This design comes from an exercise in tuning for small area on the open sky130 flow, not from production work.
In this exercise RTL edits were held to simulation tests only and were not proved equivalent to the original.
The series may have gaps, and a smaller design here may also do less where the tests do not look.

--- flow/design.v: outline only ---
// module cpx_multiply: 1430 lines
// module dot_prod_pip: 970 lines
// module arg_max: 55 lines
// module arg_max_gt: 242 lines
// module x_corr: 69 lines
module x_corr #(parameter xi_bits = 12,
                parameter xq_bits = 12,
                parameter yi_bits = 12,
                parameter yq_bits = 12,
                parameter i_bits = 31,
                parameter q_bits = 31,
                parameter length = 102,
                parameter length_counter_bits = 7,
                parameter out_max_bits = 62
                )
   (input clk,
    input                              rst,
    output                             s_axis_tready,
    input [xi_bits - 1:0]              xi,
    input [xq_bits - 1:0]              xq,
    input [yi_bits - 1:0]              yi,
    input [yq_bits - 1:0]              yq,
    input                              m_axis_tvalid,
    input                              m_axis_tready,
    output [out_max_bits - 1:0]        out_max,
    output [length_counter_bits - 1:0] index,
    output                             s_axis_tvalid
    );
  // ...
==> flow/run.sh <==
#!/bin/bash
# synth_recipe.tcl (not shown) runs the flow's synth.tcl, then flattens the netlist and writes it again
# the make line also repeats each setting of config.mk as NAME=value (left out here)
make -C /OpenROAD-flow-scripts/flow DESIGN_CONFIG=/design/flow/config.mk WORK_HOME=/design/flow/orfs CLKGATE_MAP_FILE= SYNTH_SCRIPT=/design/flow/synth_recipe.tcl finish
==> flow/config.mk <==
export PLATFORM = sky130hd
export DESIGN_NAME = x_corr
export DESIGN_NICKNAME = x_corr
export VERILOG_FILES = /design/flow/design.v
export SDC_FILE = /design/flow/constraint.sdc
export NUM_CORES = 4
export LEC_CHECK = 0
export ABC_AREA = 1
export CAP_MARGIN = 20
export CORE_MARGIN = 2
export CORE_UTILIZATION = 40
export SLEW_MARGIN = 20
==> flow/constraint.sdc <==
create_clock -name core_clock -period 10.0 [get_ports {clk}]
set_input_delay 2.0000 -clock core_clock [delete_from_list [all_inputs] [get_ports {clk}]]
set_output_delay 2.0000 -clock core_clock [all_outputs]
set_load 0.01 [all_outputs]
run_1/density.png
The die is cut into 31 by 31 equal tiles; dark purple is low, yellow is high, 0 to 100% covered.
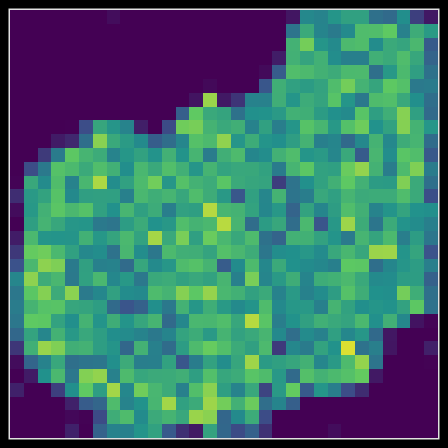
fullest tile: 95%
emptiest ninth of the die: top left
tiles over 75% full: 6.0%
mean over tiles: 42%
starting density of the core: 40.2%
Placeable Area: 0.0930 mm^2

run_1/zoom.png
Window x 57 to 97, y 57 to 97 um. Cells in grey, sequential cells in the stronger grey; small squares are vias.
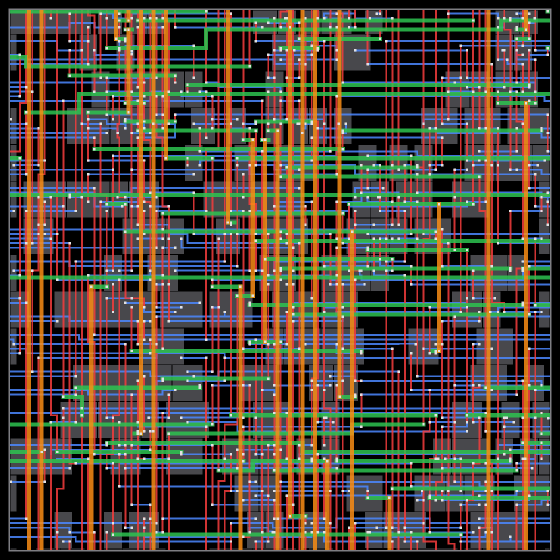
legend:
  blue:
    layer: met1
  orange:
    layer: met4
  green:
    layer: met3
  red:
    layer: met2
sequential cells in the window: 0
cells with their middle in the window: 134
most frequent: nand2_1 (28), buf_4 (22), inv_1 (17)

run_1/gate_families.png
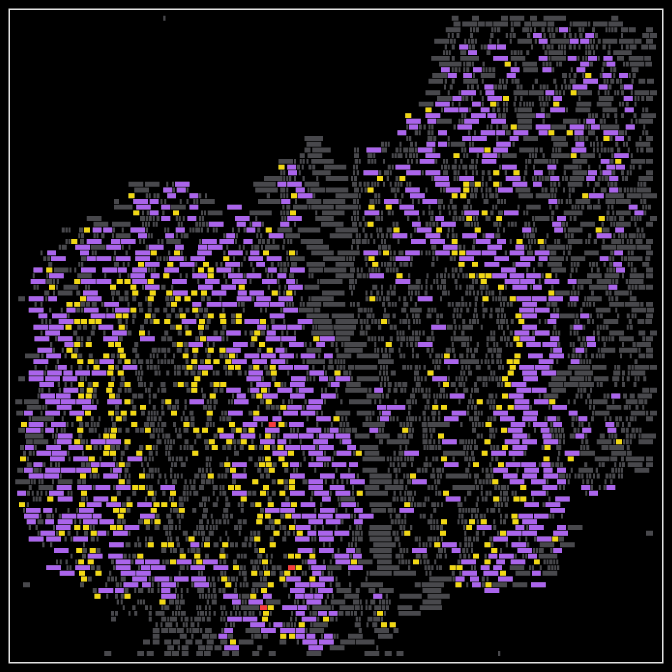
legend:
  purple:
    family: adder and majority cells
    cells: 738
    where: widely spread
  red:
    family: multiplexers
    cells: 3
  yellow:
    family: XOR/XNOR gates
    cells: 421
most common cell after layout, fill and taps aside: inv_1
Final Non-Filler Cells: 6,057
fraction of area in multi-input gates: 64.7%

run_1/final_ir_drop.png
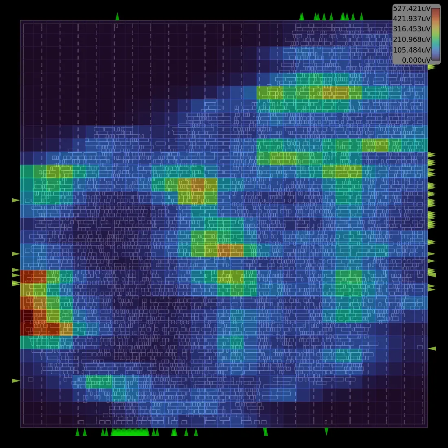

==> impl_metrics.yaml, run 1 <==
final_layout:
  area_growth_pct: 10.7
  drive_gt1_share_pct: 4.56
  fill_cells: 9434
yosys:
  synth_cell_types: 47
  ys_seq_area_share_pct: 16.1
  netlist_area_mm2: 0.0374
  synth_edf_count: 62
  synthTopCellsByArea: "fa_1 (26%), dfxtp_1 (11%), inv_1 (9.5%)"
  syn_inst: 4765
  synth_top_area_share_pct: 26.2
  synth_common_cells: "inv_1 (946), nand2_1 (788), fa_1 (490), xor2_1 (390), o22ai_1 (268)"
  synth-seq-cells: 271
  synth-warning-count: 3
  async_flop_share_pct: 0
route:
  detail-route-antenna-nets: 0
  wl_per_cell_um: 19.2
  vias: 32000
  first_pass_iters: 8
  vias_per_cell: 5.28
hold_path:
  hp-class: "flip-flop to flip-flop"
sta:
  setup_viol: 0
  rsz0062_at_grt: "no"
  hold_viol: 0
  whs_ps: 403
  setup_slack_ps: 1510
  fin_setup_tns_ps: 0
  maxSlewViolCount: 0
  max_freq_ghz: 0.118
clock_network:
  cts_buffer_depth: 3
  h-tree-depth: 2
  clk_latency_ps: 600
setup_path:
  cp_top_family: "adder cells"
  required_ps: 10500
  crit_buf_inv: 4
  critPathCaptureType: "flip-flop"
  cp_slowest_cell: "fa_1"
  critPathKind: "flip-flop to flip-flop"
  crit_arrival_ps: 8990
  r2r_cells: 33
global_routing:
  overflow: 0
floorplanning:
  num_rows: 112
run_status:
  status: "no timing/DRC/antenna violations"
placed_design:
  dp_hpwl_um: 90800
-- run 1: cell type report --
class / instances / area [um^2] / area share [%]
clock buffers: 45 / 1040 / 2.51
clock inverters: 25 / 330 / 0.797
inverters: 964 / 3620 / 8.73
multi-input cells: 3271 / 26800 / 64.7
flip-flops and latches: 271 / 6050 / 14.6
well taps: 1254 / 1570 / 3.79
repair buffers: 227 / 2010 / 4.86
-- run 1: cell usage in the layout (no fill, tap or decap), drive strengths merged, types with 12 or more instances in the layout --
master	netlist	routed
inv	958	965
nand2	789	789
fa	490	490
xor2	390	390
o22ai	268	268
o21ai	266	266
nor2	255	255
ha	248	248
dfxtp	209	209
a21oi	168	168
nand3	134	134
clkdlybuf4s50	0	120
buf	70	107
o211ai	95	95
edfxtp	62	62
clkbuf	190	45
xnor2	31	31
nor3	21	21
nand4	19	19
a21o	17	17
clkinv	6	13
o21bai	12	12
-- run 1: per-layer routing --
layer	GRT usage (%)	routed length [um]
met4	11.4	5930
met5	0	50
met3	3.94	9020
met1	31.8	48600
met2	39.7	52600
-- run 1: cells by family after synthesis --
family                     Yosys count  synth area share [%]
and+or+nand+nor                   1239                  13.3
buffers and inverters             1224                  12.4
AOI/OAI and AO/OA                  868                  13.7
adders and majority gates          738                  34.5
xor gates and xnor gates           421                  9.85
DFF                                271                  16.1
muxes                                3                0.0802
other                                1                0.0100
-- run 1: metrics by stage --
stage | instance area (um^2) | util (%) | std cells
floorplan | 37400 | - | 4766
global placement | 40000 | 43.0 | 5986
detailed placement | 40100 | 43.1 | 5987
CTS | 41400 | 44.5 | 6057
global route | 41400 | 44.5 | 6057
finish | 41400 | 44.5 | 6057
run_1/drive_strength.png
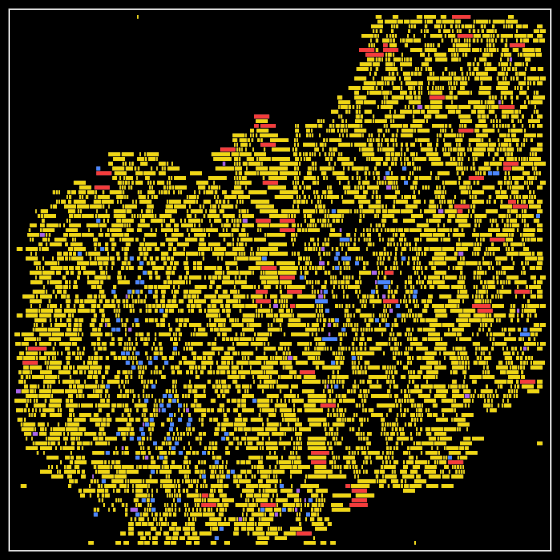

==> run 2: too many edits to list; what changed since run 1 <==
flow/design.v: 2770 -> 2578 lines; modules unchanged: 3
  dot_prod_pip: edited, 970 -> 776 lines
  x_corr: edited, 69 -> 71 lines
==> module x_corr as of run 2 <==
module x_corr #(parameter xi_bits = 12,
                parameter xq_bits = 12,
                parameter yi_bits = 12,
                parameter yq_bits = 12,
                parameter i_bits = 31,
                parameter q_bits = 31,
                parameter length = 102,
                parameter length_counter_bits = 7,
                parameter out_max_bits = 62
                )
   (input clk,
    input                              rst,
    output                             s_axis_tready,
    input [xi_bits - 1:0]              xi,
    input [xq_bits - 1:0]              xq,
    input [yi_bits - 1:0]              yi,
    input [yq_bits - 1:0]              yq,
    input                              m_axis_tvalid,
    input                              m_axis_tready,
    output [out_max_bits - 1:0]        out_max,
    output [length_counter_bits - 1:0] index,
    output                             s_axis_tvalid
    );
   reg rdy;
   always @(posedge clk) rdy <= ~rst;
   assign s_axis_tready = rdy;
   wire v = m_axis_tvalid & rdy;
   reg [6:0]  cnt;
   reg [30:0] sre, sim;
   wire       cnt_lt = (cnt < 7'd99);
   wire       cnt_end = (cnt == 7'd99);
   wire       keep = v ? cnt_lt : ~cnt_end;
   always @(posedge clk) begin
      if (rst)
        cnt <= 7'd127;
      else if (v)
        cnt <= cnt_lt ? cnt + 7'd1 : 7'd0;
      else if (cnt_end)
        cnt <= 7'd0;
   end
   wire [11:0] a = v ? xi : 12'd0;
   wire [11:0] b = v ? xq : 12'd0;
   wire        w = v & (xi == 12'h800) & (xq == 12'h800) &
                   (yi == 12'h800) & (yq == 12'h800);
   wire [30:0] nre, nim;
   cpx_multiply cm (.a(a), .b(b), .c(yi), .d(yq), .w(w),
                    .bre(keep ? sre : 31'd0), .bim(keep ? sim : 31'd0),
                    .nre(nre), .nim(nim));
   always @(posedge clk) begin
      sre <= nre;
      sim <= nim;
   end
   reg [3:0]   st;
   wire [59:0] mag, nmag;
   wire        ld = v & (cnt == 7'd98);
   always @(posedge clk) begin
      if (rst)
        st <= 4'd0;
      else if (ld)
        st <= 4'd1;
      else if (st == 4'd8)
        st <= 4'd0;
      else if (st != 4'd0)
        st <= st + 4'd1;
   end
   dot_prod_pip mg (.clk(clk), .load(ld), .st(st), .re(nre), .im(nim),
                    .nmag(nmag), .mag(mag));
   arg_max am (.clk(clk), .rst(rst), .sum_valid(st == 4'd8), .mag(nmag),
               .m_axis_tready(m_axis_tready), .out_max(out_max),
               .index(index), .s_axis_tvalid(s_axis_tvalid));
endmodule  
run_2/drive_strength.png
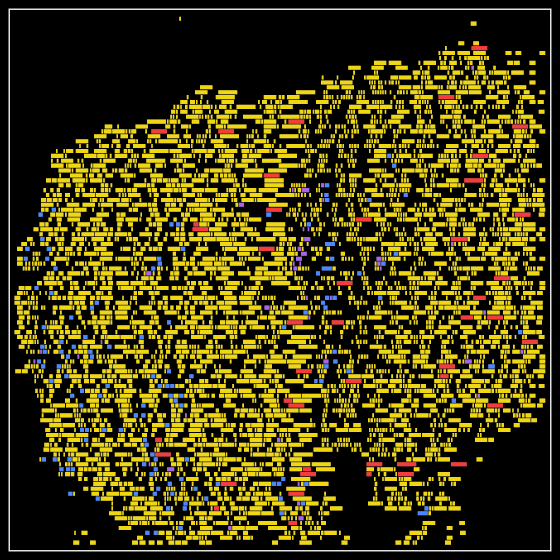
legend:
  purple:
    size: drive 2
    cells: 41
  yellow:
    size: drive 1 or less
    cells: 4,461
  red:
    size: drive 6 and up
    cells: 44
  blue:
    size: drive 3 to 4
    cells: 133
setup ws final: 1010 ps
Buffers excl. clock: 250

run_2/density.png
The die is cut into 30 by 30 equal tiles; dark purple is low, yellow is high, 0 to 100% covered.
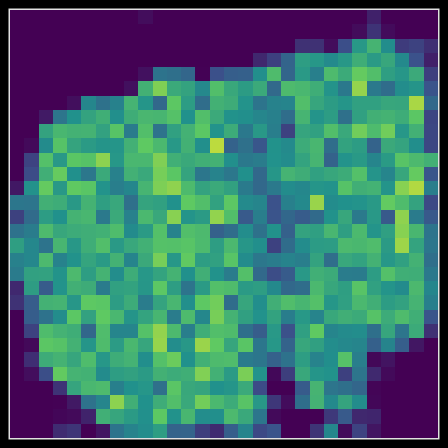
mean over tiles: 42%
fullest tile: 90%
nearly empty tiles: 19%
emptiest ninth of the die: top left
tiles over 75% full: 4.4%
Placeable Area: 0.0868 mm^2
post-layout util: 44.7%
starting density of the core: 40.4%

==> run 2 against run 1 <==
Against the previous run:
- still clean on timing, DRC and antenna
- clock-buffer cell count shrank 4
- register-to-register slack lost 510 ps
- fmax shrank 5.7%
- wire length shrank 5.7%
- setup slack lost 510 ps
- critical path type unchanged
- highest routed layer unchanged
==> impl_metrics.yaml, run 2 <==
run_status:
  status: "no timing/DRC/antenna violations"
placed_design:
  place_area_mm2: 0.0378
  dp_hpwl_um: 85300
  port_buffers: 120
final_layout:
  final_common_cell: "nand2_1"
  drive_gt1_share_pct: 4.66
  fill_cells: 8833
  final_area_mm2: 0.0388
  multi_input_area_mm2: 0.0246
  seqCellArea_mm2: 0.00599
  layout_common_cells: "nand2_1 (985), inv_1 (923), fa_1 (428)"
  area_growth_pct: 10.8
yosys:
  synth_common_cells: "nand2_1 (986), inv_1 (924), fa_1 (428), xor2_1 (321), o22ai_1 (274)"
  syn_inst: 4601
  synth_edf_count: 62
  synth_cell_types: 48
  synthTopCellsByArea: "fa_1 (24%), dfxtp_1 (12%), nand2_1 (11%)"
  synth_top_area_share_pct: 24.4
  ys_seq_area_share_pct: 17.1
  synth_ff_type: "dfxtp_1"
  synth-warning-count: 3
  synth-seq-cells: 268
  async_flop_share_pct: 0
  syn_area_per_cell_um2: 7.62
  netlist_area_mm2: 0.0350
sta:
  setup_viol: 0
  rsz0062_at_grt: "no"
  slew_headroom_pct: 28.6
  clock_skew_ps: 15.9
  fin_setup_tns_ps: 0
  max_freq_ghz: 0.111
  maxSlewViolCount: 0
  whs_ps: 481
  hold_viol: 0
route:
  vias_per_cell: 5.18
  detail-route-antenna-nets: 0
  met2WireLength_um: 49100
  met3_length_um: 8350
  first_pass_iters: 6
  routed_wl_um: 110000
  top_layer: "met5"
  wl_met1_um: 46700
  first_iter_violations: 2536
  wl_per_cell_um: 18.8
  vias: 30200
  drcViolationCount: 0
floorplanning:
  die_w_um: 300
  num_rows: 108
  die_h_um: 300
  dieArea_mm2: 0.0900
clock_network:
  clk_pin_slew_worst_paths_ps: 60
  clk_latency_ps: 580
  numCtsBuffers: 31
  cts_hold_buffers: 0
  cts_buffer_depth: 3
  ctsResizeCount: 0
  cts_tree: "done"
  h-tree-depth: 1
setup_path:
  startpoint_type: "flip-flop"
  path_depth: 48
  critPathCaptureType: "flip-flop"
  crit_arrival_ps: 9470
  slowest_delay_ps: 500
  required_ps: 10470
  cp_slowest_cell: "fa_1"
  crit_fanout: 52
  cp_top_family: "simple AND/OR/NAND/NOR gates"
  critPathKind: "flip-flop to flip-flop"
  r2r_cells: 48
  crit_buf_inv: 6
global_routing:
  overflow: 0
  grt_max_degree: 89
  grt_pass1_wl_um: 172000
  grt_pass1_vias: 30000
hold_path:
  hp-class: "flip-flop to flip-flop"
flow_run:
  max_cap_viol_count: 0
run_2/final_ir_drop.png
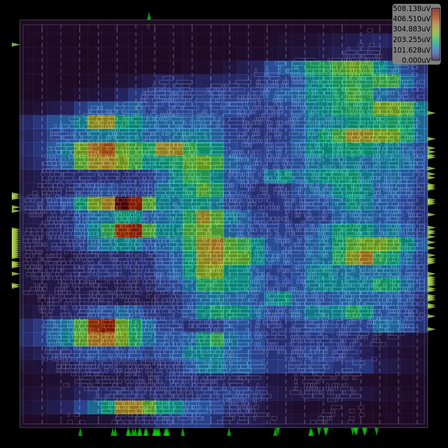

run 2: layout make-up:
type	count	share of cell area (%)
multi-input cells	3159	63.4
flip-flops and latches	268	15.4
inverters	945	9.14
repair buffers	250	5.70
well taps	1155	3.72
clock buffers	41	2.20
clock inverters	16	0.377
diodes	1	0.00645
run 2: cell families after synthesis:
| family | count (synthesis) | share of synthesized area (%) |
|---|---|---|
| fa+ha+maj | 671 | 33.1 |
| simple gates | 1504 | 17.4 |
| flops | 268 | 17.1 |
| xor+xnor | 352 | 8.80 |
| compound gates | 626 | 10.7 |
| other cells | 1 | 0.0107 |
| mux | 4 | 0.114 |
| buf+inv | 1175 | 12.8 |
run 2: tightest hold or removal path, stage by stage (launching register included):
cell and delay, ps:
dfxtp_1 320, nand2_1 60, a21oi_1 50
run 2: routing by layer:
metal	vias up	track usage [%]
met1	14200	32.3
met3	345	3.66
li1	14400	-
met5	-	0
met4	4	10.7
met2	1278	39.4
run 2: stage by stage:
stage | worst slack [ps] | std cells
finish | 1010 | 5835
global route | 259 | 5834
CTS | 976 | 5834
detailed placement | 849 | 5777
global placement | 912 | 5777
floorplan | 1770 | 4602
==> run 3, diff against run 2 <==
==> flow/flow/run.sh (new file) <==
#!/bin/bash
# Layout flow: the standard synthesis, then a polarity clean-up of the
# mapped netlist (flow/polarity.py: full adders built on complemented
# signals where that saves inverters; registers untouched), then the standard flow's
# standard ORFS layout with one-drive port buffers and a clock tree without
# dummy loads. Each tool's output goes to a log file in this folder.
set -euo pipefail
W=$(pwd)
R=$W/orfs/results/$FLOW_PLATFORM/x_corr/base

bash standard.sh synth > synth.log 2>&1

cp "$R/1_2_yosys.v" "$W/netlist_standard.v"
python3 flow/polarity.py "$W/netlist_standard.v" "$W/netlist_polarity.v" > polarity.log 2>&1
cp "$W/netlist_polarity.v" "$R/1_2_yosys.v"
rm -f "$R/1_synth.odb" "$R/1_synth.sdc"

bash standard.sh \
  BUFFER_PORTS_ARGS="-buffer_cell sky130_fd_sc_hd__buf_1" \
  CTS_ARGS="-sink_clustering_enable -repair_clock_nets -dont_use_dummy_load" \
  finish > layout.log 2>&1
==> flow/flow/polarity.py (new file) <==
#!/usr/bin/env python3
"""Polarity clean-up of a mapped sky130 netlist (Yosys write_verilog output).

Full adders are self-dual: FA(~a,~b,~c) = (~sum, ~cout). Yosys's full-adder
extraction leaves many inverters between adders. This script chooses, per
full adder, whether to build it on complemented signals, and per XOR/XNOR
gate which of the two to use, so that as few inverters as possible remain.
Registers, ports and all other cells are left as they are. The result is
logically identical to the input netlist.

usage: polarity.py IN.v OUT.v
"""
import re, sys, random
from collections import defaultdict

P = "sky130_fd_sc_hd__"
OUTPINS = {"X", "Y", "Q", "Q_N", "SUM", "COUT", "HI", "LO"}

def main(src, dst):
    text = open(src).read()
    m = re.search(r"^\s*module\s", text, re.M)
    head_end = None
    cell_re = re.compile(r"^  (\S+) (\S+) \((.*?)\n  \);\n", re.S | re.M)
    pin_re = re.compile(r"\.(\w+)\(([^()]*)\)")
    cells = []
    spans = []
    for mm in cell_re.finditer(text):
        typ, name, body = mm.group(1), mm.group(2), mm.group(3)
        pins = [(p, n.strip()) for p, n in pin_re.findall(body)]
        cells.append([typ, name, pins])
        spans.append((mm.start(), mm.end()))
    if not cells:
        sys.exit("no cells parsed")
    # ports
    ports = set()
    for mm in re.finditer(r"^\s*(input|output)\s+(\[(\d+):(\d+)\]\s*)?(\S+);", text, re.M):
        if mm.group(1) != "output":
            continue
        nm = mm.group(5)
        if mm.group(2):
            hi, lo = int(mm.group(3)), int(mm.group(4))
            for i in range(min(hi, lo), max(hi, lo) + 1):
                ports.add(f"{nm}[{i}]")
        else:
            ports.add(nm)
    isinv = lambda t: t.startswith(P + "inv_") or t.startswith(P + "clkinv_")
    isfa = lambda t: t.startswith(P + "fa_")
    isxor = lambda t: t.startswith(P + "xor2_") or t.startswith(P + "xnor2_")
    driver = {}
    loads = defaultdict(list)
    for ci, (typ, name, pins) in enumerate(cells):
        for p, n in pins:
            if p in OUTPINS:
                driver[n] = (ci, p)
            else:
                loads[n].append((ci, p))
    # root resolution through inverters
    memo = {}
    def root(n):
        if n in memo:
            return memo[n]
        d = driver.get(n)
        if d is not None and isinv(cells[d[0]][0]):
            inp = dict(cells[d[0]][2])["A"]
            r, q = root(inp)
            res = (r, q ^ 1)
        else:
            res = (n, 0)
        memo[n] = res
        return res
    # inverters that drive ports stay; everything else is rebuilt
    keep_inv = set()
    for ci, (typ, name, pins) in enumerate(cells):
        if isinv(typ):
            out = dict(pins)["Y"]
            if out in ports:
                keep_inv.add(ci)
    # flippable cells: FA (not driving ports), XOR/XNOR (free)
    flip = {}
    fa_cells = []
    for ci, (typ, name, pins) in enumerate(cells):
        if isfa(typ):
            outs = [n for p, n in pins if p in OUTPINS]
            if not any(o in ports for o in outs):
                flip[ci] = 0
                fa_cells.append(ci)
        elif isxor(typ):
            outs = [n for p, n in pins if p in OUTPINS]
            if not any(o in ports for o in outs):
                flip[ci] = 0
    # load requirements: list of (ci, pin, root, parity) for non-inverter loads
    # and kept inverters (which need parity on their input)
    reqs = defaultdict(list)     # root -> list of (ci, pin, q)
    cell_in_roots = defaultdict(list)
    for ci, (typ, name, pins) in enumerate(cells):
        if isinv(typ) and ci not in keep_inv:
            continue
        for p, n in pins:
            if p in OUTPINS:
                continue
            if n.startswith("1'") or n.startswith("0'"):
                continue
            r, q = root(n)
            reqs[r].append((ci, p, q))
            cell_in_roots[ci].append(r)
    for n in ports:
        r, q = root(n)
        d = driver.get(n)
        if d is not None and isinv(cells[d[0]][0]):
            continue  # handled by kept inverter
        if n != r:
            print("port through buffer?", n, r)
    def phys(r):
        d = driver.get(r)
        if d is not None and d[0] in flip and isfa(cells[d[0]][0]):
            return flip[d[0]]
        if d is not None and d[0] in flip and isxor(cells[d[0]][0]):
            return flip[d[0]]
        return 0
    def need_inv(r):
        pr = phys(r)
        for ci, p, q in reqs[r]:
            t = cells[ci][0]
            if ci in flip and isxor(t):
                continue  # absorbed
            f = flip.get(ci, 0) if isfa(t) else 0
            if (q ^ f) != pr:
                return 1
        return 0
    def cost_roots(rs):
        return sum(need_inv(r) for r in rs)
    def touched(ci):
        rs = set(cell_in_roots[ci])
        for p, n in cells[ci][2]:
            if p in OUTPINS:
                rs.add(n)
        return rs
    allroots = set(reqs.keys())
    before = cost_roots(allroots)
    flippable = list(flip.keys())
    tt = {ci: touched(ci) for ci in flippable}
    # greedy passes, then simulated annealing, keeping the best assignment
    random.seed(1)
    cur = before
    best = cur
    best_flip = dict(flip)
    it = 0
    T = 0.6
    steps = 400 * len(flippable)
    for step in range(steps):
        ci = flippable[random.randrange(len(flippable))]
        rs = tt[ci]
        c0 = cost_roots(rs)
        flip[ci] ^= 1
        c1 = cost_roots(rs)
        d = c1 - c0
        if d <= 0 or random.random() < pow(2.718, -d / T):
            cur += d
            if cur < best:
                best = cur
                best_flip = dict(flip)
        else:
            flip[ci] ^= 1
        T = max(0.05, 0.6 * (1 - step / steps))
    flip.update(best_flip)
    improved = True
    while improved:
        improved = False
        it += 1
        for ci in flippable:
            rs = tt[ci]
            c0 = cost_roots(rs)
            flip[ci] ^= 1
            if cost_roots(rs) < c0:
                improved = True
            else:
                flip[ci] ^= 1
    after = cost_roots(allroots)
    # rebuild: for each root needing an inverter, one new inverter
    invnet = {}
    newcells = []
    k = 0
    for r in sorted(allroots):
        if need_inv(r):
            k += 1
            nn = f"_pol{k}_"
            invnet[r] = nn
            newcells.append((P + "inv_1", f"_polinv{k}_", [("A", r), ("Y", nn)]))
    def conn(ci, p, n):
        r, q = root(n)
        t = cells[ci][0]
        if ci in flip and isxor(t):
            return r
        f = flip.get(ci, 0) if isfa(t) else 0
        if (q ^ f) != phys(r):
            return invnet[r]
        return r
    out_cells = []
    for ci, (typ, name, pins) in enumerate(cells):
        if isinv(typ) and ci not in keep_inv:
            continue
        newpins = []
        if ci in flip and isxor(typ):
            # parity absorbed: xor of physical inputs vs wanted
            par = flip[ci]
            for p, n in pins:
                if p in OUTPINS:
                    newpins.append((p, n))
                    continue
                r, q = root(n)
                par ^= q ^ phys(r)
                newpins.append((p, r))
            base = "xor2_" if typ.startswith(P + "xor2_") else "xnor2_"
            # cell value = base(phys inputs); wanted output physical = true ^ flip
            # true = base(true inputs) = base(phys) ^ (q^phys parity sum)
            isx = (base == "xor2_")
            want_x = isx ^ bool(par)
            drive = typ.split("_")[-1]
            typ2 = P + ("xor2_" if want_x else "xnor2_") + drive
            opin = "X" if want_x else "Y"
            newpins = [((opin if p in OUTPINS else p), n) for p, n in newpins]
            out_cells.append((typ2, name, newpins))
            continue
        for p, n in pins:
            if p in OUTPINS or n.startswith("1'") or n.startswith("0'"):
                newpins.append((p, n))
            else:
                newpins.append((p, conn(ci, p, n)))
        out_cells.append((typ, name, newpins))
    out_cells.extend(newcells)
    # write: header (everything before first cell), declare new wires, cells, endmodule
    first = spans[0][0]
    last = spans[-1][1]
    head = text[:first]
    tail = text[last:]
    decl = "".join(f"  wire _pol{i}_;\n" for i in range(1, k + 1))
    body = []
    for typ, name, pins in out_cells:
        body.append(f"  {typ} {name} (\n" + ",\n".join(f"    .{p}({n})" for p, n in pins) + "\n  );\n")
    open(dst, "w").write(head + decl + "".join(body) + tail)
    ninv0 = sum(1 for c in cells if isinv(c[0]))
    print(f"cells {len(cells)}; inverters {ninv0} -> {len(keep_inv) + k}; roots needing inverter {before} -> {after}; passes {it}")
    nfl = sum(1 for ci in fa_cells if flip[ci])
    print(f"full adders flipped: {nfl} of {len(fa_cells)}")

if __name__ == "__main__":
    main(sys.argv[1], sys.argv[2])
==> flow/standard.sh (new file) <==
#!/bin/bash
# synth_recipe.tcl (not shown) runs the flow's synth.tcl, then flattens the netlist and writes it again
# the make line also repeats each setting of config.mk as NAME=value (left out here)
make -C /OpenROAD-flow-scripts/flow DESIGN_CONFIG=/design/flow/config.mk WORK_HOME=/design/flow/orfs CLKGATE_MAP_FILE= SYNTH_SCRIPT=/design/flow/synth_recipe.tcl "${@:-finish}"
removed: flow/run.sh
==> run 3 against run 2 <==
Against the previous run:
- the run now fails in netlist read-in after synthesis
==> impl_metrics.yaml, run 3 <==
run_status:
  stop_stage: "netlist read-in after synthesis"
  status: "stopped before the end"
  error_line: "[ERROR STA-0171] /design/flow/orfs/results/sky130hd/x_corr/base/1_2_yosys.v line 5958, syntax error"
yosys:
  synth-warning-count: 3
==> run 4, diff against run 3 <==
--- a/flow/design.v
+++ b/flow/design.v
@@ -1247,20 +1247,20 @@
    wire ic167 = (ic143 & is144) | (ic143 & 1'b1) | (is144 & 1'b1);
    wire is168 = ic144 ^ ic121 ^ bim[23];
    wire ic168 = (ic144 & ic121) | (ic144 & bim[23]) | (ic121 & bim[23]);
-   wire is169 = bim[24] ^ w ^ 1'b1;
-   wire ic169 = (bim[24] & w) | (bim[24] & 1'b1) | (w & 1'b1);
-   wire is170 = bim[25] ^ w ^ 1'b1;
-   wire ic170 = (bim[25] & w) | (bim[25] & 1'b1) | (w & 1'b1);
-   wire is171 = bim[26] ^ w ^ 1'b1;
-   wire ic171 = (bim[26] & w) | (bim[26] & 1'b1) | (w & 1'b1);
-   wire is172 = bim[27] ^ w ^ 1'b1;
-   wire ic172 = (bim[27] & w) | (bim[27] & 1'b1) | (w & 1'b1);
-   wire is173 = bim[28] ^ w ^ 1'b1;
-   wire ic173 = (bim[28] & w) | (bim[28] & 1'b1) | (w & 1'b1);
-   wire is174 = bim[29] ^ w ^ 1'b1;
-   wire ic174 = (bim[29] & w) | (bim[29] & 1'b1) | (w & 1'b1);
-   wire is175 = bim[30] ^ w ^ 1'b1;
-   wire ic175 = (bim[30] & w) | (bim[30] & 1'b1) | (w & 1'b1);
+   wire is169 = bim[24] ^ ~w;
+   wire ic169 = bim[24] & ~w;
+   wire is170 = bim[25] ^ 1'b1;
+   wire ic170 = bim[25] & 1'b1;
+   wire is171 = bim[26] ^ 1'b1;
+   wire ic171 = bim[26] & 1'b1;
+   wire is172 = bim[27] ^ 1'b1;
+   wire ic172 = bim[27] & 1'b1;
+   wire is173 = bim[28] ^ 1'b1;
+   wire ic173 = bim[28] & 1'b1;
+   wire is174 = bim[29] ^ 1'b1;
+   wire ic174 = bim[29] & 1'b1;
+   wire is175 = bim[30] ^ 1'b1;
+   wire ic175 = bim[30] & 1'b1;
    wire ikg0_0 = is145 & iec0_neg;
    wire ikp0_0 = is145 ^ iec0_neg;
    wire ikg1_0 = ic145 & is146;
@@ -1472,6 +1472,7 @@
         default: oim_w = 5'd0;
       endcase
    end
+   wire [37:0] low;
    wire oree0_one = ore_w[1] ^ ore_w[0];
    wire oree0_two = (ore_w[2] & ~ore_w[1] & ~ore_w[0]) | (~ore_w[2] & ore_w[1] & ore_w[0]);
    wire oree0_neg = ore_w[2];
@@ -1814,54 +1815,6 @@
    wire mc100 = (mc65 & mc32) | (mc65 & mag[30]) | (mc32 & mag[30]);
    wire ms101 = mag[31] ^ 1'b1;
    wire mc101 = mag[31] & 1'b1;
-   wire ms102 = mag[32] ^ 1'b1;
-   wire mc102 = mag[32] & 1'b1;
-   wire ms103 = mag[33] ^ 1'b1;
-   wire mc103 = mag[33] & 1'b1;
-   wire ms104 = mag[34] ^ 1'b1;
-   wire mc104 = mag[34] & 1'b1;
-   wire ms105 = mag[35] ^ 1'b1;
-   wire mc105 = mag[35] & 1'b1;
-   wire ms106 = mag[36] ^ 1'b1;
-   wire mc106 = mag[36] & 1'b1;
-   wire ms107 = mag[37] ^ 1'b1;
-   wire mc107 = mag[37] & 1'b1;
-   wire ms108 = mag[38] ^ 1'b1;
-   wire mc108 = mag[38] & 1'b1;
-   wire ms109 = mag[39] ^ 1'b1;
-   wire mc109 = mag[39] & 1'b1;
-   wire ms110 = mag[40] ^ 1'b1;
-   wire mc110 = mag[40] & 1'b1;
-   wire ms111 = mag[41] ^ 1'b1;
-   wire mc111 = mag[41] & 1'b1;
-   wire ms112 = mag[42] ^ 1'b1;
-   wire mc112 = mag[42] & 1'b1;
-   wire ms113 = mag[43] ^ 1'b1;
-   wire mc113 = mag[43] & 1'b1;
-   wire ms114 = mag[44] ^ 1'b1;
-   wire mc114 = mag[44] & 1'b1;
-   wire ms115 = mag[45] ^ 1'b1;
-   wire mc115 = mag[45] & 1'b1;
-   wire ms116 = mag[46] ^ 1'b1;
-   wire mc116 = mag[46] & 1'b1;
-   wire ms117 = mag[47] ^ 1'b1;
-   wire mc117 = mag[47] & 1'b1;
-   wire ms118 = mag[48] ^ 1'b1;
-   wire mc118 = mag[48] & 1'b1;
-   wire ms119 = mag[49] ^ 1'b1;
-   wire mc119 = mag[49] & 1'b1;
-   wire ms120 = mag[50] ^ 1'b1;
-   wire mc120 = mag[50] & 1'b1;
-   wire ms121 = mag[51] ^ 1'b1;
-   wire mc121 = mag[51] & 1'b1;
-   wire ms122 = mag[52] ^ 1'b1;
-   wire mc122 = mag[52] & 1'b1;
-   wire ms123 = mag[53] ^ 1'b1;
-   wire mc123 = mag[53] & 1'b1;
-   wire ms124 = mag[54] ^ 1'b1;
-   wire mc124 = mag[54] & 1'b1;
-   wire ms125 = mag[55] ^ 1'b1;
-   wire mc125 = mag[55] & 1'b1;
    wire mkg0_0 = ms66 & oime0_neg;
    wire mkp0_0 = ms66 ^ oime0_neg;
    wire mkg1_0 = mc66 & ms67;
@@ -1934,54 +1887,8 @@
    wire mkp34_0 = mc99 ^ ms100;
    wire mkg35_0 = mc100 & ms101;
    wire mkp35_0 = mc100 ^ ms101;
-   wire mkg36_0 = mc101 & ms102;
-   wire mkp36_0 = mc101 ^ ms102;
-   wire mkg37_0 = mc102 & ms103;
-   wire mkp37_0 = mc102 ^ ms103;
-   wire mkg38_0 = mc103 & ms104;
-   wire mkp38_0 = mc103 ^ ms104;
-   wire mkg39_0 = mc104 & ms105;
-   wire mkp39_0 = mc104 ^ ms105;
-   wire mkg40_0 = mc105 & ms106;
-   wire mkp40_0 = mc105 ^ ms106;
-   wire mkg41_0 = mc106 & ms107;
-   wire mkp41_0 = mc106 ^ ms107;
-   wire mkg42_0 = mc107 & ms108;
-   wire mkp42_0 = mc107 ^ ms108;
-   wire mkg43_0 = mc108 & ms109;
-   wire mkp43_0 = mc108 ^ ms109;
-   wire mkg44_0 = mc109 & ms110;
-   wire mkp44_0 = mc109 ^ ms110;
-   wire mkg45_0 = mc110 & ms111;
-   wire mkp45_0 = mc110 ^ ms111;
-   wire mkg46_0 = mc111 & ms112;
-   wire mkp46_0 = mc111 ^ ms112;
-   wire mkg47_0 = mc112 & ms113;
-   wire mkp47_0 = mc112 ^ ms113;
-   wire mkg48_0 = mc113 & ms114;
-   wire mkp48_0 = mc113 ^ ms114;
-   wire mkg49_0 = mc114 & ms115;
-   wire mkp49_0 = mc114 ^ ms115;
-   wire mkg50_0 = mc115 & ms116;
-   wire mkp50_0 = mc115 ^ ms116;
-   wire mkg51_0 = mc116 & ms117;
-   wire mkp51_0 = mc116 ^ ms117;
-   wire mkg52_0 = mc117 & ms118;
-   wire mkp52_0 = mc117 ^ ms118;
-   wire mkg53_0 = mc118 & ms119;
-   wire mkp53_0 = mc118 ^ ms119;
-   wire mkg54_0 = mc119 & ms120;
-   wire mkp54_0 = mc119 ^ ms120;
-   wire mkg55_0 = mc120 & ms121;
-   wire mkp55_0 = mc120 ^ ms121;
-   wire mkg56_0 = mc121 & ms122;
-   wire mkp56_0 = mc121 ^ ms122;
-   wire mkg57_0 = mc122 & ms123;
-   wire mkp57_0 = mc122 ^ ms123;
-   wire mkg58_0 = mc123 & ms124;
-   wire mkp58_0 = mc123 ^ ms124;
-   wire mkg59_0 = mc124 & ms125;
-   wire mkp59_0 = mc124 ^ ms125;
+   wire mkg36_0 = mc101 & 1'b1;
+   wire mkp36_0 = mc101 ^ 1'b1;
    wire mkG1 = mkg1_0 | (mkp1_0 & mkg0_0);
    wire mkP1 = mkp1_0 & mkp0_0;
    wire mkG2 = mkg3_0 | (mkp3_0 & mkg2_0);
@@ -2018,191 +1925,117 @@
    wire mkP17 = mkp33_0 & mkp32_0;
    wire mkG18 = mkg35_0 | (mkp35_0 & mkg34_0);
    wire mkP18 = mkp35_0 & mkp34_0;
-   wire mkG19 = mkg37_0 | (mkp37_0 & mkg36_0);
-   wire mkP19 = mkp37_0 & mkp36_0;
-   wire mkG20 = mkg39_0 | (mkp39_0 & mkg38_0);
-   wire mkP20 = mkp39_0 & mkp38_0;
-   wire mkG21 = mkg41_0 | (mkp41_0 & mkg40_0);
-   wire mkP21 = mkp41_0 & mkp40_0;
-   wire mkG22 = mkg43_0 | (mkp43_0 & mkg42_0);
-   wire mkP22 = mkp43_0 & mkp42_0;
-   wire mkG23 = mkg45_0 | (mkp45_0 & mkg44_0);
-   wire mkP23 = mkp45_0 & mkp44_0;
-   wire mkG24 = mkg47_0 | (mkp47_0 & mkg46_0);
-   wire mkP24 = mkp47_0 & mkp46_0;
-   wire mkG25 = mkg49_0 | (mkp49_0 & mkg48_0);
-   wire mkP25 = mkp49_0 & mkp48_0;
-   wire mkG26 = mkg51_0 | (mkp51_0 & mkg50_0);
-   wire mkP26 = mkp51_0 & mkp50_0;
-   wire mkG27 = mkg53_0 | (mkp53_0 & mkg52_0);
-   wire mkP27 = mkp53_0 & mkp52_0;
-   wire mkG28 = mkg55_0 | (mkp55_0 & mkg54_0);
-   wire mkP28 = mkp55_0 & mkp54_0;
-   wire mkG29 = mkg57_0 | (mkp57_0 & mkg56_0);
-   wire mkP29 = mkp57_0 & mkp56_0;
-   wire mkG30 = mkg59_0 | (mkp59_0 & mkg58_0);
-   wire mkP30 = mkp59_0 & mkp58_0;
-   wire mkG31 = mkG2 | (mkP2 & mkG1);
-   wire mkP31 = mkP2 & mkP1;
-   wire mkG32 = mkG4 | (mkP4 & mkG3);
-   wire mkP32 = mkP4 & mkP3;
-   wire mkG33 = mkG6 | (mkP6 & mkG5);
-   wire mkP33 = mkP6 & mkP5;
-   wire mkG34 = mkG8 | (mkP8 & mkG7);
-   wire mkP34 = mkP8 & mkP7;
-   wire mkG35 = mkG10 | (mkP10 & mkG9);
-   wire mkP35 = mkP10 & mkP9;
-   wire mkG36 = mkG12 | (mkP12 & mkG11);
-   wire mkP36 = mkP12 & mkP11;
-   wire mkG37 = mkG14 | (mkP14 & mkG13);
-   wire mkP37 = mkP14 & mkP13;
-   wire mkG38 = mkG16 | (mkP16 & mkG15);
-   wire mkP38 = mkP16 & mkP15;
-   wire mkG39 = mkG18 | (mkP18 & mkG17);
-   wire mkP39 = mkP18 & mkP17;
-   wire mkG40 = mkG20 | (mkP20 & mkG19);
-   wire mkP40 = mkP20 & mkP19;
-   wire mkG41 = mkG22 | (mkP22 & mkG21);
-   wire mkP41 = mkP22 & mkP21;
-   wire mkG42 = mkG24 | (mkP24 & mkG23);
-   wire mkP42 = mkP24 & mkP23;
-   wire mkG43 = mkG26 | (mkP26 & mkG25);
-   wire mkP43 = mkP26 & mkP25;
-   wire mkG44 = mkG28 | (mkP28 & mkG27);
-   wire mkP44 = mkP28 & mkP27;
-   wire mkG45 = mkG30 | (mkP30 & mkG29);
-   wire mkP45 = mkP30 & mkP29;
-   wire mkG46 = mkG32 | (mkP32 & mkG31);
-   wire mkP46 = mkP32 & mkP31;
-   wire mkG47 = mkG34 | (mkP34 & mkG33);
-   wire mkP47 = mkP34 & mkP33;
-   wire mkG48 = mkG36 | (mkP36 & mkG35);
-   wire mkP48 = mkP36 & mkP35;
-   wire mkG49 = mkG38 | (mkP38 & mkG37);
-   wire mkP49 = mkP38 & mkP37;
-   wire mkG50 = mkG40 | (mkP40 & mkG39);
-   wire mkP50 = mkP40 & mkP39;
-   wire mkG51 = mkG42 | (mkP42 & mkG41);
-   wire mkP51 = mkP42 & mkP41;
-   wire mkG52 = mkG44 | (mkP44 & mkG43);
-   wire mkP52 = mkP44 & mkP43;
-   wire mkG53 = mkG47 | (mkP47 & mkG46);
-   wire mkP53 = mkP47 & mkP46;
-   wire mkG54 = mkG49 | (mkP49 & mkG48);
-   wire mkP54 = mkP49 & mkP48;
-   wire mkG55 = mkG51 | (mkP51 & mkG50);
-   wire mkP55 = mkP51 & mkP50;
-   wire mkG56 = mkG54 | (mkP54 & mkG53);
-   wire mkP56 = mkP54 & mkP53;
-   wire mkG57 = mkG55 | (mkP55 & mkG56);
-   wire mkP57 = mkP55 & mkP56;
-   wire mkG58 = mkG48 | (mkP48 & mkG53);
-   wire mkP58 = mkP48 & mkP53;
-   wire mkG59 = mkG50 | (mkP50 & mkG56);
-   wire mkP59 = mkP50 & mkP56;
-   wire mkG60 = mkG52 | (mkP52 & mkG57);
-   wire mkP60 = mkP52 & mkP57;
-   wire mkG61 = mkG33 | (mkP33 & mkG46);
-   wire mkP61 = mkP33 & mkP46;
-   wire mkG62 = mkG35 | (mkP35 & mkG53);
-   wire mkP62 = mkP35 & mkP53;
-   wire mkG63 = mkG37 | (mkP37 & mkG58);
-   wire mkP63 = mkP37 & mkP58;
-   wire mkG64 = mkG39 | (mkP39 & mkG56);
-   wire mkP64 = mkP39 & mkP56;
-   wire mkG65 = mkG41 | (mkP41 & mkG59);
-   wire mkP65 = mkP41 & mkP59;
-   wire mkG66 = mkG43 | (mkP43 & mkG57);
-   wire mkP66 = mkP43 & mkP57;
-   wire mkG67 = mkG45 | (mkP45 & mkG60);
-   wire mkP67 = mkP45 & mkP60;
-   wire mkG68 = mkG3 | (mkP3 & mkG31);
-   wire mkP68 = mkP3 & mkP31;
-   wire mkG69 = mkG5 | (mkP5 & mkG46);
-   wire mkP69 = mkP5 & mkP46;
-   wire mkG70 = mkG7 | (mkP7 & mkG61);
-   wire mkP70 = mkP7 & mkP61;
-   wire mkG71 = mkG9 | (mkP9 & mkG53);
-   wire mkP71 = mkP9 & mkP53;
-   wire mkG72 = mkG11 | (mkP11 & mkG62);
-   wire mkP72 = mkP11 & mkP62;
-   wire mkG73 = mkG13 | (mkP13 & mkG58);
-   wire mkP73 = mkP13 & mkP58;
-   wire mkG74 = mkG15 | (mkP15 & mkG63);
-   wire mkP74 = mkP15 & mkP63;
-   wire mkG75 = mkG17 | (mkP17 & mkG56);
-   wire mkP75 = mkP17 & mkP56;
-   wire mkG76 = mkG19 | (mkP19 & mkG64);
-   wire mkP76 = mkP19 & mkP64;
-   wire mkG77 = mkG21 | (mkP21 & mkG59);
-   wire mkP77 = mkP21 & mkP59;
-   wire mkG78 = mkG23 | (mkP23 & mkG65);
-   wire mkP78 = mkP23 & mkP65;
-   wire mkG79 = mkG25 | (mkP25 & mkG57);
-   wire mkP79 = mkP25 & mkP57;
-   wire mkG80 = mkG27 | (mkP27 & mkG66);
-   wire mkP80 = mkP27 & mkP66;
-   wire mkG81 = mkG29 | (mkP29 & mkG60);
-   wire mkP81 = mkP29 & mkP60;
-   wire mkG82 = mkg2_0 | (mkp2_0 & mkG1);
-   wire mkP82 = mkp2_0 & mkP1;
-   wire mkG83 = mkg4_0 | (mkp4_0 & mkG31);
-   wire mkP83 = mkp4_0 & mkP31;
-   wire mkG84 = mkg6_0 | (mkp6_0 & mkG68);
-   wire mkP84 = mkp6_0 & mkP68;
-   wire mkG85 = mkg8_0 | (mkp8_0 & mkG46);
-   wire mkP85 = mkp8_0 & mkP46;
-   wire mkG86 = mkg10_0 | (mkp10_0 & mkG69);
-   wire mkP86 = mkp10_0 & mkP69;
-   wire mkG87 = mkg12_0 | (mkp12_0 & mkG61);
-   wire mkP87 = mkp12_0 & mkP61;
-   wire mkG88 = mkg14_0 | (mkp14_0 & mkG70);
-   wire mkP88 = mkp14_0 & mkP70;
-   wire mkG89 = mkg16_0 | (mkp16_0 & mkG53);
-   wire mkP89 = mkp16_0 & mkP53;
-   wire mkG90 = mkg18_0 | (mkp18_0 & mkG71);
-   wire mkP90 = mkp18_0 & mkP71;
-   wire mkG91 = mkg20_0 | (mkp20_0 & mkG62);
-   wire mkP91 = mkp20_0 & mkP62;
-   wire mkG92 = mkg22_0 | (mkp22_0 & mkG72);
-   wire mkP92 = mkp22_0 & mkP72;
-   wire mkG93 = mkg24_0 | (mkp24_0 & mkG58);
-   wire mkP93 = mkp24_0 & mkP58;
-   wire mkG94 = mkg26_0 | (mkp26_0 & mkG73);
-   wire mkP94 = mkp26_0 & mkP73;
-   wire mkG95 = mkg28_0 | (mkp28_0 & mkG63);
-   wire mkP95 = mkp28_0 & mkP63;
-   wire mkG96 = mkg30_0 | (mkp30_0 & mkG74);
-   wire mkP96 = mkp30_0 & mkP74;
-   wire mkG97 = mkg32_0 | (mkp32_0 & mkG56);
-   wire mkP97 = mkp32_0 & mkP56;
-   wire mkG98 = mkg34_0 | (mkp34_0 & mkG75);
-   wire mkP98 = mkp34_0 & mkP75;
-   wire mkG99 = mkg36_0 | (mkp36_0 & mkG64);
-   wire mkP99 = mkp36_0 & mkP64;
-   wire mkG100 = mkg38_0 | (mkp38_0 & mkG76);
-   wire mkP100 = mkp38_0 & mkP76;
-   wire mkG101 = mkg40_0 | (mkp40_0 & mkG59);
-   wire mkP101 = mkp40_0 & mkP59;
-   wire mkG102 = mkg42_0 | (mkp42_0 & mkG77);
-   wire mkP102 = mkp42_0 & mkP77;
-   wire mkG103 = mkg44_0 | (mkp44_0 & mkG65);
-   wire mkP103 = mkp44_0 & mkP65;
-   wire mkG104 = mkg46_0 | (mkp46_0 & mkG78);
-   wire mkP104 = mkp46_0 & mkP78;
-   wire mkG105 = mkg48_0 | (mkp48_0 & mkG57);
-   wire mkP105 = mkp48_0 & mkP57;
-   wire mkG106 = mkg50_0 | (mkp50_0 & mkG79);
-   wire mkP106 = mkp50_0 & mkP79;
-   wire mkG107 = mkg52_0 | (mkp52_0 & mkG66);
-   wire mkP107 = mkp52_0 & mkP66;
-   wire mkG108 = mkg54_0 | (mkp54_0 & mkG80);
-   wire mkP108 = mkp54_0 & mkP80;
-   wire mkG109 = mkg56_0 | (mkp56_0 & mkG60);
-   wire mkP109 = mkp56_0 & mkP60;
-   wire mkG110 = mkg58_0 | (mkp58_0 & mkG81);
-   wire mkP110 = mkp58_0 & mkP81;
-   assign nmag = {(mkp59_0 ^ mkG110), (mkp58_0 ^ mkG81), (mkp57_0 ^ mkG109), (mkp56_0 ^ mkG60), (mkp55_0 ^ mkG108), (mkp54_0 ^ mkG80), (mkp53_0 ^ mkG107), (mkp52_0 ^ mkG66), (mkp51_0 ^ mkG106), (mkp50_0 ^ mkG79), (mkp49_0 ^ mkG105), (mkp48_0 ^ mkG57), (mkp47_0 ^ mkG104), (mkp46_0 ^ mkG78), (mkp45_0 ^ mkG103), (mkp44_0 ^ mkG65), (mkp43_0 ^ mkG102), (mkp42_0 ^ mkG77), (mkp41_0 ^ mkG101), (mkp40_0 ^ mkG59), (mkp39_0 ^ mkG100), (mkp38_0 ^ mkG76), (mkp37_0 ^ mkG99), (mkp36_0 ^ mkG64), (mkp35_0 ^ mkG98), (mkp34_0 ^ mkG75), (mkp33_0 ^ mkG97), (mkp32_0 ^ mkG56), (mkp31_0 ^ mkG96), (mkp30_0 ^ mkG74), (mkp29_0 ^ mkG95), (mkp28_0 ^ mkG63), (mkp27_0 ^ mkG94), (mkp26_0 ^ mkG73), (mkp25_0 ^ mkG93), (mkp24_0 ^ mkG58), (mkp23_0 ^ mkG92), (mkp22_0 ^ mkG72), (mkp21_0 ^ mkG91), (mkp20_0 ^ mkG62), (mkp19_0 ^ mkG90), (mkp18_0 ^ mkG71), (mkp17_0 ^ mkG89), (mkp16_0 ^ mkG53), (mkp15_0 ^ mkG88), (mkp14_0 ^ mkG70), (mkp13_0 ^ mkG87), (mkp12_0 ^ mkG61), (mkp11_0 ^ mkG86), (mkp10_0 ^ mkG69), (mkp9_0 ^ mkG85), (mkp8_0 ^ mkG46), (mkp7_0 ^ mkG84), (mkp6_0 ^ mkG68), (mkp5_0 ^ mkG83), (mkp4_0 ^ mkG31), (mkp3_0 ^ mkG82), (mkp2_0 ^ mkG1), (mkp1_0 ^ mkg0_0), mkp0_0};
+   wire mkG19 = 1'b0 | (1'b1 & mkg36_0);
+   wire mkP19 = 1'b1 & mkp36_0;
+   wire mkG20 = mkG2 | (mkP2 & mkG1);
+   wire mkP20 = mkP2 & mkP1;
+   wire mkG21 = mkG4 | (mkP4 & mkG3);
+   wire mkP21 = mkP4 & mkP3;
+   wire mkG22 = mkG6 | (mkP6 & mkG5);
+   wire mkP22 = mkP6 & mkP5;
+   wire mkG23 = mkG8 | (mkP8 & mkG7);
+   wire mkP23 = mkP8 & mkP7;
+   wire mkG24 = mkG10 | (mkP10 & mkG9);
+   wire mkP24 = mkP10 & mkP9;
+   wire mkG25 = mkG12 | (mkP12 & mkG11);
+   wire mkP25 = mkP12 & mkP11;
+   wire mkG26 = mkG14 | (mkP14 & mkG13);
+   wire mkP26 = mkP14 & mkP13;
+   wire mkG27 = mkG16 | (mkP16 & mkG15);
+   wire mkP27 = mkP16 & mkP15;
+   wire mkG28 = mkG18 | (mkP18 & mkG17);
+   wire mkP28 = mkP18 & mkP17;
+   wire mkG29 = mkG21 | (mkP21 & mkG20);
+   wire mkP29 = mkP21 & mkP20;
+   wire mkG30 = mkG23 | (mkP23 & mkG22);
+   wire mkP30 = mkP23 & mkP22;
+   wire mkG31 = mkG25 | (mkP25 & mkG24);
+   wire mkP31 = mkP25 & mkP24;
+   wire mkG32 = mkG27 | (mkP27 & mkG26);
+   wire mkP32 = mkP27 & mkP26;
+   wire mkG33 = mkG30 | (mkP30 & mkG29);
+   wire mkP33 = mkP30 & mkP29;
+   wire mkG34 = mkG32 | (mkP32 & mkG31);
+   wire mkP34 = mkP32 & mkP31;
+   wire mkG35 = mkG34 | (mkP34 & mkG33);
+   wire mkP35 = mkP34 & mkP33;
+   wire mkG36 = mkG31 | (mkP31 & mkG33);
+   wire mkP36 = mkP31 & mkP33;
+   wire mkG37 = mkG22 | (mkP22 & mkG29);
+   wire mkP37 = mkP22 & mkP29;
+   wire mkG38 = mkG24 | (mkP24 & mkG33);
+   wire mkP38 = mkP24 & mkP33;
+   wire mkG39 = mkG26 | (mkP26 & mkG36);
+   wire mkP39 = mkP26 & mkP36;
+   wire mkG40 = mkG28 | (mkP28 & mkG35);
+   wire mkP40 = mkP28 & mkP35;
+   wire mkG41 = mkG3 | (mkP3 & mkG20);
+   wire mkP41 = mkP3 & mkP20;
+   wire mkG42 = mkG5 | (mkP5 & mkG29);
+   wire mkP42 = mkP5 & mkP29;
+   wire mkG43 = mkG7 | (mkP7 & mkG37);
+   wire mkP43 = mkP7 & mkP37;
+   wire mkG44 = mkG9 | (mkP9 & mkG33);
+   wire mkP44 = mkP9 & mkP33;
+   wire mkG45 = mkG11 | (mkP11 & mkG38);
+   wire mkP45 = mkP11 & mkP38;
+   wire mkG46 = mkG13 | (mkP13 & mkG36);
+   wire mkP46 = mkP13 & mkP36;
+   wire mkG47 = mkG15 | (mkP15 & mkG39);
+   wire mkP47 = mkP15 & mkP39;
+   wire mkG48 = mkG17 | (mkP17 & mkG35);
+   wire mkP48 = mkP17 & mkP35;
+   wire mkG49 = mkG19 | (mkP19 & mkG40);
+   wire mkP49 = mkP19 & mkP40;
+   wire mkG50 = mkg2_0 | (mkp2_0 & mkG1);
+   wire mkP50 = mkp2_0 & mkP1;
+   wire mkG51 = mkg4_0 | (mkp4_0 & mkG20);
+   wire mkP51 = mkp4_0 & mkP20;
+   wire mkG52 = mkg6_0 | (mkp6_0 & mkG41);
+   wire mkP52 = mkp6_0 & mkP41;
+   wire mkG53 = mkg8_0 | (mkp8_0 & mkG29);
+   wire mkP53 = mkp8_0 & mkP29;
+   wire mkG54 = mkg10_0 | (mkp10_0 & mkG42);
+   wire mkP54 = mkp10_0 & mkP42;
+   wire mkG55 = mkg12_0 | (mkp12_0 & mkG37);
+   wire mkP55 = mkp12_0 & mkP37;
+   wire mkG56 = mkg14_0 | (mkp14_0 & mkG43);
+   wire mkP56 = mkp14_0 & mkP43;
+   wire mkG57 = mkg16_0 | (mkp16_0 & mkG33);
+   wire mkP57 = mkp16_0 & mkP33;
+   wire mkG58 = mkg18_0 | (mkp18_0 & mkG44);
+   wire mkP58 = mkp18_0 & mkP44;
+   wire mkG59 = mkg20_0 | (mkp20_0 & mkG38);
+   wire mkP59 = mkp20_0 & mkP38;
+   wire mkG60 = mkg22_0 | (mkp22_0 & mkG45);
+   wire mkP60 = mkp22_0 & mkP45;
+   wire mkG61 = mkg24_0 | (mkp24_0 & mkG36);
+   wire mkP61 = mkp24_0 & mkP36;
+   wire mkG62 = mkg26_0 | (mkp26_0 & mkG46);
+   wire mkP62 = mkp26_0 & mkP46;
+   wire mkG63 = mkg28_0 | (mkp28_0 & mkG39);
+   wire mkP63 = mkp28_0 & mkP39;
+   wire mkG64 = mkg30_0 | (mkp30_0 & mkG47);
+   wire mkP64 = mkp30_0 & mkP47;
+   wire mkG65 = mkg32_0 | (mkp32_0 & mkG35);
+   wire mkP65 = mkp32_0 & mkP35;
+   wire mkG66 = mkg34_0 | (mkp34_0 & mkG48);
+   wire mkP66 = mkp34_0 & mkP48;
+   wire mkG67 = mkg36_0 | (mkp36_0 & mkG40);
+   wire mkP67 = mkp36_0 & mkP40;
+   assign low = {(1'b1 ^ mkG67), (mkp36_0 ^ mkG40), (mkp35_0 ^ mkG66), (mkp34_0 ^ mkG48), (mkp33_0 ^ mkG65), (mkp32_0 ^ mkG35), (mkp31_0 ^ mkG64), (mkp30_0 ^ mkG47), (mkp29_0 ^ mkG63), (mkp28_0 ^ mkG39), (mkp27_0 ^ mkG62), (mkp26_0 ^ mkG46), (mkp25_0 ^ mkG61), (mkp24_0 ^ mkG36), (mkp23_0 ^ mkG60), (mkp22_0 ^ mkG45), (mkp21_0 ^ mkG59), (mkp20_0 ^ mkG38), (mkp19_0 ^ mkG58), (mkp18_0 ^ mkG44), (mkp17_0 ^ mkG57), (mkp16_0 ^ mkG33), (mkp15_0 ^ mkG56), (mkp14_0 ^ mkG43), (mkp13_0 ^ mkG55), (mkp12_0 ^ mkG37), (mkp11_0 ^ mkG54), (mkp10_0 ^ mkG42), (mkp9_0 ^ mkG53), (mkp8_0 ^ mkG29), (mkp7_0 ^ mkG52), (mkp6_0 ^ mkG41), (mkp5_0 ^ mkG51), (mkp4_0 ^ mkG20), (mkp3_0 ^ mkG50), (mkp2_0 ^ mkG1), (mkp1_0 ^ mkg0_0), mkp0_0};
+   wire [23:0] up = mag[55:32];
+   wire inc = ~low[37] & low[36];
+   wire dec = low[37];
+   wire [23:0] p1, p0;
+   assign p1[0] = 1'b1;
+   assign p0[0] = 1'b1;
+   genvar gi;
+   for (gi = 1; gi < 24; gi = gi + 1) begin : pre
+      assign p1[gi] = p1[gi-1] & up[gi-1];
+      assign p0[gi] = p0[gi-1] & ~up[gi-1];
+   end
+   assign nmag = {up ^ (({24{inc}} & p1) | ({24{dec}} & p0)), low[35:0]};
    always @(posedge clk)
      mag <= nmag;
 endmodule  
==> flow/run.sh (new file) <==
#!/bin/bash
# synth_recipe.tcl (not shown) runs the flow's synth.tcl, then flattens the netlist and writes it again
# the make line also repeats each setting of config.mk as NAME=value (left out here)
make -C /OpenROAD-flow-scripts/flow DESIGN_CONFIG=/design/flow/config.mk WORK_HOME=/design/flow/orfs CLKGATE_MAP_FILE= SYNTH_SCRIPT=/design/flow/synth_recipe.tcl finish
removed: flow/flow/run.sh
removed: flow/flow/polarity.py
removed: flow/standard.sh
run_4/drive_strength.png
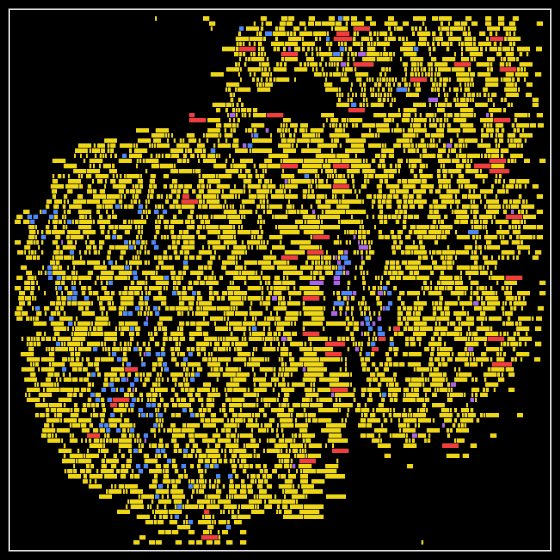
legend:
  purple:
    size: drive 2
    cells: 53
  blue:
    size: drive 3 to 4
    cells: 151
  red:
    size: drive 6 and up
    cells: 47
  yellow:
    size: drive 1 or less
    cells: 3,689
Area growth, synth to finish: 12.3%
Final Cell Area: 0.0364 mm^2
setup ws final: 742 ps
Buffers excl. clock: 266

run_4/zoom.png
Window x 52 to 92, y 52 to 92 um. Cells in grey, sequential cells in the stronger grey; small squares are vias.
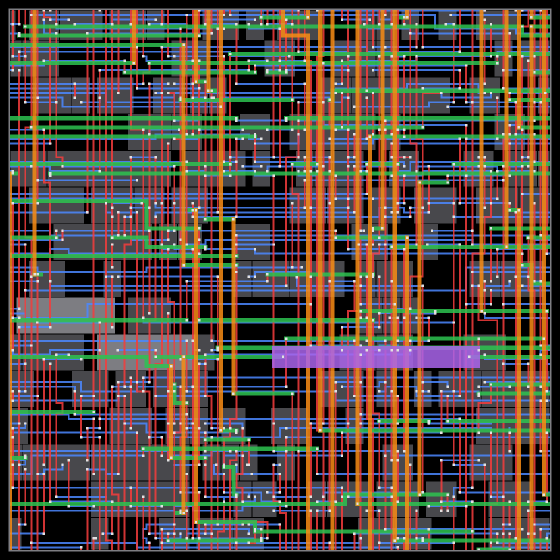
legend:
  blue:
    layer: met1
  purple:
    layer: met5
  red:
    layer: met2
  orange:
    layer: met4
  green:
    layer: met3
sequential cells in the window: 2
cells with their middle in the window: 127
most frequent: buf_4 (24), o22ai_1 (22), xor2_1 (22)

run_4/gate_families.png
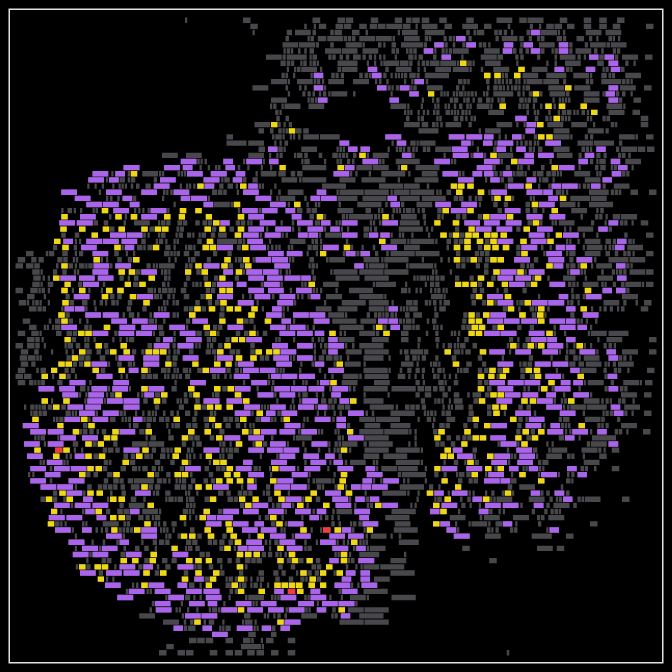
fraction of area in multi-input gates: 61.6%
Final Non-Filler Cells: 5,001

==> run 4 against run 3 <==
Against the previous run:
- the run now finishes clean
==> impl_metrics.yaml, run 4 <==
clock_network:
  cts_tree: "done"
  clk_latency_ps: 600
  h-tree-depth: 1
  cts_buffer_depth: 3
  clk_pin_slew_worst_paths_ps: 60
  clock-sinks: 268
  cts_hold_buffers: 0
  cts-root-buf: "clkbuf_16"
  numCtsBuffers: 30
final_layout:
  largest_reg_flops: 60
  multi_input_area_mm2: 0.0225
  nets: 4603
  layout_common_cells: "inv_1 (848), fa_1 (416), o22ai_1 (413)"
  seqCellArea_mm2: 0.00599
  drive_gt1_share_pct: 6.37
  fill_cells: 7955
  final_common_cell: "inv_1"
global_routing:
  grt_pass1_wl_um: 153000
  grt_max_degree: 106
  grt_pass1_vias: 26300
  antenna_found_initial: 4
  grt_usage_pct: 23.7
  overflow: 0
sta:
  max_freq_ghz: 0.108
  hold_viol: 0
  fin_crit_sh_pct: 92.6
  fin_setup_tns_ps: 0
  period_needed_ps: 9260
  clock_skew_ps: 17.7
  setup_viol: 0
  worst_pin_slew_ps: 891
  maxSlewViolCount: 0
  whs_ps: 457
  slew_headroom_pct: 40.0
  rsz0062_at_grt: "no"
setup_path:
  crit_fanout: 52
  cp_slowest_cell: "fa_1"
  r2r_cells: 44
  startpoint_type: "flip-flop"
  path_depth: 44
  critPathCaptureType: "flip-flop"
  critPathKind: "flip-flop to flip-flop"
  crit_buf_inv: 6
  slowest_delay_ps: 510
  required_ps: 10490
  crit_arrival_ps: 9740
  cp_top_family: "simple AND/OR/NAND/NOR gates"
  r2r_setup_slack_ps: 740
yosys:
  syn_area_per_cell_um2: 8.50
  synth_edf_count: 62
  netlist_area_mm2: 0.0324
  synth_ff_type: "dfxtp_1"
  synth-warning-count: 3
  synth_cell_types: 57
  synth_common_cells: "inv_1 (849), fa_1 (416), o22ai_1 (413), xor2_1 (406), nand2_1 (299)"
  synth-seq-cells: 268
  async_flop_share_pct: 0
  syn_inst: 3816
  synth_top_area_share_pct: 25.7
  ys_seq_area_share_pct: 18.5
  yosysMostFrequentCell: "inv_1"
  synthTopCellsByArea: "fa_1 (26%), dfxtp_1 (13%), xor2_1 (11%)"
  synth_area_leader_cell: "fa_1"
floorplanning:
  ioPinCount: 123
  start_util_pct: 40.3
  die_w_um: 289
  dieArea_mm2: 0.0834
  fp.coreArea_mm2: 0.0804
  num_rows: 104
  die_h_um: 289
route:
  detail-route-antenna-nets: 0
  routed_wl_um: 99600
  top_layer: "met5"
  wl_per_cell_um: 19.9
  drcViolationCount: 0
  met3_length_um: 8110
  vias_per_cell: 5.31
  vias: 26500
  met2WireLength_um: 43800
  first_iter_violations: 2080
  wl_met1_um: 43100
  first_pass_iters: 6
run_status:
  status: "no timing/DRC/antenna violations"
placed_design:
  port_buffers: 120
  gp_congestion: 1.03
  dp_hpwl_um: 78300
flow_run:
  max_cap_viol_count: 0
hold_path:
  hp-class: "flip-flop to flip-flop"
  worstHoldPathCells: 2
[run 4: worst reg2reg max path: cells and delay by family, from the launching register on]
family / cells / cell delay, ps
and+or+nand+nor: 18 / 2670
adders and majority gates: 7 / 2560
AOI/OAI and AO/OA: 11 / 2410
buffers and inverters: 6 / 700
xor gates and xnor gates: 2 / 450
DFF: 1 / 340
[run 4: logic make-up (layout without fill, tap and decap cells)]
family	after synthesis	after routing	synth area share, %
other	1	3	0.0116
adders and majority gates	635	635	34.1
muxes	3	3	0.0926
DFF	268	268	18.5
xor gates and xnor gates	474	474	12.8
buffers and inverters	1069	1192	12.6
and+or+nand+nor	585	585	7.71
AOI/OAI and AO/OA	781	781	14.3
[run 4: per-layer routing]
layer  up-vias  GRT usage (%)
met3       287           4.15
met2      1187           37.3
met4         4           9.24
met1     12700           32.4
li1      12400              -
met5         -              0
[run 4: metrics by stage]
step           setup WS, ps  std cells  utilization [%]  area, um^2
5_1_grt                38.2       5000             45.3       36400
6_report                742       5001             45.3       36400
4_1_cts                 153       4996             45.2       36300
3_3_place_gp            141       4939             43.9       35300
3_5_place_dp           -117       4940             43.9       35300
2_1_floorplan          1300       3817                -       32400
[run 4: layout make-up]
cell class              instances  area share, %
multi-input cells            2480           61.6
flip-flops and latches        268           16.4
inverters                     870           8.97
repair buffers                266           6.58
well taps                    1060           3.64
clock buffers                  33           2.09
clock inverters                23          0.663
diodes                          1        0.00687
[run 4: timing repair]
action,in CTS,in global routing
endpoints found under the setup margin,12,67
pin swaps,0,1
endpoints found under the hold margin,0,0
cloned,0,1
buffers inserted,0,3
resized for setup,2,19
run_4/density.png
The die is cut into 29 by 29 equal tiles; dark purple is low, yellow is high, 0 to 100% covered.
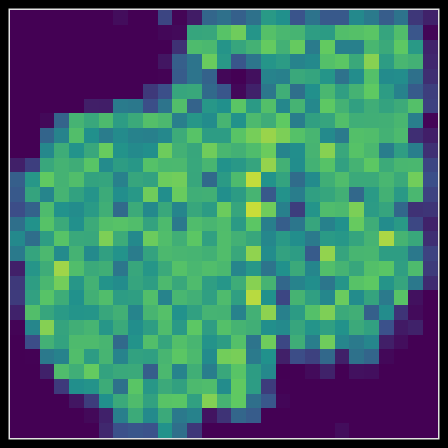

==> run 5: too many edits to list; what changed since run 4 <==
flow/design.v: 2411 -> 2375 lines; modules unchanged: 4
  cpx_multiply: edited, 1430 -> 1394 lines
--- a/flow/config.mk
+++ b/flow/config.mk
@@ -10,3 +10,4 @@
 export CORE_MARGIN = 2
 export CORE_UTILIZATION = 40
+export CTS_BUF_LIST = sky130_fd_sc_hd__clkbuf_4 sky130_fd_sc_hd__clkbuf_8
 export SLEW_MARGIN = 20
run_5/density.png
The die is cut into 29 by 29 equal tiles; dark purple is low, yellow is high, 0 to 100% covered.
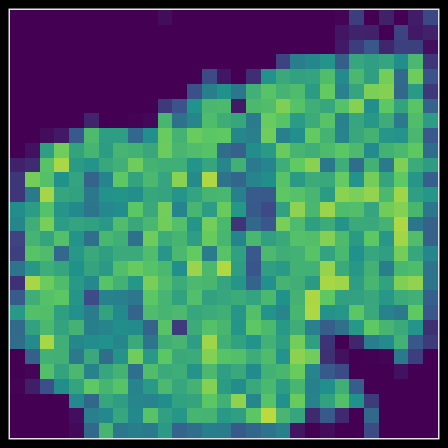
fullest tile: 90%
nearly empty tiles: 22%
emptiest ninth of the die: top left
tiles over 75% full: 8.8%
mean over tiles: 43%
post-layout util: 46.1%
Placeable Area: 0.0808 mm^2
starting density of the core: 40.5%

run_5/final_ir_drop.png
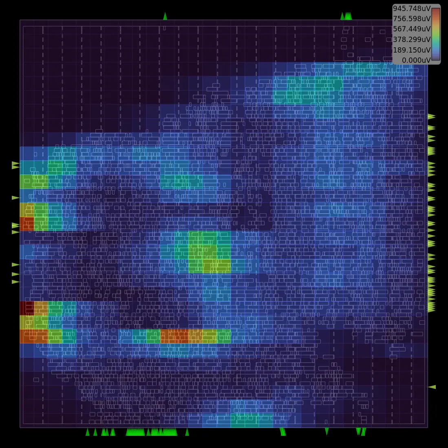

==> run 5 against run 4 <==
Against the previous run:
- still clean
- cell area up 2.1%
- die area up 0.86%
- fmax down 2.9%
- cell count up 0.72%
- clock-buffer cell count up 35
- first-iteration DRC count down 1.6%
- worst hold slack better by 5.6 ps
- clock skew up 26 ps
- wire length up 2.5%
- via count up 1.3%
- critical path type unchanged
- critical endpoint is now am.omax[15]
==> impl_metrics.yaml, run 5 <==
clock_network:
  clk_pin_slew_worst_paths_ps: 60
  numCtsBuffers: 50
  cts_buffer_depth: 3
  h-tree-depth: 2
  cts-root-buf: "clkbuf_8"
  clk_latency_ps: 640
  cts_tree: "done"
  clock-sinks: 268
  cts_hold_buffers: 0
route:
  drcViolationCount: 0
  wl_per_cell_um: 20.3
  vias_per_cell: 5.33
  first_pass_iters: 28
  vias: 26900
  routed_wl_um: 102000
  first_iter_violations: 2047
  detail-route-antenna-nets: 0
placed_design:
  place_ws_ps: -135
  gp_congestion: 0.971
  dp_hpwl_um: 77800
  port_buffers: 120
flow_run:
  max_cap_viol_count: 0
setup_path:
  startpoint_type: "flip-flop"
  slowest_delay_ps: 550
  crit_arrival_ps: 10040
  crit_fanout: 20
  critPathKind: "flip-flop to flip-flop"
  required_ps: 10510
  cp_slowest_cell: "fa_1"
  cpMostUsedCell: "nand2_1"
  r2r_setup_slack_ps: 470
  r2r_cells: 54
  critPathCaptureType: "flip-flop"
sta:
  whs_ps: 463
  setup_viol: 0
  fin_crit_sh_pct: 95.3
  maxSlewViolCount: 0
  setup_slack_ps: 469
  period_needed_ps: 9530
  worst_pin_slew_ps: 845
  slew_headroom_pct: 43.6
  clock_skew_ps: 44.1
  fin_setup_tns_ps: 0
  max_freq_ghz: 0.105
  hold_viol: 0
global_routing:
  met2_usage_pct: 37.5
  met3_usage_pct: 4.53
  overflow: 0
  grt_busiest_layer: "met2"
  grt_pass1_wl_um: 157000
  grt_usage_pct: 23.9
  grtUsageMet1_pct: 31.8
  grt_max_degree: 71
  antenna_found_initial: 7
  grt_pass1_vias: 27200
final_layout:
  nets: 4618
  layout_common_cells: "inv_1 (811), fa_1 (412), xor2_1 (409)"
  largest_reg_flops: 60
  area_growth_pct: 13.7
  drive_gt1_share_pct: 10.7
  final_common_cell: "inv_1"
  fill_cells: 7882
floorplanning:
  die_w_um: 290
  dieArea_mm2: 0.0841
  ioPinCount: 123
  die_h_um: 290
  num_rows: 104
yosys:
  synth_cell_types: 61
  yosysMostFrequentCell: "inv_1"
  netlist_area_mm2: 0.0327
  synth_edf_count: 62
  synth-warning-count: 3
  synth_common_cells: "inv_1 (813), fa_1 (413), xor2_1 (411), o22ai_1 (365), nand2_1 (298)"
  synth-seq-cells: 268
  syn_area_per_cell_um2: 8.64
  synth_top_area_share_pct: 25.3
  synth_ff_type: "dfxtp_1"
  synthTopCellsByArea: "fa_1 (25%), dfxtp_1 (13%), xor2_1 (11%)"
  synth_area_leader_cell: "fa_1"
  ys_seq_area_share_pct: 18.3
  async_flop_share_pct: 0
  syn_inst: 3789
hold_path:
  hp-class: "flip-flop to flip-flop"
  worstHoldPathCells: 2
run_status:
  status: "no timing/DRC/antenna violations"
run_5/zoom.png
Window x 53 to 93, y 53 to 93 um. Cells in grey, sequential cells in the stronger grey; small squares are vias.
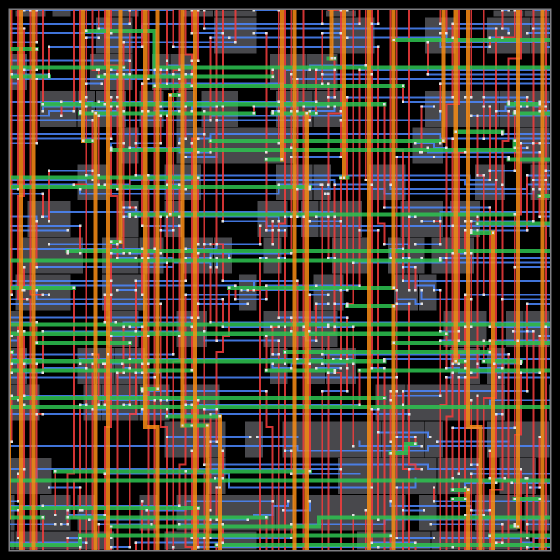
legend:
  red:
    layer: met2
  blue:
    layer: met1
  orange:
    layer: met4
  green:
    layer: met3
most frequent: o22ai_1 (22), xor2_1 (16)
cells with their middle in the window: 108
sequential cells in the window: 0

==> run 5: layout make-up <==
type / instances / area [um^2] / share of cell area (%)
Timing Repair inverter: 2 / 20.0 / 0.0538
Clock buffer: 68 / 848 / 2.28
Timing Repair Buffer: 298 / 2670 / 7.18
Clock inverter: 14 / 193 / 0.518
Inverter: 837 / 3150 / 8.48
Sequential cell: 268 / 5990 / 16.1
Multi-Input combinational cell: 2488 / 23000 / 61.8
Antenna cell: 2 / 5.00 / 0.0134
Tap cell: 1060 / 1330 / 3.56
==> run 5: metal layers <==
metal  part of all wire [%]  vias to the layer above
met5                  0.013                        -
met4                    5.2                        2
met3                    7.7                      308
met2                     44                     1142
met1                     43                    13000
li1                       -                    12500
==> run 5: per-stage QoR <==
stage | area, um^2 | cells
finish | 37200 | 5037
global route | 37200 | 5036
CTS | 36700 | 5014
detailed placement | 35700 | 4932
global placement | 35700 | 4932
floorplan | 32700 | 3790
==> run 5: timing repair <==
| item | 4_1_cts | 5_1_grt |
|---|---|---|
| endpoints found under the setup margin | 57 | 67 |
| resized for setup | 2 | 66 |
| setup buffers | 0 | 15 |
| pin swaps | 0 | 28 |
| cloned | 0 | 6 |
==> run 5: kinds of logic after synthesis <==
family                   synth area share [%]
XOR/XNOR                                 12.6
other                                  0.0115
buffers and inverters                    12.2
AND/OR/NAND/NOR                          8.62
AO/OA/AOI/OAI                            15.1
adder cells (fa/ha/maj)                  33.2
flip-flops                               18.3
multiplexers                           0.0459
==> run 5: critical path: cells and delay by family, from the launching register on <==
kind | cells | cell delay, ps
AND/OR/NAND/NOR | 28 | 3490
flip-flops | 1 | 340
XOR/XNOR | 1 | 180
adder cells (fa/ha/maj) | 7 | 2510
buffers and inverters | 10 | 1150
AO/OA/AOI/OAI | 8 | 1670
run_5/drive_strength.png
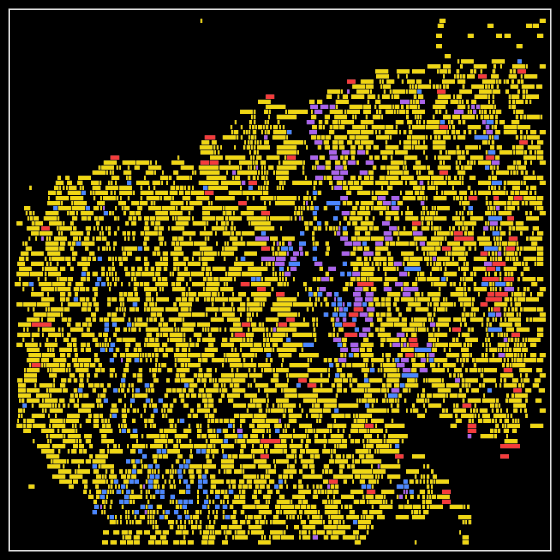

==> run 6, diff against run 5 <==
==> flow/flow/run.sh (new file) <==
#!/bin/bash
# Layout flow: the standard synthesis, then a polarity clean-up of the
# mapped netlist (flow/polarity.py: full adders built on complemented
# signals, and XOR/XNOR swapped, where that saves inverters; registers and
# ports untouched), then the standard ORFS layout with one-drive port
# buffers and a clock tree of small buffers without dummy loads.
# Each tool's output goes to a log file in this folder.
set -euo pipefail
W=$(pwd)
R=$W/orfs/results/$FLOW_PLATFORM/x_corr/base

bash standard.sh synth > synth.log 2>&1

cp "$R/1_2_yosys.v" "$W/netlist_standard.v"
python3 flow/polarity.py "$W/netlist_standard.v" "$W/netlist_polarity.v" > polarity.log 2>&1
cp "$W/netlist_polarity.v" "$R/1_2_yosys.v"
rm -f "$R/1_synth.odb" "$R/1_synth.sdc"

bash standard.sh \
  BUFFER_PORTS_ARGS="-buffer_cell sky130_fd_sc_hd__buf_1" \
  CTS_ARGS="-sink_clustering_enable -repair_clock_nets -dont_use_dummy_load -buf_list {sky130_fd_sc_hd__clkbuf_4 sky130_fd_sc_hd__clkbuf_8}" \
  finish > layout.log 2>&1
==> flow/flow/polarity.py (new file) <==
#!/usr/bin/env python3
"""Polarity clean-up of a mapped sky130 netlist (Yosys write_verilog output).

Full adders are self-dual: FA(~a,~b,~c) = (~sum, ~cout). Yosys's full-adder
extraction leaves many inverters between adders. This script chooses, per
full adder, whether to build it on complemented signals, and per XOR/XNOR
gate which of the two to use, so that as few inverters as possible remain.
Registers, ports and all other cells are left as they are. The result is
logically identical to the input netlist.

usage: polarity.py IN.v OUT.v
"""
import re, sys, random
from collections import defaultdict

P = "sky130_fd_sc_hd__"
OUTPINS = {"X", "Y", "Q", "Q_N", "SUM", "COUT", "HI", "LO"}

def esc(n):
    # escaped identifiers end at white space
    return n + " " if n.startswith("\\") else n

def main(src, dst):
    text = open(src).read()
    m = re.search(r"^\s*module\s", text, re.M)
    head_end = None
    cell_re = re.compile(r"^  (\S+) (\\\S+ |\S+) ?\((.*?)\n  \);\n", re.S | re.M)
    pin_re = re.compile(r"\.(\w+)\(([^()]*)\)")
    cells = []
    spans = []
    for mm in cell_re.finditer(text):
        typ, name, body = mm.group(1), mm.group(2).strip(), mm.group(3)
        pins = [(p, n.strip()) for p, n in pin_re.findall(body)]
        cells.append([typ, name, pins])
        spans.append((mm.start(), mm.end()))
    ncell_lines = len(re.findall(r"^  sky130_fd_sc_hd__", text, re.M))
    if not cells or ncell_lines != len(cells):
        # not the netlist format this script knows: leave it unchanged
        print(f"parsed {len(cells)} of {ncell_lines} cells; netlist left unchanged")
        open(dst, "w").write(text)
        return
    # the cells must form one contiguous block
    for (a, b), (c, d) in zip(spans, spans[1:]):
        if text[b:c].strip():
            print("text between cells; netlist left unchanged")
            open(dst, "w").write(text)
            return
    # ports
    ports = set()
    for mm in re.finditer(r"^\s*(input|output)\s+(\[(\d+):(\d+)\]\s*)?(\S+);", text, re.M):
        if mm.group(1) != "output":
            continue
        nm = mm.group(5)
        if mm.group(2):
            hi, lo = int(mm.group(3)), int(mm.group(4))
            for i in range(min(hi, lo), max(hi, lo) + 1):
                ports.add(f"{nm}[{i}]")
        else:
            ports.add(nm)
    isinv = lambda t: t.startswith(P + "inv_") or t.startswith(P + "clkinv_")
    isfa = lambda t: t.startswith(P + "fa_")
    isxor = lambda t: t.startswith(P + "xor2_") or t.startswith(P + "xnor2_")
    driver = {}
    loads = defaultdict(list)
    for ci, (typ, name, pins) in enumerate(cells):
        for p, n in pins:
            if p in OUTPINS:
                driver[n] = (ci, p)
            else:
                loads[n].append((ci, p))
    # root resolution through inverters
    memo = {}
    def root(n):
        if n in memo:
            return memo[n]
        d = driver.get(n)
        if d is not None and isinv(cells[d[0]][0]):
            inp = dict(cells[d[0]][2])["A"]
            r, q = root(inp)
            res = (r, q ^ 1)
        else:
            res = (n, 0)
        memo[n] = res
        return res
    # inverters that drive ports stay; everything else is rebuilt
    keep_inv = set()
    for ci, (typ, name, pins) in enumerate(cells):
        if isinv(typ):
            out = dict(pins)["Y"]
            if out in ports:
                keep_inv.add(ci)
    # flippable cells: FA (not driving ports), XOR/XNOR (free)
    flip = {}
    fa_cells = []
    for ci, (typ, name, pins) in enumerate(cells):
        if isfa(typ):
            outs = [n for p, n in pins if p in OUTPINS]
            if not any(o in ports for o in outs):
                flip[ci] = 0
                fa_cells.append(ci)
        elif isxor(typ):
            outs = [n for p, n in pins if p in OUTPINS]
            if not any(o in ports for o in outs):
                flip[ci] = 0
    # load requirements: list of (ci, pin, root, parity) for non-inverter loads
    # and kept inverters (which need parity on their input)
    reqs = defaultdict(list)     # root -> list of (ci, pin, q)
    cell_in_roots = defaultdict(list)
    for ci, (typ, name, pins) in enumerate(cells):
        if isinv(typ) and ci not in keep_inv:
            continue
        for p, n in pins:
            if p in OUTPINS:
                continue
            if n.startswith("1'") or n.startswith("0'"):
                continue
            r, q = root(n)
            reqs[r].append((ci, p, q))
            cell_in_roots[ci].append(r)
    for n in ports:
        r, q = root(n)
        d = driver.get(n)
        if d is not None and isinv(cells[d[0]][0]):
            continue  # handled by kept inverter
        if n != r:
            print("port through buffer?", n, r)
    def phys(r):
        d = driver.get(r)
        if d is not None and d[0] in flip and isfa(cells[d[0]][0]):
            return flip[d[0]]
        if d is not None and d[0] in flip and isxor(cells[d[0]][0]):
            return flip[d[0]]
        return 0
    def need_inv(r):
        pr = phys(r)
        for ci, p, q in reqs[r]:
            t = cells[ci][0]
            if ci in flip and isxor(t):
                continue  # absorbed
            f = flip.get(ci, 0) if isfa(t) else 0
            if (q ^ f) != pr:
                return 1
        return 0
    def cost_roots(rs):
        return sum(need_inv(r) for r in rs)
    def touched(ci):
        rs = set(cell_in_roots[ci])
        for p, n in cells[ci][2]:
            if p in OUTPINS:
                rs.add(n)
        return rs
    allroots = set(reqs.keys())
    before = cost_roots(allroots)
    flippable = list(flip.keys())
    tt = {ci: touched(ci) for ci in flippable}
    # greedy passes, then simulated annealing, keeping the best assignment
    random.seed(1)
    cur = before
    best = cur
    best_flip = dict(flip)
    it = 0
    T = 0.6
    steps = 400 * len(flippable)
    for step in range(steps):
        ci = flippable[random.randrange(len(flippable))]
        rs = tt[ci]
        c0 = cost_roots(rs)
        flip[ci] ^= 1
        c1 = cost_roots(rs)
        d = c1 - c0
        if d <= 0 or random.random() < pow(2.718, -d / T):
            cur += d
            if cur < best:
                best = cur
                best_flip = dict(flip)
        else:
            flip[ci] ^= 1
        T = max(0.05, 0.6 * (1 - step / steps))
    flip.update(best_flip)
    improved = True
    while improved:
        improved = False
        it += 1
        for ci in flippable:
            rs = tt[ci]
            c0 = cost_roots(rs)
            flip[ci] ^= 1
            if cost_roots(rs) < c0:
                improved = True
            else:
                flip[ci] ^= 1
    after = cost_roots(allroots)
    # rebuild: for each root needing an inverter, one new inverter
    invnet = {}
    newcells = []
    k = 0
    for r in sorted(allroots):
        if need_inv(r):
            k += 1
            nn = f"_pol{k}_"
            invnet[r] = nn
            newcells.append((P + "inv_1", f"_polinv{k}_", [("A", r), ("Y", nn)]))
    def conn(ci, p, n):
        r, q = root(n)
        t = cells[ci][0]
        if ci in flip and isxor(t):
            return r
        f = flip.get(ci, 0) if isfa(t) else 0
        if (q ^ f) != phys(r):
            return invnet[r]
        return r
    out_cells = []
    for ci, (typ, name, pins) in enumerate(cells):
        if isinv(typ) and ci not in keep_inv:
            continue
        newpins = []
        if ci in flip and isxor(typ):
            # parity absorbed: xor of physical inputs vs wanted
            par = flip[ci]
            for p, n in pins:
                if p in OUTPINS:
                    newpins.append((p, n))
                    continue
                r, q = root(n)
                par ^= q ^ phys(r)
                newpins.append((p, r))
            base = "xor2_" if typ.startswith(P + "xor2_") else "xnor2_"
            # cell value = base(phys inputs); wanted output physical = true ^ flip
            # true = base(true inputs) = base(phys) ^ (q^phys parity sum)
            isx = (base == "xor2_")
            want_x = isx ^ bool(par)
            drive = typ.split("_")[-1]
            typ2 = P + ("xor2_" if want_x else "xnor2_") + drive
            opin = "X" if want_x else "Y"
            newpins = [((opin if p in OUTPINS else p), n) for p, n in newpins]
            out_cells.append((typ2, name, newpins))
            continue
        for p, n in pins:
            if p in OUTPINS or n.startswith("1'") or n.startswith("0'"):
                newpins.append((p, n))
            else:
                newpins.append((p, conn(ci, p, n)))
        out_cells.append((typ, name, newpins))
    out_cells.extend(newcells)
    # write: header (everything before first cell), declare new wires, cells, endmodule
    first = spans[0][0]
    last = spans[-1][1]
    head = text[:first]
    tail = text[last:]
    decl = "".join(f"  wire _pol{i}_;\n" for i in range(1, k + 1))
    body = []
    for typ, name, pins in out_cells:
        body.append(f"  {typ} {esc(name)} (\n" + ",\n".join(f"    .{p}({esc(n)})" for p, n in pins) + "\n  );\n")
    open(dst, "w").write(head + decl + "".join(body) + tail)
    ninv0 = sum(1 for c in cells if isinv(c[0]))
    print(f"cells {len(cells)}; inverters {ninv0} -> {len(keep_inv) + k}; roots needing inverter {before} -> {after}; passes {it}")
    nfl = sum(1 for ci in fa_cells if flip[ci])
    print(f"full adders flipped: {nfl} of {len(fa_cells)}")

if __name__ == "__main__":
    main(sys.argv[1], sys.argv[2])
==> flow/standard.sh (new file) <==
#!/bin/bash
# synth_recipe.tcl (not shown) runs the flow's synth.tcl, then flattens the netlist and writes it again
# the make line also repeats each setting of config.mk as NAME=value (left out here)
make -C /OpenROAD-flow-scripts/flow DESIGN_CONFIG=/design/flow/config.mk WORK_HOME=/design/flow/orfs CLKGATE_MAP_FILE= SYNTH_SCRIPT=/design/flow/synth_recipe.tcl "${@:-finish}"
--- a/flow/config.mk
+++ b/flow/config.mk
@@ -8,6 +8,5 @@
 export ABC_AREA = 1
 export CAP_MARGIN = 20
 export CORE_MARGIN = 2
-export CORE_UTILIZATION = 40
-export CTS_BUF_LIST = sky130_fd_sc_hd__clkbuf_4 sky130_fd_sc_hd__clkbuf_8
+export CORE_UTILIZATION = 65
 export SLEW_MARGIN = 20
removed: flow/run.sh
run_6/drive_strength.png
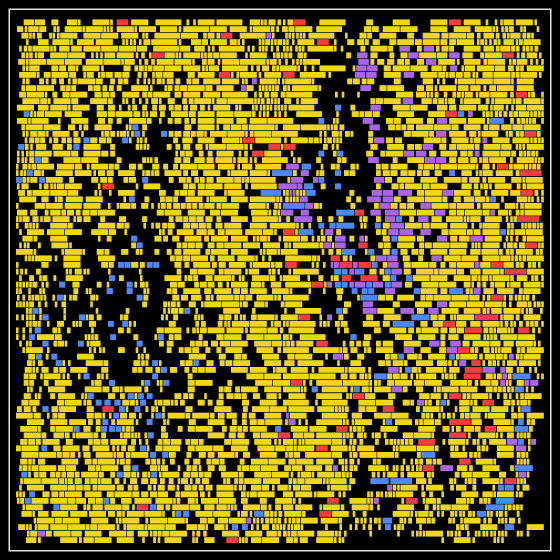
legend:
  blue:
    size: drive 3 to 4
    cells: 166
  purple:
    size: drive 2
    cells: 123
  yellow:
    size: drive 1 or less
    cells: 3,230
  red:
    size: drive 6 and up
    cells: 66
Area growth, synth to finish: 8.58%
Buffers excl. clock: 270
setup ws final: 404 ps

run_6/zoom.png
Window x 36 to 76, y 36 to 76 um. Cells in grey, sequential cells in the stronger grey; small squares are vias.
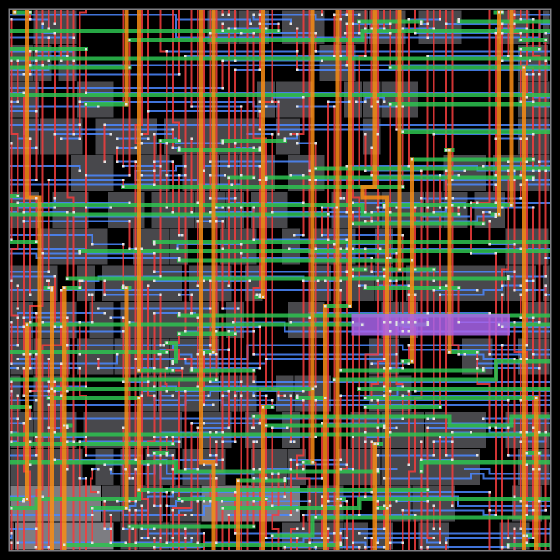
legend:
  purple:
    layer: met5
  orange:
    layer: met4
  blue:
    layer: met1
  green:
    layer: met3
  red:
    layer: met2
most frequent: o22ai_1 (30), buf_4 (25), inv_1 (17)
cells with their middle in the window: 138
sequential cells in the window: 3

==> run 6 against run 5 <==
Against the previous run:
- critical path type unchanged
- worst hold slack lost 2.1 ps
- setup slack lost 65 ps
- global-route usage grew 17 points
- cell area shrank 8.1%
- sequential share of layout area grew 1.4 points
- critical path depth shrank 1
- wire length grew 0.18%
- critical endpoint is now am.omax[5]
==> impl_metrics.yaml, run 6 <==
setup_path:
  cp_top_family: "simple AND/OR/NAND/NOR gates"
  slowest_delay_ps: 590
  path_depth: 53
  cp_slowest_cell: "fa_1"
  r2r_cells: 53
  r2r_setup_slack_ps: 400
  critPathCaptureType: "flip-flop"
  crit_fanout: 10
  required_ps: 10490
  critPathKind: "flip-flop to flip-flop"
  crit_buf_inv: 7
  startpoint_type: "flip-flop"
  crit_arrival_ps: 10090
  cpMostUsedCell: "nand2_2"
clock_network:
  h-tree-depth: 2
  clk_latency_ps: 640
  cts_buffer_depth: 3
  cts-root-buf: "clkbuf_8"
  clock-sinks: 268
  cts_tree: "done"
  clk_pin_slew_worst_paths_ps: 60
  numCtsBuffers: 48
global_routing:
  antenna_found_initial: 6
  grt_pass1_vias: 27900
  grt_pass1_wl_um: 156000
  grt_usage_pct: 40.9
  overflow: 0
  grt_max_degree: 64
sta:
  clock_skew_ps: 89.7
  slew_headroom_pct: 32.9
  maxSlewViolCount: 0
  fin_setup_tns_ps: 0
  setup_viol: 0
  hold_viol: 0
  fin_crit_sh_pct: 96.0
  worst_pin_slew_ps: 997
  period_needed_ps: 9600
  max_freq_ghz: 0.104
floorplanning:
  die_h_um: 224
  dieArea_mm2: 0.0502
  num_rows: 80
  ioPinCount: 123
  die_w_um: 224
final_layout:
  final_common_cell: "inv_1"
  fill_cells: 3609
  nets: 4260
  seqCellArea_mm2: 0.00600
  multi_input_area_mm2: 0.0231
  largest_reg_flops: 60
  drive_gt1_share_pct: 9.90
  layout_common_cells: "inv_1 (506), fa_1 (413), o22ai_1 (365)"
route:
  drcViolationCount: 0
  routed_wl_um: 102000
  top_layer: "met5"
  wl_per_cell_um: 24.3
  met3_length_um: 9280
  vias_per_cell: 6.37
  first_pass_iters: 7
  first_iter_violations: 2497
  vias: 26800
  wl_met1_um: 37100
  met2WireLength_um: 48600
  detail-route-antenna-nets: 0
yosys:
  synth-warning-count: 3
  netlist_area_mm2: 0.0315
  syn_area_per_cell_um2: 9.10
  syn_inst: 3463
placed_design:
  dp_hpwl_um: 78700
  gp_congestion: 1.05
  place_ws_ps: -161
  port_buffers: 120
flow_run:
  max_cap_viol_count: 0
run_status:
  status: "no timing/DRC/antenna violations"
hold_path:
  hp-class: "flip-flop to flip-flop"
  worstHoldPathCells: 2
run_6/density.png
The die is cut into 22 by 22 equal tiles; dark purple is low, yellow is high, 0 to 100% covered.
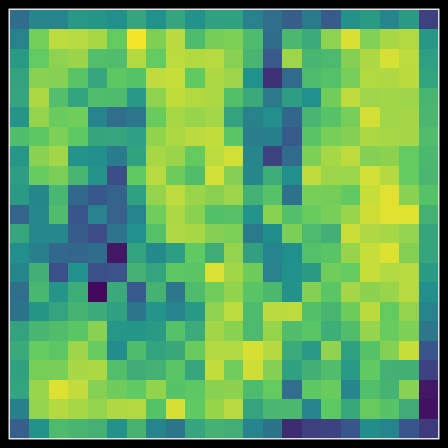
mean over tiles: 67%
densest ninth of the die: right middle
emptiest ninth of the die: left middle
fullest tile: 99%
starting density of the core: 66.0%
Placeable Area: 0.0477 mm^2
post-layout util: 71.6%

-- run 6: layout make-up --
cell class,count,area share (%)
antenna,3,0.0219
clock buffer,48,1.93
inverter,511,5.63
multi-input combinational,2488,67.5
sequential,268,17.5
tap,615,2.25
timing repair buffer,270,5.18
-- run 6: timing repair --
item,4_1_cts,5_1_grt
endpoints found under the setup margin,65,67
hold buffers,0,0
resized for setup,3,109
pin swaps,0,26
gates cloned,0,4
setup buffers,0,27
-- run 6: metal layers --
metal | vias to the layer above | GRT usage, %
met5 | - | 0
met4 | 4 | 25.1
met1 | 13000 | 48.5
li1 | 11700 | -
met2 | 1582 | 67.9
met3 | 452 | 9.02
-- run 6: per-stage QoR --
stage,instances,hold WS [ps],cell area (um^2)
after floorplan,3464,457,31500
after global placement,4121,453,32800
after detailed placement,4121,457,32800
after CTS,4169,465,33500
after global routing,4201,503,34200
final,4203,461,34200
-- run 6: worst reg2reg max path: cells and delay by family, from the launching register on --
family / cells / cell delay (ps)
AND/OR/NAND/NOR: 28 / 3880
adder cells (fa/ha/maj): 7 / 2590
AO/OA/AOI/OAI: 10 / 1610
buffers and inverters: 7 / 830
XOR/XNOR: 1 / 160
flip-flops: 1 / 370
run_6/final_ir_drop.png
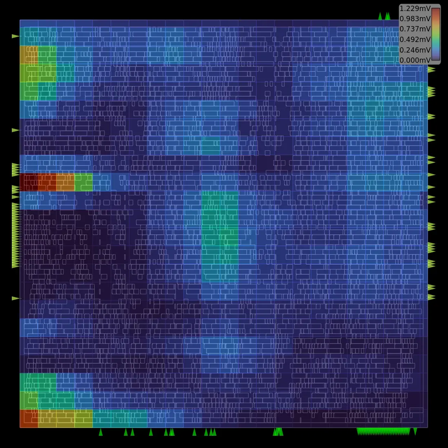

==> run 7, diff against run 6 <==
--- a/flow/config.mk
+++ b/flow/config.mk
@@ -8,5 +8,5 @@
 export ABC_AREA = 1
 export CAP_MARGIN = 20
 export CORE_MARGIN = 2
-export CORE_UTILIZATION = 65
+export CORE_UTILIZATION = 40
 export SLEW_MARGIN = 20
run_7/final_ir_drop.png
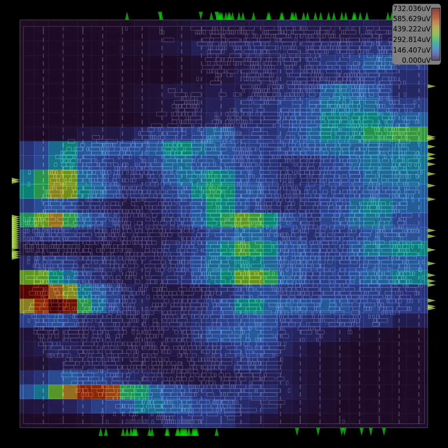

run_7/gate_families.png
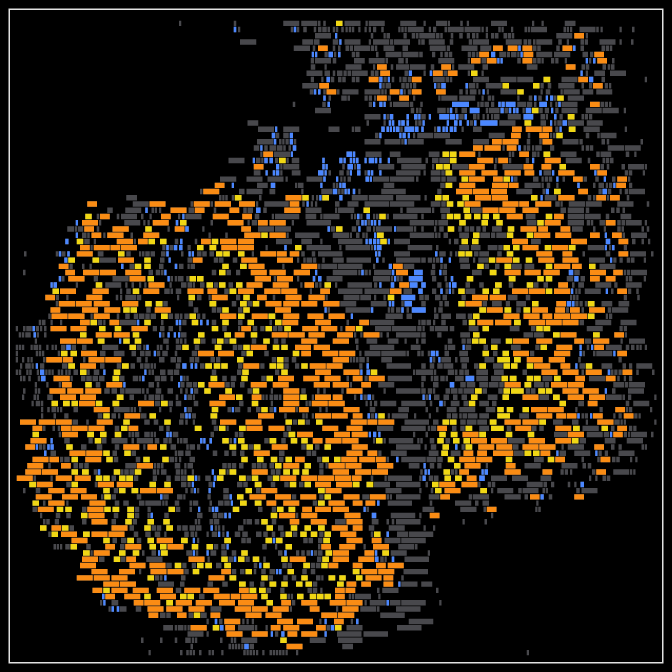
Final Non-Filler Cells: 4,620
fraction of area in multi-input gates: 66.6%

run_7/zoom.png
Window x 51 to 91, y 51 to 91 um. Cells in grey, sequential cells in the stronger grey; small squares are vias.
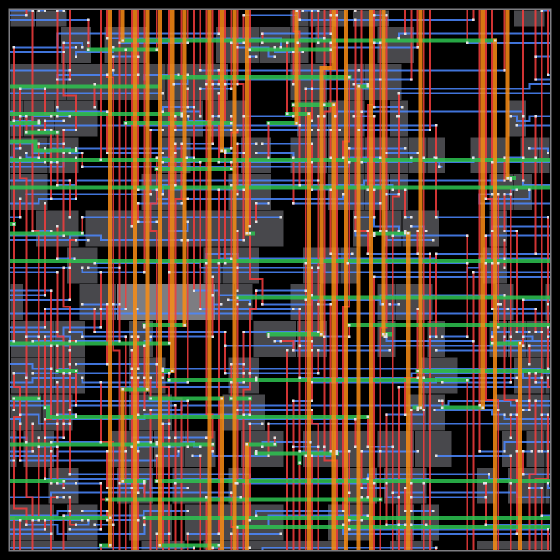

==> run 7 against run 6 <==
Against the previous run:
- wire length down 5.4%
- critical path depth up 3
- cell area up 0.79%
- clock-buffer cell count up 2
- register-to-register slack better by 300 ps
- fmax up 3.3%
- synthesized cell count unchanged
==> impl_metrics.yaml, run 7 <==
clock_network:
  numCtsBuffers: 50
  cts_tree: "done"
  cts_hold_buffers: 0
  clk_pin_slew_worst_paths_ps: 60
  cts_buffer_depth: 3
  clk_latency_ps: 640
  h-tree-depth: 2
  cts-root-buf: "clkbuf_8"
  clock-sinks: 268
hold_path:
  worstHoldPathCells: 2
  hp-class: "flip-flop to flip-flop"
global_routing:
  grt_usage_pct: 23.8
  grt_pass1_wl_um: 150000
  grt_pass1_vias: 25700
  grt_max_degree: 71
  overflow: 0
  antenna_found_initial: 5
sta:
  fin_setup_tns_ps: 0
  clock_skew_ps: 78.4
  maxSlewViolCount: 0
  worst_pin_slew_ps: 851
  period_needed_ps: 9290
  whs_ps: 459
  setup_viol: 0
  hold_viol: 0
  fin_crit_sh_pct: 92.9
  slew_headroom_pct: 43.1
  max_freq_ghz: 0.108
  setup_slack_ps: 706
floorplanning:
  num_rows: 102
  start_util_pct: 40.5
  fp.coreArea_mm2: 0.0777
  die_w_um: 285
  ioPinCount: 123
  dieArea_mm2: 0.0810
  die_h_um: 285
route:
  vias: 25300
  wl_per_cell_um: 20.9
  vias_per_cell: 5.47
  routed_wl_um: 96700
  drcViolationCount: 0
  detail-route-antenna-nets: 0
  first_iter_violations: 2121
  first_pass_iters: 5
flow_run:
  max_cap_viol_count: 0
final_layout:
  area_growth_pct: 9.45
  nets: 4251
  drive_gt1_share_pct: 9.31
  final_common_cell: "inv_1"
  largest_reg_flops: 60
  layout_common_cells: "inv_1 (507), fa_1 (413), o22ai_1 (364)"
setup_path:
  cpMostUsedCell: "nand2_1"
  crit_fanout: 70
  r2r_cells: 56
  startpoint_type: "flip-flop"
  critPathKind: "flip-flop to flip-flop"
  slowest_delay_ps: 540
  r2r_setup_slack_ps: 710
  cp_slowest_cell: "fa_1"
  required_ps: 10460
  crit_arrival_ps: 9750
  critPathCaptureType: "flip-flop"
placed_design:
  place_ws_ps: 132
  dp_hpwl_um: 75100
  port_buffers: 120
  gp_congestion: 0.991
yosys:
  syn_inst: 3463
  syn_area_per_cell_um2: 9.10
  netlist_area_mm2: 0.0315
  synth-warning-count: 3
run_status:
  status: "no timing/DRC/antenna violations"
[run 7: per-stage QoR]
stage | cell area (um^2) | util (%) | std cells
2_1_floorplan | 31500 | - | 3464
3_3_place_gp | 33500 | 43.1 | 4557
3_5_place_dp | 33500 | 43.1 | 4557
4_1_cts | 34200 | 43.9 | 4607
5_1_grt | 34500 | 44.3 | 4617
6_report | 34500 | 44.4 | 4620
[run 7: worst max-delay path: cells and delay by family, from the launching register on]
family / cells / cell delay [ps]
AOI/OAI and AO/OA: 9 / 1330
buffers and inverters: 7 / 800
xor gates and xnor gates: 1 / 240
and+or+nand+nor: 32 / 3900
DFF: 1 / 350
adders and majority gates: 7 / 2490
[run 7: timing repair]
action,in CTS,in global routing
endpoints found under the setup margin,0,67
resized for setup,0,51
buffers inserted,0,8
[run 7: layout make-up]
cell class,count,area [um^2]
Sequential cell,268,5990
Multi-Input combinational cell,2488,23000
Clock buffer,50,688
Tap cell,1040,1300
Fill cell,7611,43200
Inverter,511,1920
Timing Repair Buffer,259,1590
Antenna cell,4,10.0
[run 7: routing by layer]
metal	track usage (%)	vias up	routed length, um
met2	37.5	1079	43100
met5	0	-	0
li1	-	11700	-
met4	9.93	0	4360
met3	4.48	267	7660
met1	32.0	12200	41600
run_7/drive_strength.png
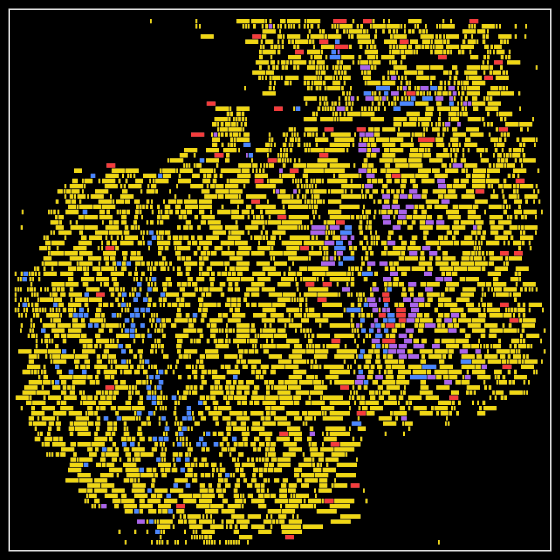

==> run 8, diff against run 7 <==
--- a/flow/design.v
+++ b/flow/design.v
@@ -1408,34 +1408,44 @@
         ore <= re;
         oim <= im;
      end
-   reg [4:0] ore_w;
+   reg [4:0] ore_nw;
    always @(*) begin
-      case (st)
-        4'd1: ore_w = {ore[30], ore[30], ore[29], ore[28], ore[27]};
-        4'd2: ore_w = {ore[27], ore[26], ore[25], ore[24], ore[23]};
-        4'd3: ore_w = {ore[23], ore[22], ore[21], ore[20], ore[19]};
-        4'd4: ore_w = {ore[19], ore[18], ore[17], ore[16], ore[15]};
-        4'd5: ore_w = {ore[15], ore[14], ore[13], ore[12], ore[11]};
-        4'd6: ore_w = {ore[11], ore[10], ore[9], ore[8], ore[7]};
-        4'd7: ore_w = {ore[7], ore[6], ore[5], ore[4], ore[3]};
-        4'd8: ore_w = {ore[3], ore[2], ore[1], ore[0], 1'b0};
-        default: ore_w = 5'd0;
-      endcase
+      if (load)
+        ore_nw = {re[30], re[30], re[29], re[28], re[27]};
+      else
+        case (st)
+          4'd1: ore_nw = {ore[27], ore[26], ore[25], ore[24], ore[23]};
+          4'd2: ore_nw = {ore[23], ore[22], ore[21], ore[20], ore[19]};
+          4'd3: ore_nw = {ore[19], ore[18], ore[17], ore[16], ore[15]};
+          4'd4: ore_nw = {ore[15], ore[14], ore[13], ore[12], ore[11]};
+          4'd5: ore_nw = {ore[11], ore[10], ore[9], ore[8], ore[7]};
+          4'd6: ore_nw = {ore[7], ore[6], ore[5], ore[4], ore[3]};
+          4'd7: ore_nw = {ore[3], ore[2], ore[1], ore[0], 1'b0};
+          default: ore_nw = 5'd0;
+        endcase
    end
-   reg [4:0] oim_w;
+   reg [4:0] ore_w;
+   always @(posedge clk)
+     ore_w <= ore_nw;
+   reg [4:0] oim_nw;
    always @(*) begin
-      case (st)
-        4'd1: oim_w = {oim[30], oim[30], oim[29], oim[28], oim[27]};
-        4'd2: oim_w = {oim[27], oim[26], oim[25], oim[24], oim[23]};
-        4'd3: oim_w = {oim[23], oim[22], oim[21], oim[20], oim[19]};
-        4'd4: oim_w = {oim[19], oim[18], oim[17], oim[16], oim[15]};
-        4'd5: oim_w = {oim[15], oim[14], oim[13], oim[12], oim[11]};
-        4'd6: oim_w = {oim[11], oim[10], oim[9], oim[8], oim[7]};
-        4'd7: oim_w = {oim[7], oim[6], oim[5], oim[4], oim[3]};
-        4'd8: oim_w = {oim[3], oim[2], oim[1], oim[0], 1'b0};
-        default: oim_w = 5'd0;
-      endcase
+      if (load)
+        oim_nw = {im[30], im[30], im[29], im[28], im[27]};
+      else
+        case (st)
+          4'd1: oim_nw = {oim[27], oim[26], oim[25], oim[24], oim[23]};
+          4'd2: oim_nw = {oim[23], oim[22], oim[21], oim[20], oim[19]};
+          4'd3: oim_nw = {oim[19], oim[18], oim[17], oim[16], oim[15]};
+          4'd4: oim_nw = {oim[15], oim[14], oim[13], oim[12], oim[11]};
+          4'd5: oim_nw = {oim[11], oim[10], oim[9], oim[8], oim[7]};
+          4'd6: oim_nw = {oim[7], oim[6], oim[5], oim[4], oim[3]};
+          4'd7: oim_nw = {oim[3], oim[2], oim[1], oim[0], 1'b0};
+          default: oim_nw = 5'd0;
+        endcase
    end
+   reg [4:0] oim_w;
+   always @(posedge clk)
+     oim_w <= oim_nw;
    wire [37:0] low;
    wire oree0_one = ore_w[1] ^ ore_w[0];
    wire oree0_two = (ore_w[2] & ~ore_w[1] & ~ore_w[0]) | (~ore_w[2] & ore_w[1] & ore_w[0]);
--- a/flow/flow/run.sh
+++ b/flow/flow/run.sh
@@ -3,7 +3,8 @@
 # mapped netlist (flow/polarity.py: full adders built on complemented
 # signals, and XOR/XNOR swapped, where that saves inverters; registers and
 # ports untouched), then the standard ORFS layout with one-drive port
-# buffers and a clock tree of small buffers without dummy loads.
+# buffers, a clock tree of small buffers without dummy loads, and
+# downsizing of non-critical cells after global routing.
 # Each tool's output goes to a log file in this folder.
 set -euo pipefail
 W=$(pwd)
@@ -18,5 +19,6 @@
 
 bash standard.sh \
   BUFFER_PORTS_ARGS="-buffer_cell sky130_fd_sc_hd__buf_1" \
-  CTS_ARGS="-sink_clustering_enable -repair_clock_nets -dont_use_dummy_load -buf_list {sky130_fd_sc_hd__clkbuf_4 sky130_fd_sc_hd__clkbuf_8}" \
+  CTS_ARGS="-sink_clustering_enable -repair_clock_nets -dont_use_dummy_load -sink_clustering_size 24 -buf_list {sky130_fd_sc_hd__clkbuf_4 sky130_fd_sc_hd__clkbuf_8}" \
+  RECOVER_POWER=100 \
   finish > layout.log 2>&1
run_8/drive_strength.png
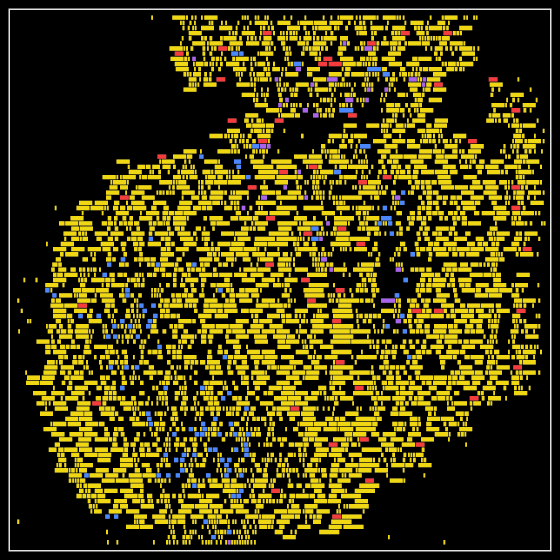
Buffers excl. clock: 224
Area growth, synth to finish: 7.48%
Final Cell Area: 0.0341 mm^2
setup ws final: 1020 ps

run_8/density.png
The die is cut into 29 by 29 equal tiles; dark purple is low, yellow is high, 0 to 100% covered.
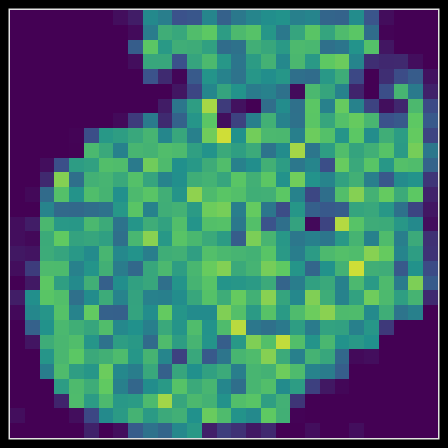
Placeable Area: 0.0787 mm^2
starting density of the core: 40.3%
post-layout util: 43.3%

run_8/zoom.png
Window x 51 to 91, y 51 to 91 um. Cells in grey, sequential cells in the stronger grey; small squares are vias.
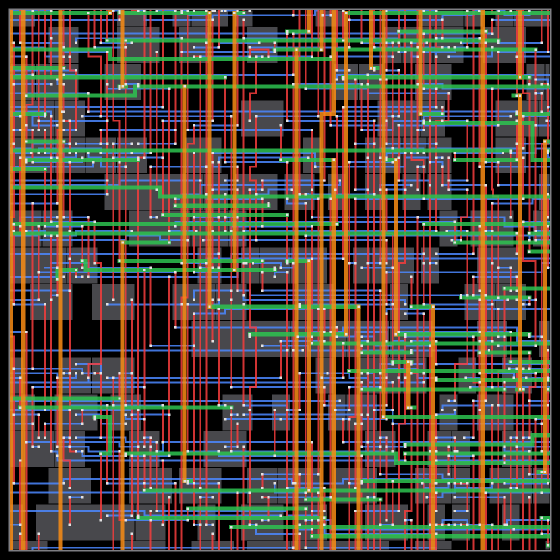
legend:
  green:
    layer: met3
  red:
    layer: met2
  orange:
    layer: met4
  blue:
    layer: met1
most frequent: o22ai_1 (34), xor2_1 (20), nand2_1 (16)
sequential cells in the window: 0
cells with their middle in the window: 118

==> run 8 against run 7 <==
Against the previous run:
- now fails the layout checks on capacitance limit, slew limit
- sequential cell count increased by 10
- critical path depth down 27
==> impl_metrics.yaml, run 8 <==
clock_network:
  h-tree-depth: 2
  cts-root-buf: "clkbuf_8"
  cts_tree: "done"
  clk_latency_ps: 650
  cts_setup_buffers: 0
  clk_pin_slew_worst_paths_ps: 50
  ctsResizeCount: 0
  cts_hold_buffers: 0
  clock-sinks: 278
  numCtsBuffers: 52
  cts_buffer_depth: 3
sta:
  rsz0062_at_grt: "no"
  max_freq_ghz: 0.111
  hold_viol: 0
  slew_headroom_pct: -24.3
  maxSlewViolCount: 37
  clock_skew_ps: 77.0
  fin_crit_sh_pct: 89.8
  fin_setup_tns_ps: 0
  period_needed_ps: 8980
  worst_pin_slew_ps: 1870
  setup_viol: 0
yosys:
  syn_area_per_cell_um2: 8.80
  syn_inst: 3603
  synth-warning-count: 3
  netlist_area_mm2: 0.0317
route:
  vias: 26000
  first_iter_violations: 2337
  vias_per_cell: 5.50
  drcViolationCount: 0
  wl_per_cell_um: 20.8
  routed_wl_um: 98500
  first_pass_iters: 8
  detail-route-antenna-nets: 0
setup_path:
  slowest_delay_ps: 700
  critPathKind: "input port to flip-flop"
  crit_fanout: 14
  startpoint_type: "input port"
  cpMostUsedCell: "nand2_1"
  required_ps: 10330
  cp_slowest_cell: "clkbuf_1"
  r2r_cells: 45
  critPathCaptureType: "flip-flop"
  r2r_setup_slack_ps: 1200
  crit_arrival_ps: 9310
placed_design:
  gp_congestion: 1.03
  dp_hpwl_um: 77000
  port_buffers: 120
final_layout:
  drive_gt1_share_pct: 5.39
  largest_reg_flops: 60
  nets: 4348
  layout_common_cells: "inv_1 (487), fa_1 (413), o22ai_1 (398)"
  final_common_cell: "inv_1"
floorplanning:
  ioPinCount: 123
  dieArea_mm2: 0.0816
  die_h_um: 286
  num_rows: 103
  die_w_um: 286
global_routing:
  grt_usage_pct: 24.2
  grt_pass1_wl_um: 153000
  overflow: 0
  grt_pass1_vias: 26000
  grt_max_degree: 94
  antenna_found_initial: 6
hold_path:
  worstHoldPathCells: 2
  hp-class: "flip-flop to flip-flop"
run_status:
  violations: "capacitance limit, slew limit"
  status: "finished with violations"
flow_run:
  max_cap_viol_count: 1
run 8: per-stage QoR:
| step | std cells | util (%) | setup WS [ps] | instance area, um^2 | hold slack (ps) |
|---|---|---|---|---|---|
| after floorplan | 3604 | - | 1460 | 31700 | 459 |
| after global placement | 4671 | 42.5 | 659 | 33400 | 462 |
| after detailed placement | 4671 | 42.5 | 690 | 33400 | 467 |
| after CTS | 4723 | 43.4 | 1300 | 34200 | 475 |
| after global routing | 4724 | 43.3 | 381 | 34100 | 496 |
| final | 4727 | 43.3 | 1020 | 34100 | 472 |
run 8: cell type report:
class                      count  area (um^2)
multi-input combinational   2632        22800
fill                        7815        44700
sequential                   278         6190
inverter                     487         1830
tap                         1050         1310
clock buffer                  52          716
antenna                        4         10.0
timing repair buffer         224         1230
run 8: worst max-delay path: cells and delay by family:
kind,cells,cell delay [ps]
adders and majority gates,8,3560
xor gates and xnor gates,1,470
and+or+nand+nor,15,1950
buffers and inverters,4,1160
AOI/OAI and AO/OA,1,110
run 8: per-layer routing:
layer | vias to the layer above | share of wire [%] | GRT usage [%]
met5 | - | 0.036 | 0
met4 | 6 | 5.4 | 12.2
met3 | 304 | 8.3 | 4.56
met2 | 1162 | 44 | 37.5
met1 | 12500 | 42 | 32.5
li1 | 12000 | - | -
run_8/final_ir_drop.png
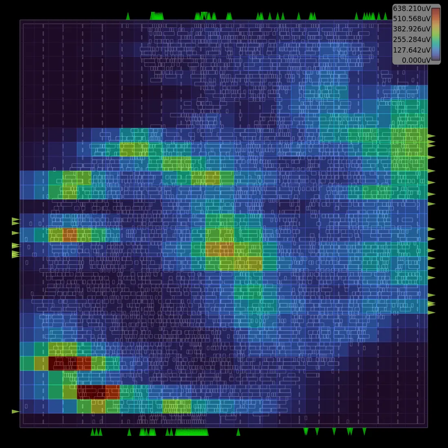

==> run 9, diff against run 8 <==
--- a/flow/flow/run.sh
+++ b/flow/flow/run.sh
@@ -3,8 +3,7 @@
 # mapped netlist (flow/polarity.py: full adders built on complemented
 # signals, and XOR/XNOR swapped, where that saves inverters; registers and
 # ports untouched), then the standard ORFS layout with one-drive port
-# buffers, a clock tree of small buffers without dummy loads, and
-# downsizing of non-critical cells after global routing.
+# buffers and a clock tree of small buffers without dummy loads.
 # Each tool's output goes to a log file in this folder.
 set -euo pipefail
 W=$(pwd)
@@ -20,5 +19,4 @@
 bash standard.sh \
   BUFFER_PORTS_ARGS="-buffer_cell sky130_fd_sc_hd__buf_1" \
   CTS_ARGS="-sink_clustering_enable -repair_clock_nets -dont_use_dummy_load -sink_clustering_size 24 -buf_list {sky130_fd_sc_hd__clkbuf_4 sky130_fd_sc_hd__clkbuf_8}" \
-  RECOVER_POWER=100 \
   finish > layout.log 2>&1
--- a/flow/config.mk
+++ b/flow/config.mk
@@ -6,7 +6,7 @@
 export NUM_CORES = 4
 export LEC_CHECK = 0
 export ABC_AREA = 1
-export CAP_MARGIN = 20
+export CAP_MARGIN = 10
 export CORE_MARGIN = 2
 export CORE_UTILIZATION = 40
-export SLEW_MARGIN = 20
+export SLEW_MARGIN = 10
run_9/final_ir_drop.png
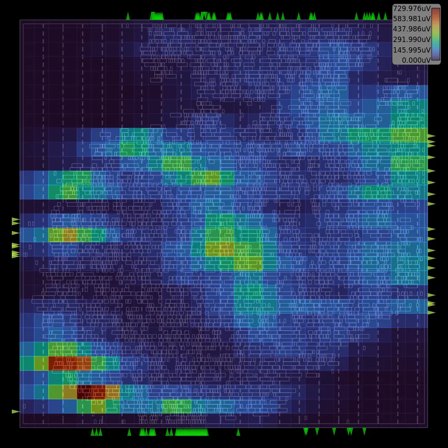

run_9/zoom.png
Window x 51 to 91, y 51 to 91 um. Cells in grey, sequential cells in the stronger grey; small squares are vias.
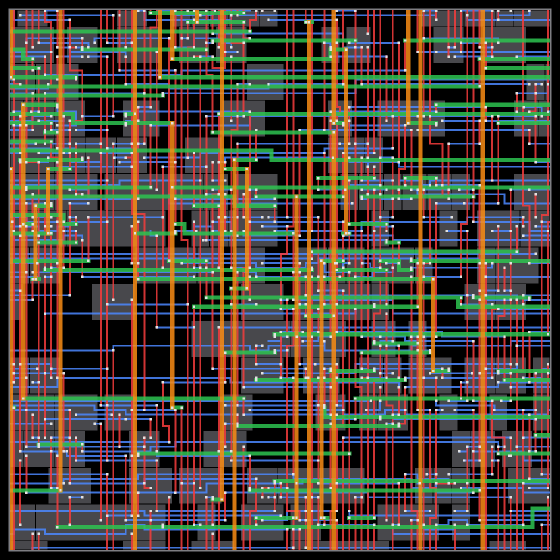

run_9/gate_families.png
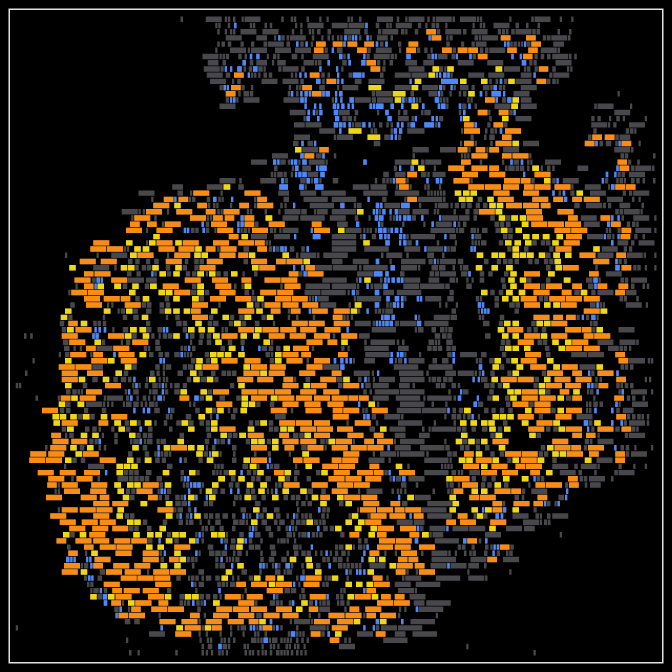
legend:
  yellow:
    family: XOR/XNOR gates
    cells: 452
  orange:
    family: adder and majority cells
    cells: 621
    where: widely spread
  blue:
    family: NAND gates
    cells: 504
Final Non-Filler Cells: 4,727
fraction of area in multi-input gates: 66.9%

==> run 9 against run 8 <==
Against the previous run:
- the run now finishes clean
- worst hold slack worse by 1.6 ps
- die area is the same
- area after synthesis unchanged
- cell area rose by 0.25%
- sequential cell count is the same
- register-to-register slack lost 100 ps
==> impl_metrics.yaml, run 9 <==
clock_network:
  cts_tree: "done"
  clk_latency_ps: 640
  clk_pin_slew_worst_paths_ps: 50
  numCtsBuffers: 53
  h-tree-depth: 2
  cts_hold_buffers: 0
  cts-root-buf: "clkbuf_8"
sta:
  rsz0062_at_grt: "no"
  clock_skew_ps: 49.1
  worst_pin_slew_ps: 1220
  hold_viol: 0
  slew_headroom_pct: 18.5
  max_freq_ghz: 0.112
  fin_crit_sh_pct: 89.0
setup_path:
  cpMostUsedCell: "nand2_1"
  cp_slowest_cell: "o21ai_2"
  startpoint_type: "flip-flop"
  slowest_delay_ps: 940
  critPathCaptureType: "flip-flop"
  crit_arrival_ps: 9420
  required_ps: 10520
  r2r_cells: 42
  crit_fanout: 30
  critPathKind: "flip-flop to flip-flop"
placed_design:
  dp.cells: 4671
  place_area_mm2: 0.0334
  dp_hpwl_um: 77100
  gp_congestion: 1.03
global_routing:
  grt_max_degree: 94
  antenna_found_initial: 5
  grt_pass1_wl_um: 153000
  grt_usage_pct: 24.2
route:
  wl_per_cell_um: 20.7
  detail-route-antenna-nets: 0
  routed_wl_um: 98000
  drcViolationCount: 0
  vias_per_cell: 5.47
  vias: 25900
  first_iter_violations: 2243
yosys:
  synth-warning-count: 3
  syn_inst: 3603
  syn_area_per_cell_um2: 8.80
  netlist_area_mm2: 0.0317
floorplanning:
  die_h_um: 286
  fp.coreArea_mm2: 0.0787
final_layout:
  final_common_cell: "inv_1"
  area_growth_pct: 7.75
  drive_gt1_share_pct: 5.91
  fill_cells: 7773
hold_path:
  worstHoldPathCells: 2
flow_run:
  max_cap_viol_count: 0
run_status:
  status: "no timing/DRC/antenna violations"
[run 9: cell count changes in the layout (fill, tap and decap cells not counted), sizes merged]
cell    change
buf         +5
clkbuf      -4
diode       -1
[run 9: cell type report]
class	instances	area (um^2)	area share, %
timing repair buffer	224	1240	3.64
multi-input combinational	2632	22900	66.9
antenna	3	7.51	0.0220
sequential	278	6190	18.1
clock buffer	53	729	2.13
tap	1050	1310	3.84
inverter	487	1830	5.35
[run 9: through the flow]
| stage | setup slack [ps] | util, % |
|---|---|---|
| 3_5_place_dp | 649 | 42.5 |
| 4_1_cts | 1070 | 43.4 |
| 5_1_grt | 170 | 43.4 |
| 2_1_floorplan | 1460 | - |
| 6_report | 1100 | 43.4 |
| 3_3_place_gp | 659 | 42.5 |
[run 9: critical path, delay by kind of cell, from the launching register on]
kind / cells / cell delay, ps
and+or+nand+nor: 25 / 2950
AOI/OAI and AO/OA: 7 / 2620
adders and majority gates: 6 / 2490
DFF: 1 / 320
buffers and inverters: 3 / 230
xor gates and xnor gates: 1 / 220
[run 9: routing by layer]
layer / global-route usage, % / wire length, um
met5: 0 / 49
met4: 11.7 / 5330
met3: 4.23 / 8390
met2: 37.7 / 43000
met1: 32.7 / 41200

## Gallery

Gate families picked out.
image #1
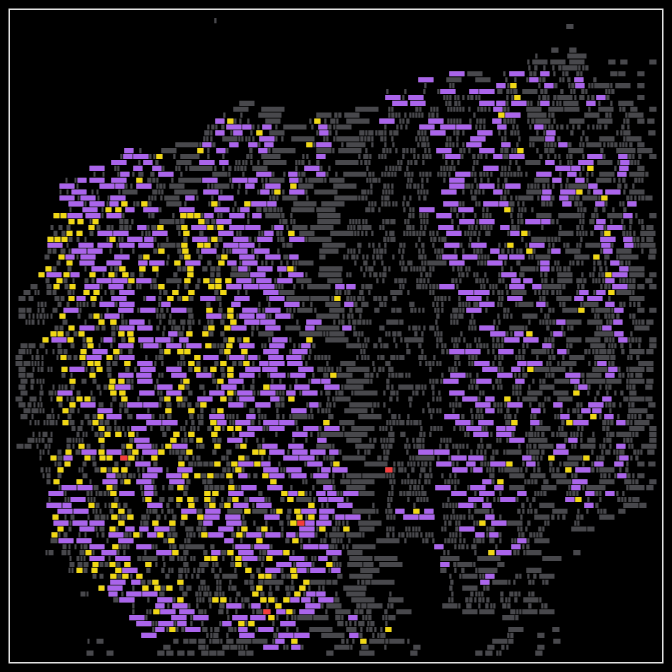
image #2
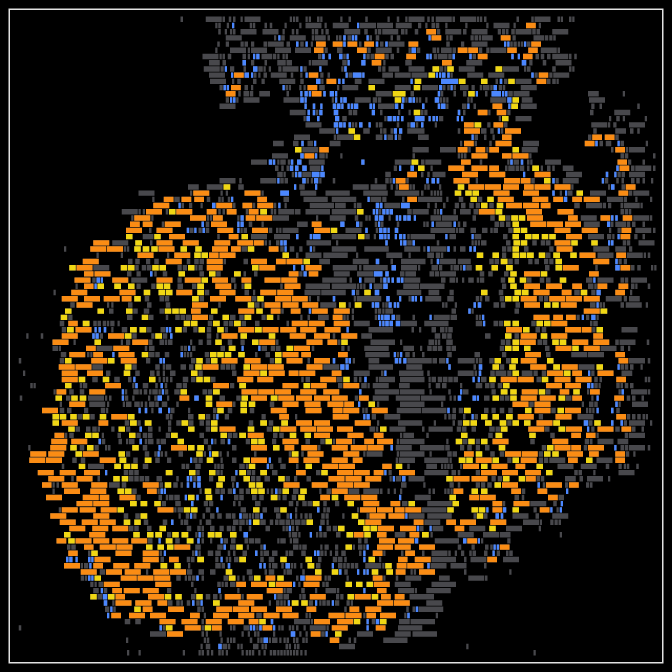
image #3
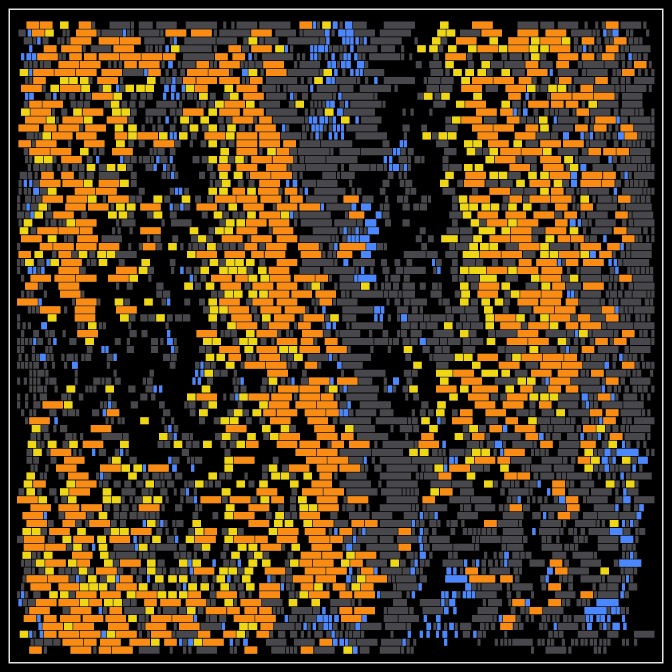
image #1 -> run 2
image #2 -> run 8
image #3 -> run 6
The one with the most cells is image #1.

Key to image #1:
legend:
  yellow:
    family: XOR/XNOR gates
    cells: 352
  purple:
    family: adder and majority cells
    cells: 671
  red:
    family: multiplexers
    cells: 4
    where: bottom middle

## what the ideal ports hide
In the flow no input, the clock included, has a driving cell. The finished layouts below were timed again as built, in two steps. Step 1 sets driving cells, clkbuf_16 on the clock port and buf_2 on the other inputs (assumed; they add their load-dependent delay and slew). Step 2 moves the port delays by t, midway between the first and last clock arrival at a register: inputs arrive t later, outputs are due t later. That takes back most of the time a late clock gives input paths. Slacks: ideal ports / drivers / drivers and shift; pairs: ideal ports / drivers.
| run | t (ns) | setup WS [ns] | latest minus earliest clock arrival (ns) | worst register clock-pin slew, ns | cell pins on the clock port's net |
|---|---|---|---|---|---|
| run 1 | 0.660 | 1.514 / 1.514 / 0.993 | 0.035 / 0.034 | 0.07 / 0.07 | 1 |
| run 2 | 0.642 | 1.006 / 1.006 / 0.762 | 0.016 / 0.016 | 0.07 / 0.07 | 1 |
| run 4 | 0.655 | 0.742 / 0.742 / 0.186 | 0.018 / 0.019 | 0.07 / 0.07 | 1 |
| run 5 | 0.689 | 0.469 / 0.469 / 0.337 | 0.045 / 0.046 | 0.07 / 0.07 | 1 |
| run 6 | 0.666 | 0.404 / 0.404 / 0.339 | 0.094 / 0.094 | 0.06 / 0.06 | 1 |
| run 7 | 0.662 | 0.706 / 0.706 / 0.435 | 0.080 / 0.080 | 0.07 / 0.07 | 1 |
| run 8 | 0.679 | 1.019 / 1.062 / 0.383 | 0.077 / 0.077 | 0.07 / 0.07 | 1 |
| run 9 | 0.683 | 1.098 / 1.098 / 0.530 | 0.055 / 0.055 | 0.07 / 0.07 | 1 |
The setup slack of run 8, which loses most, moves by +0.043 ns with the drivers and by -0.636 ns with both steps.
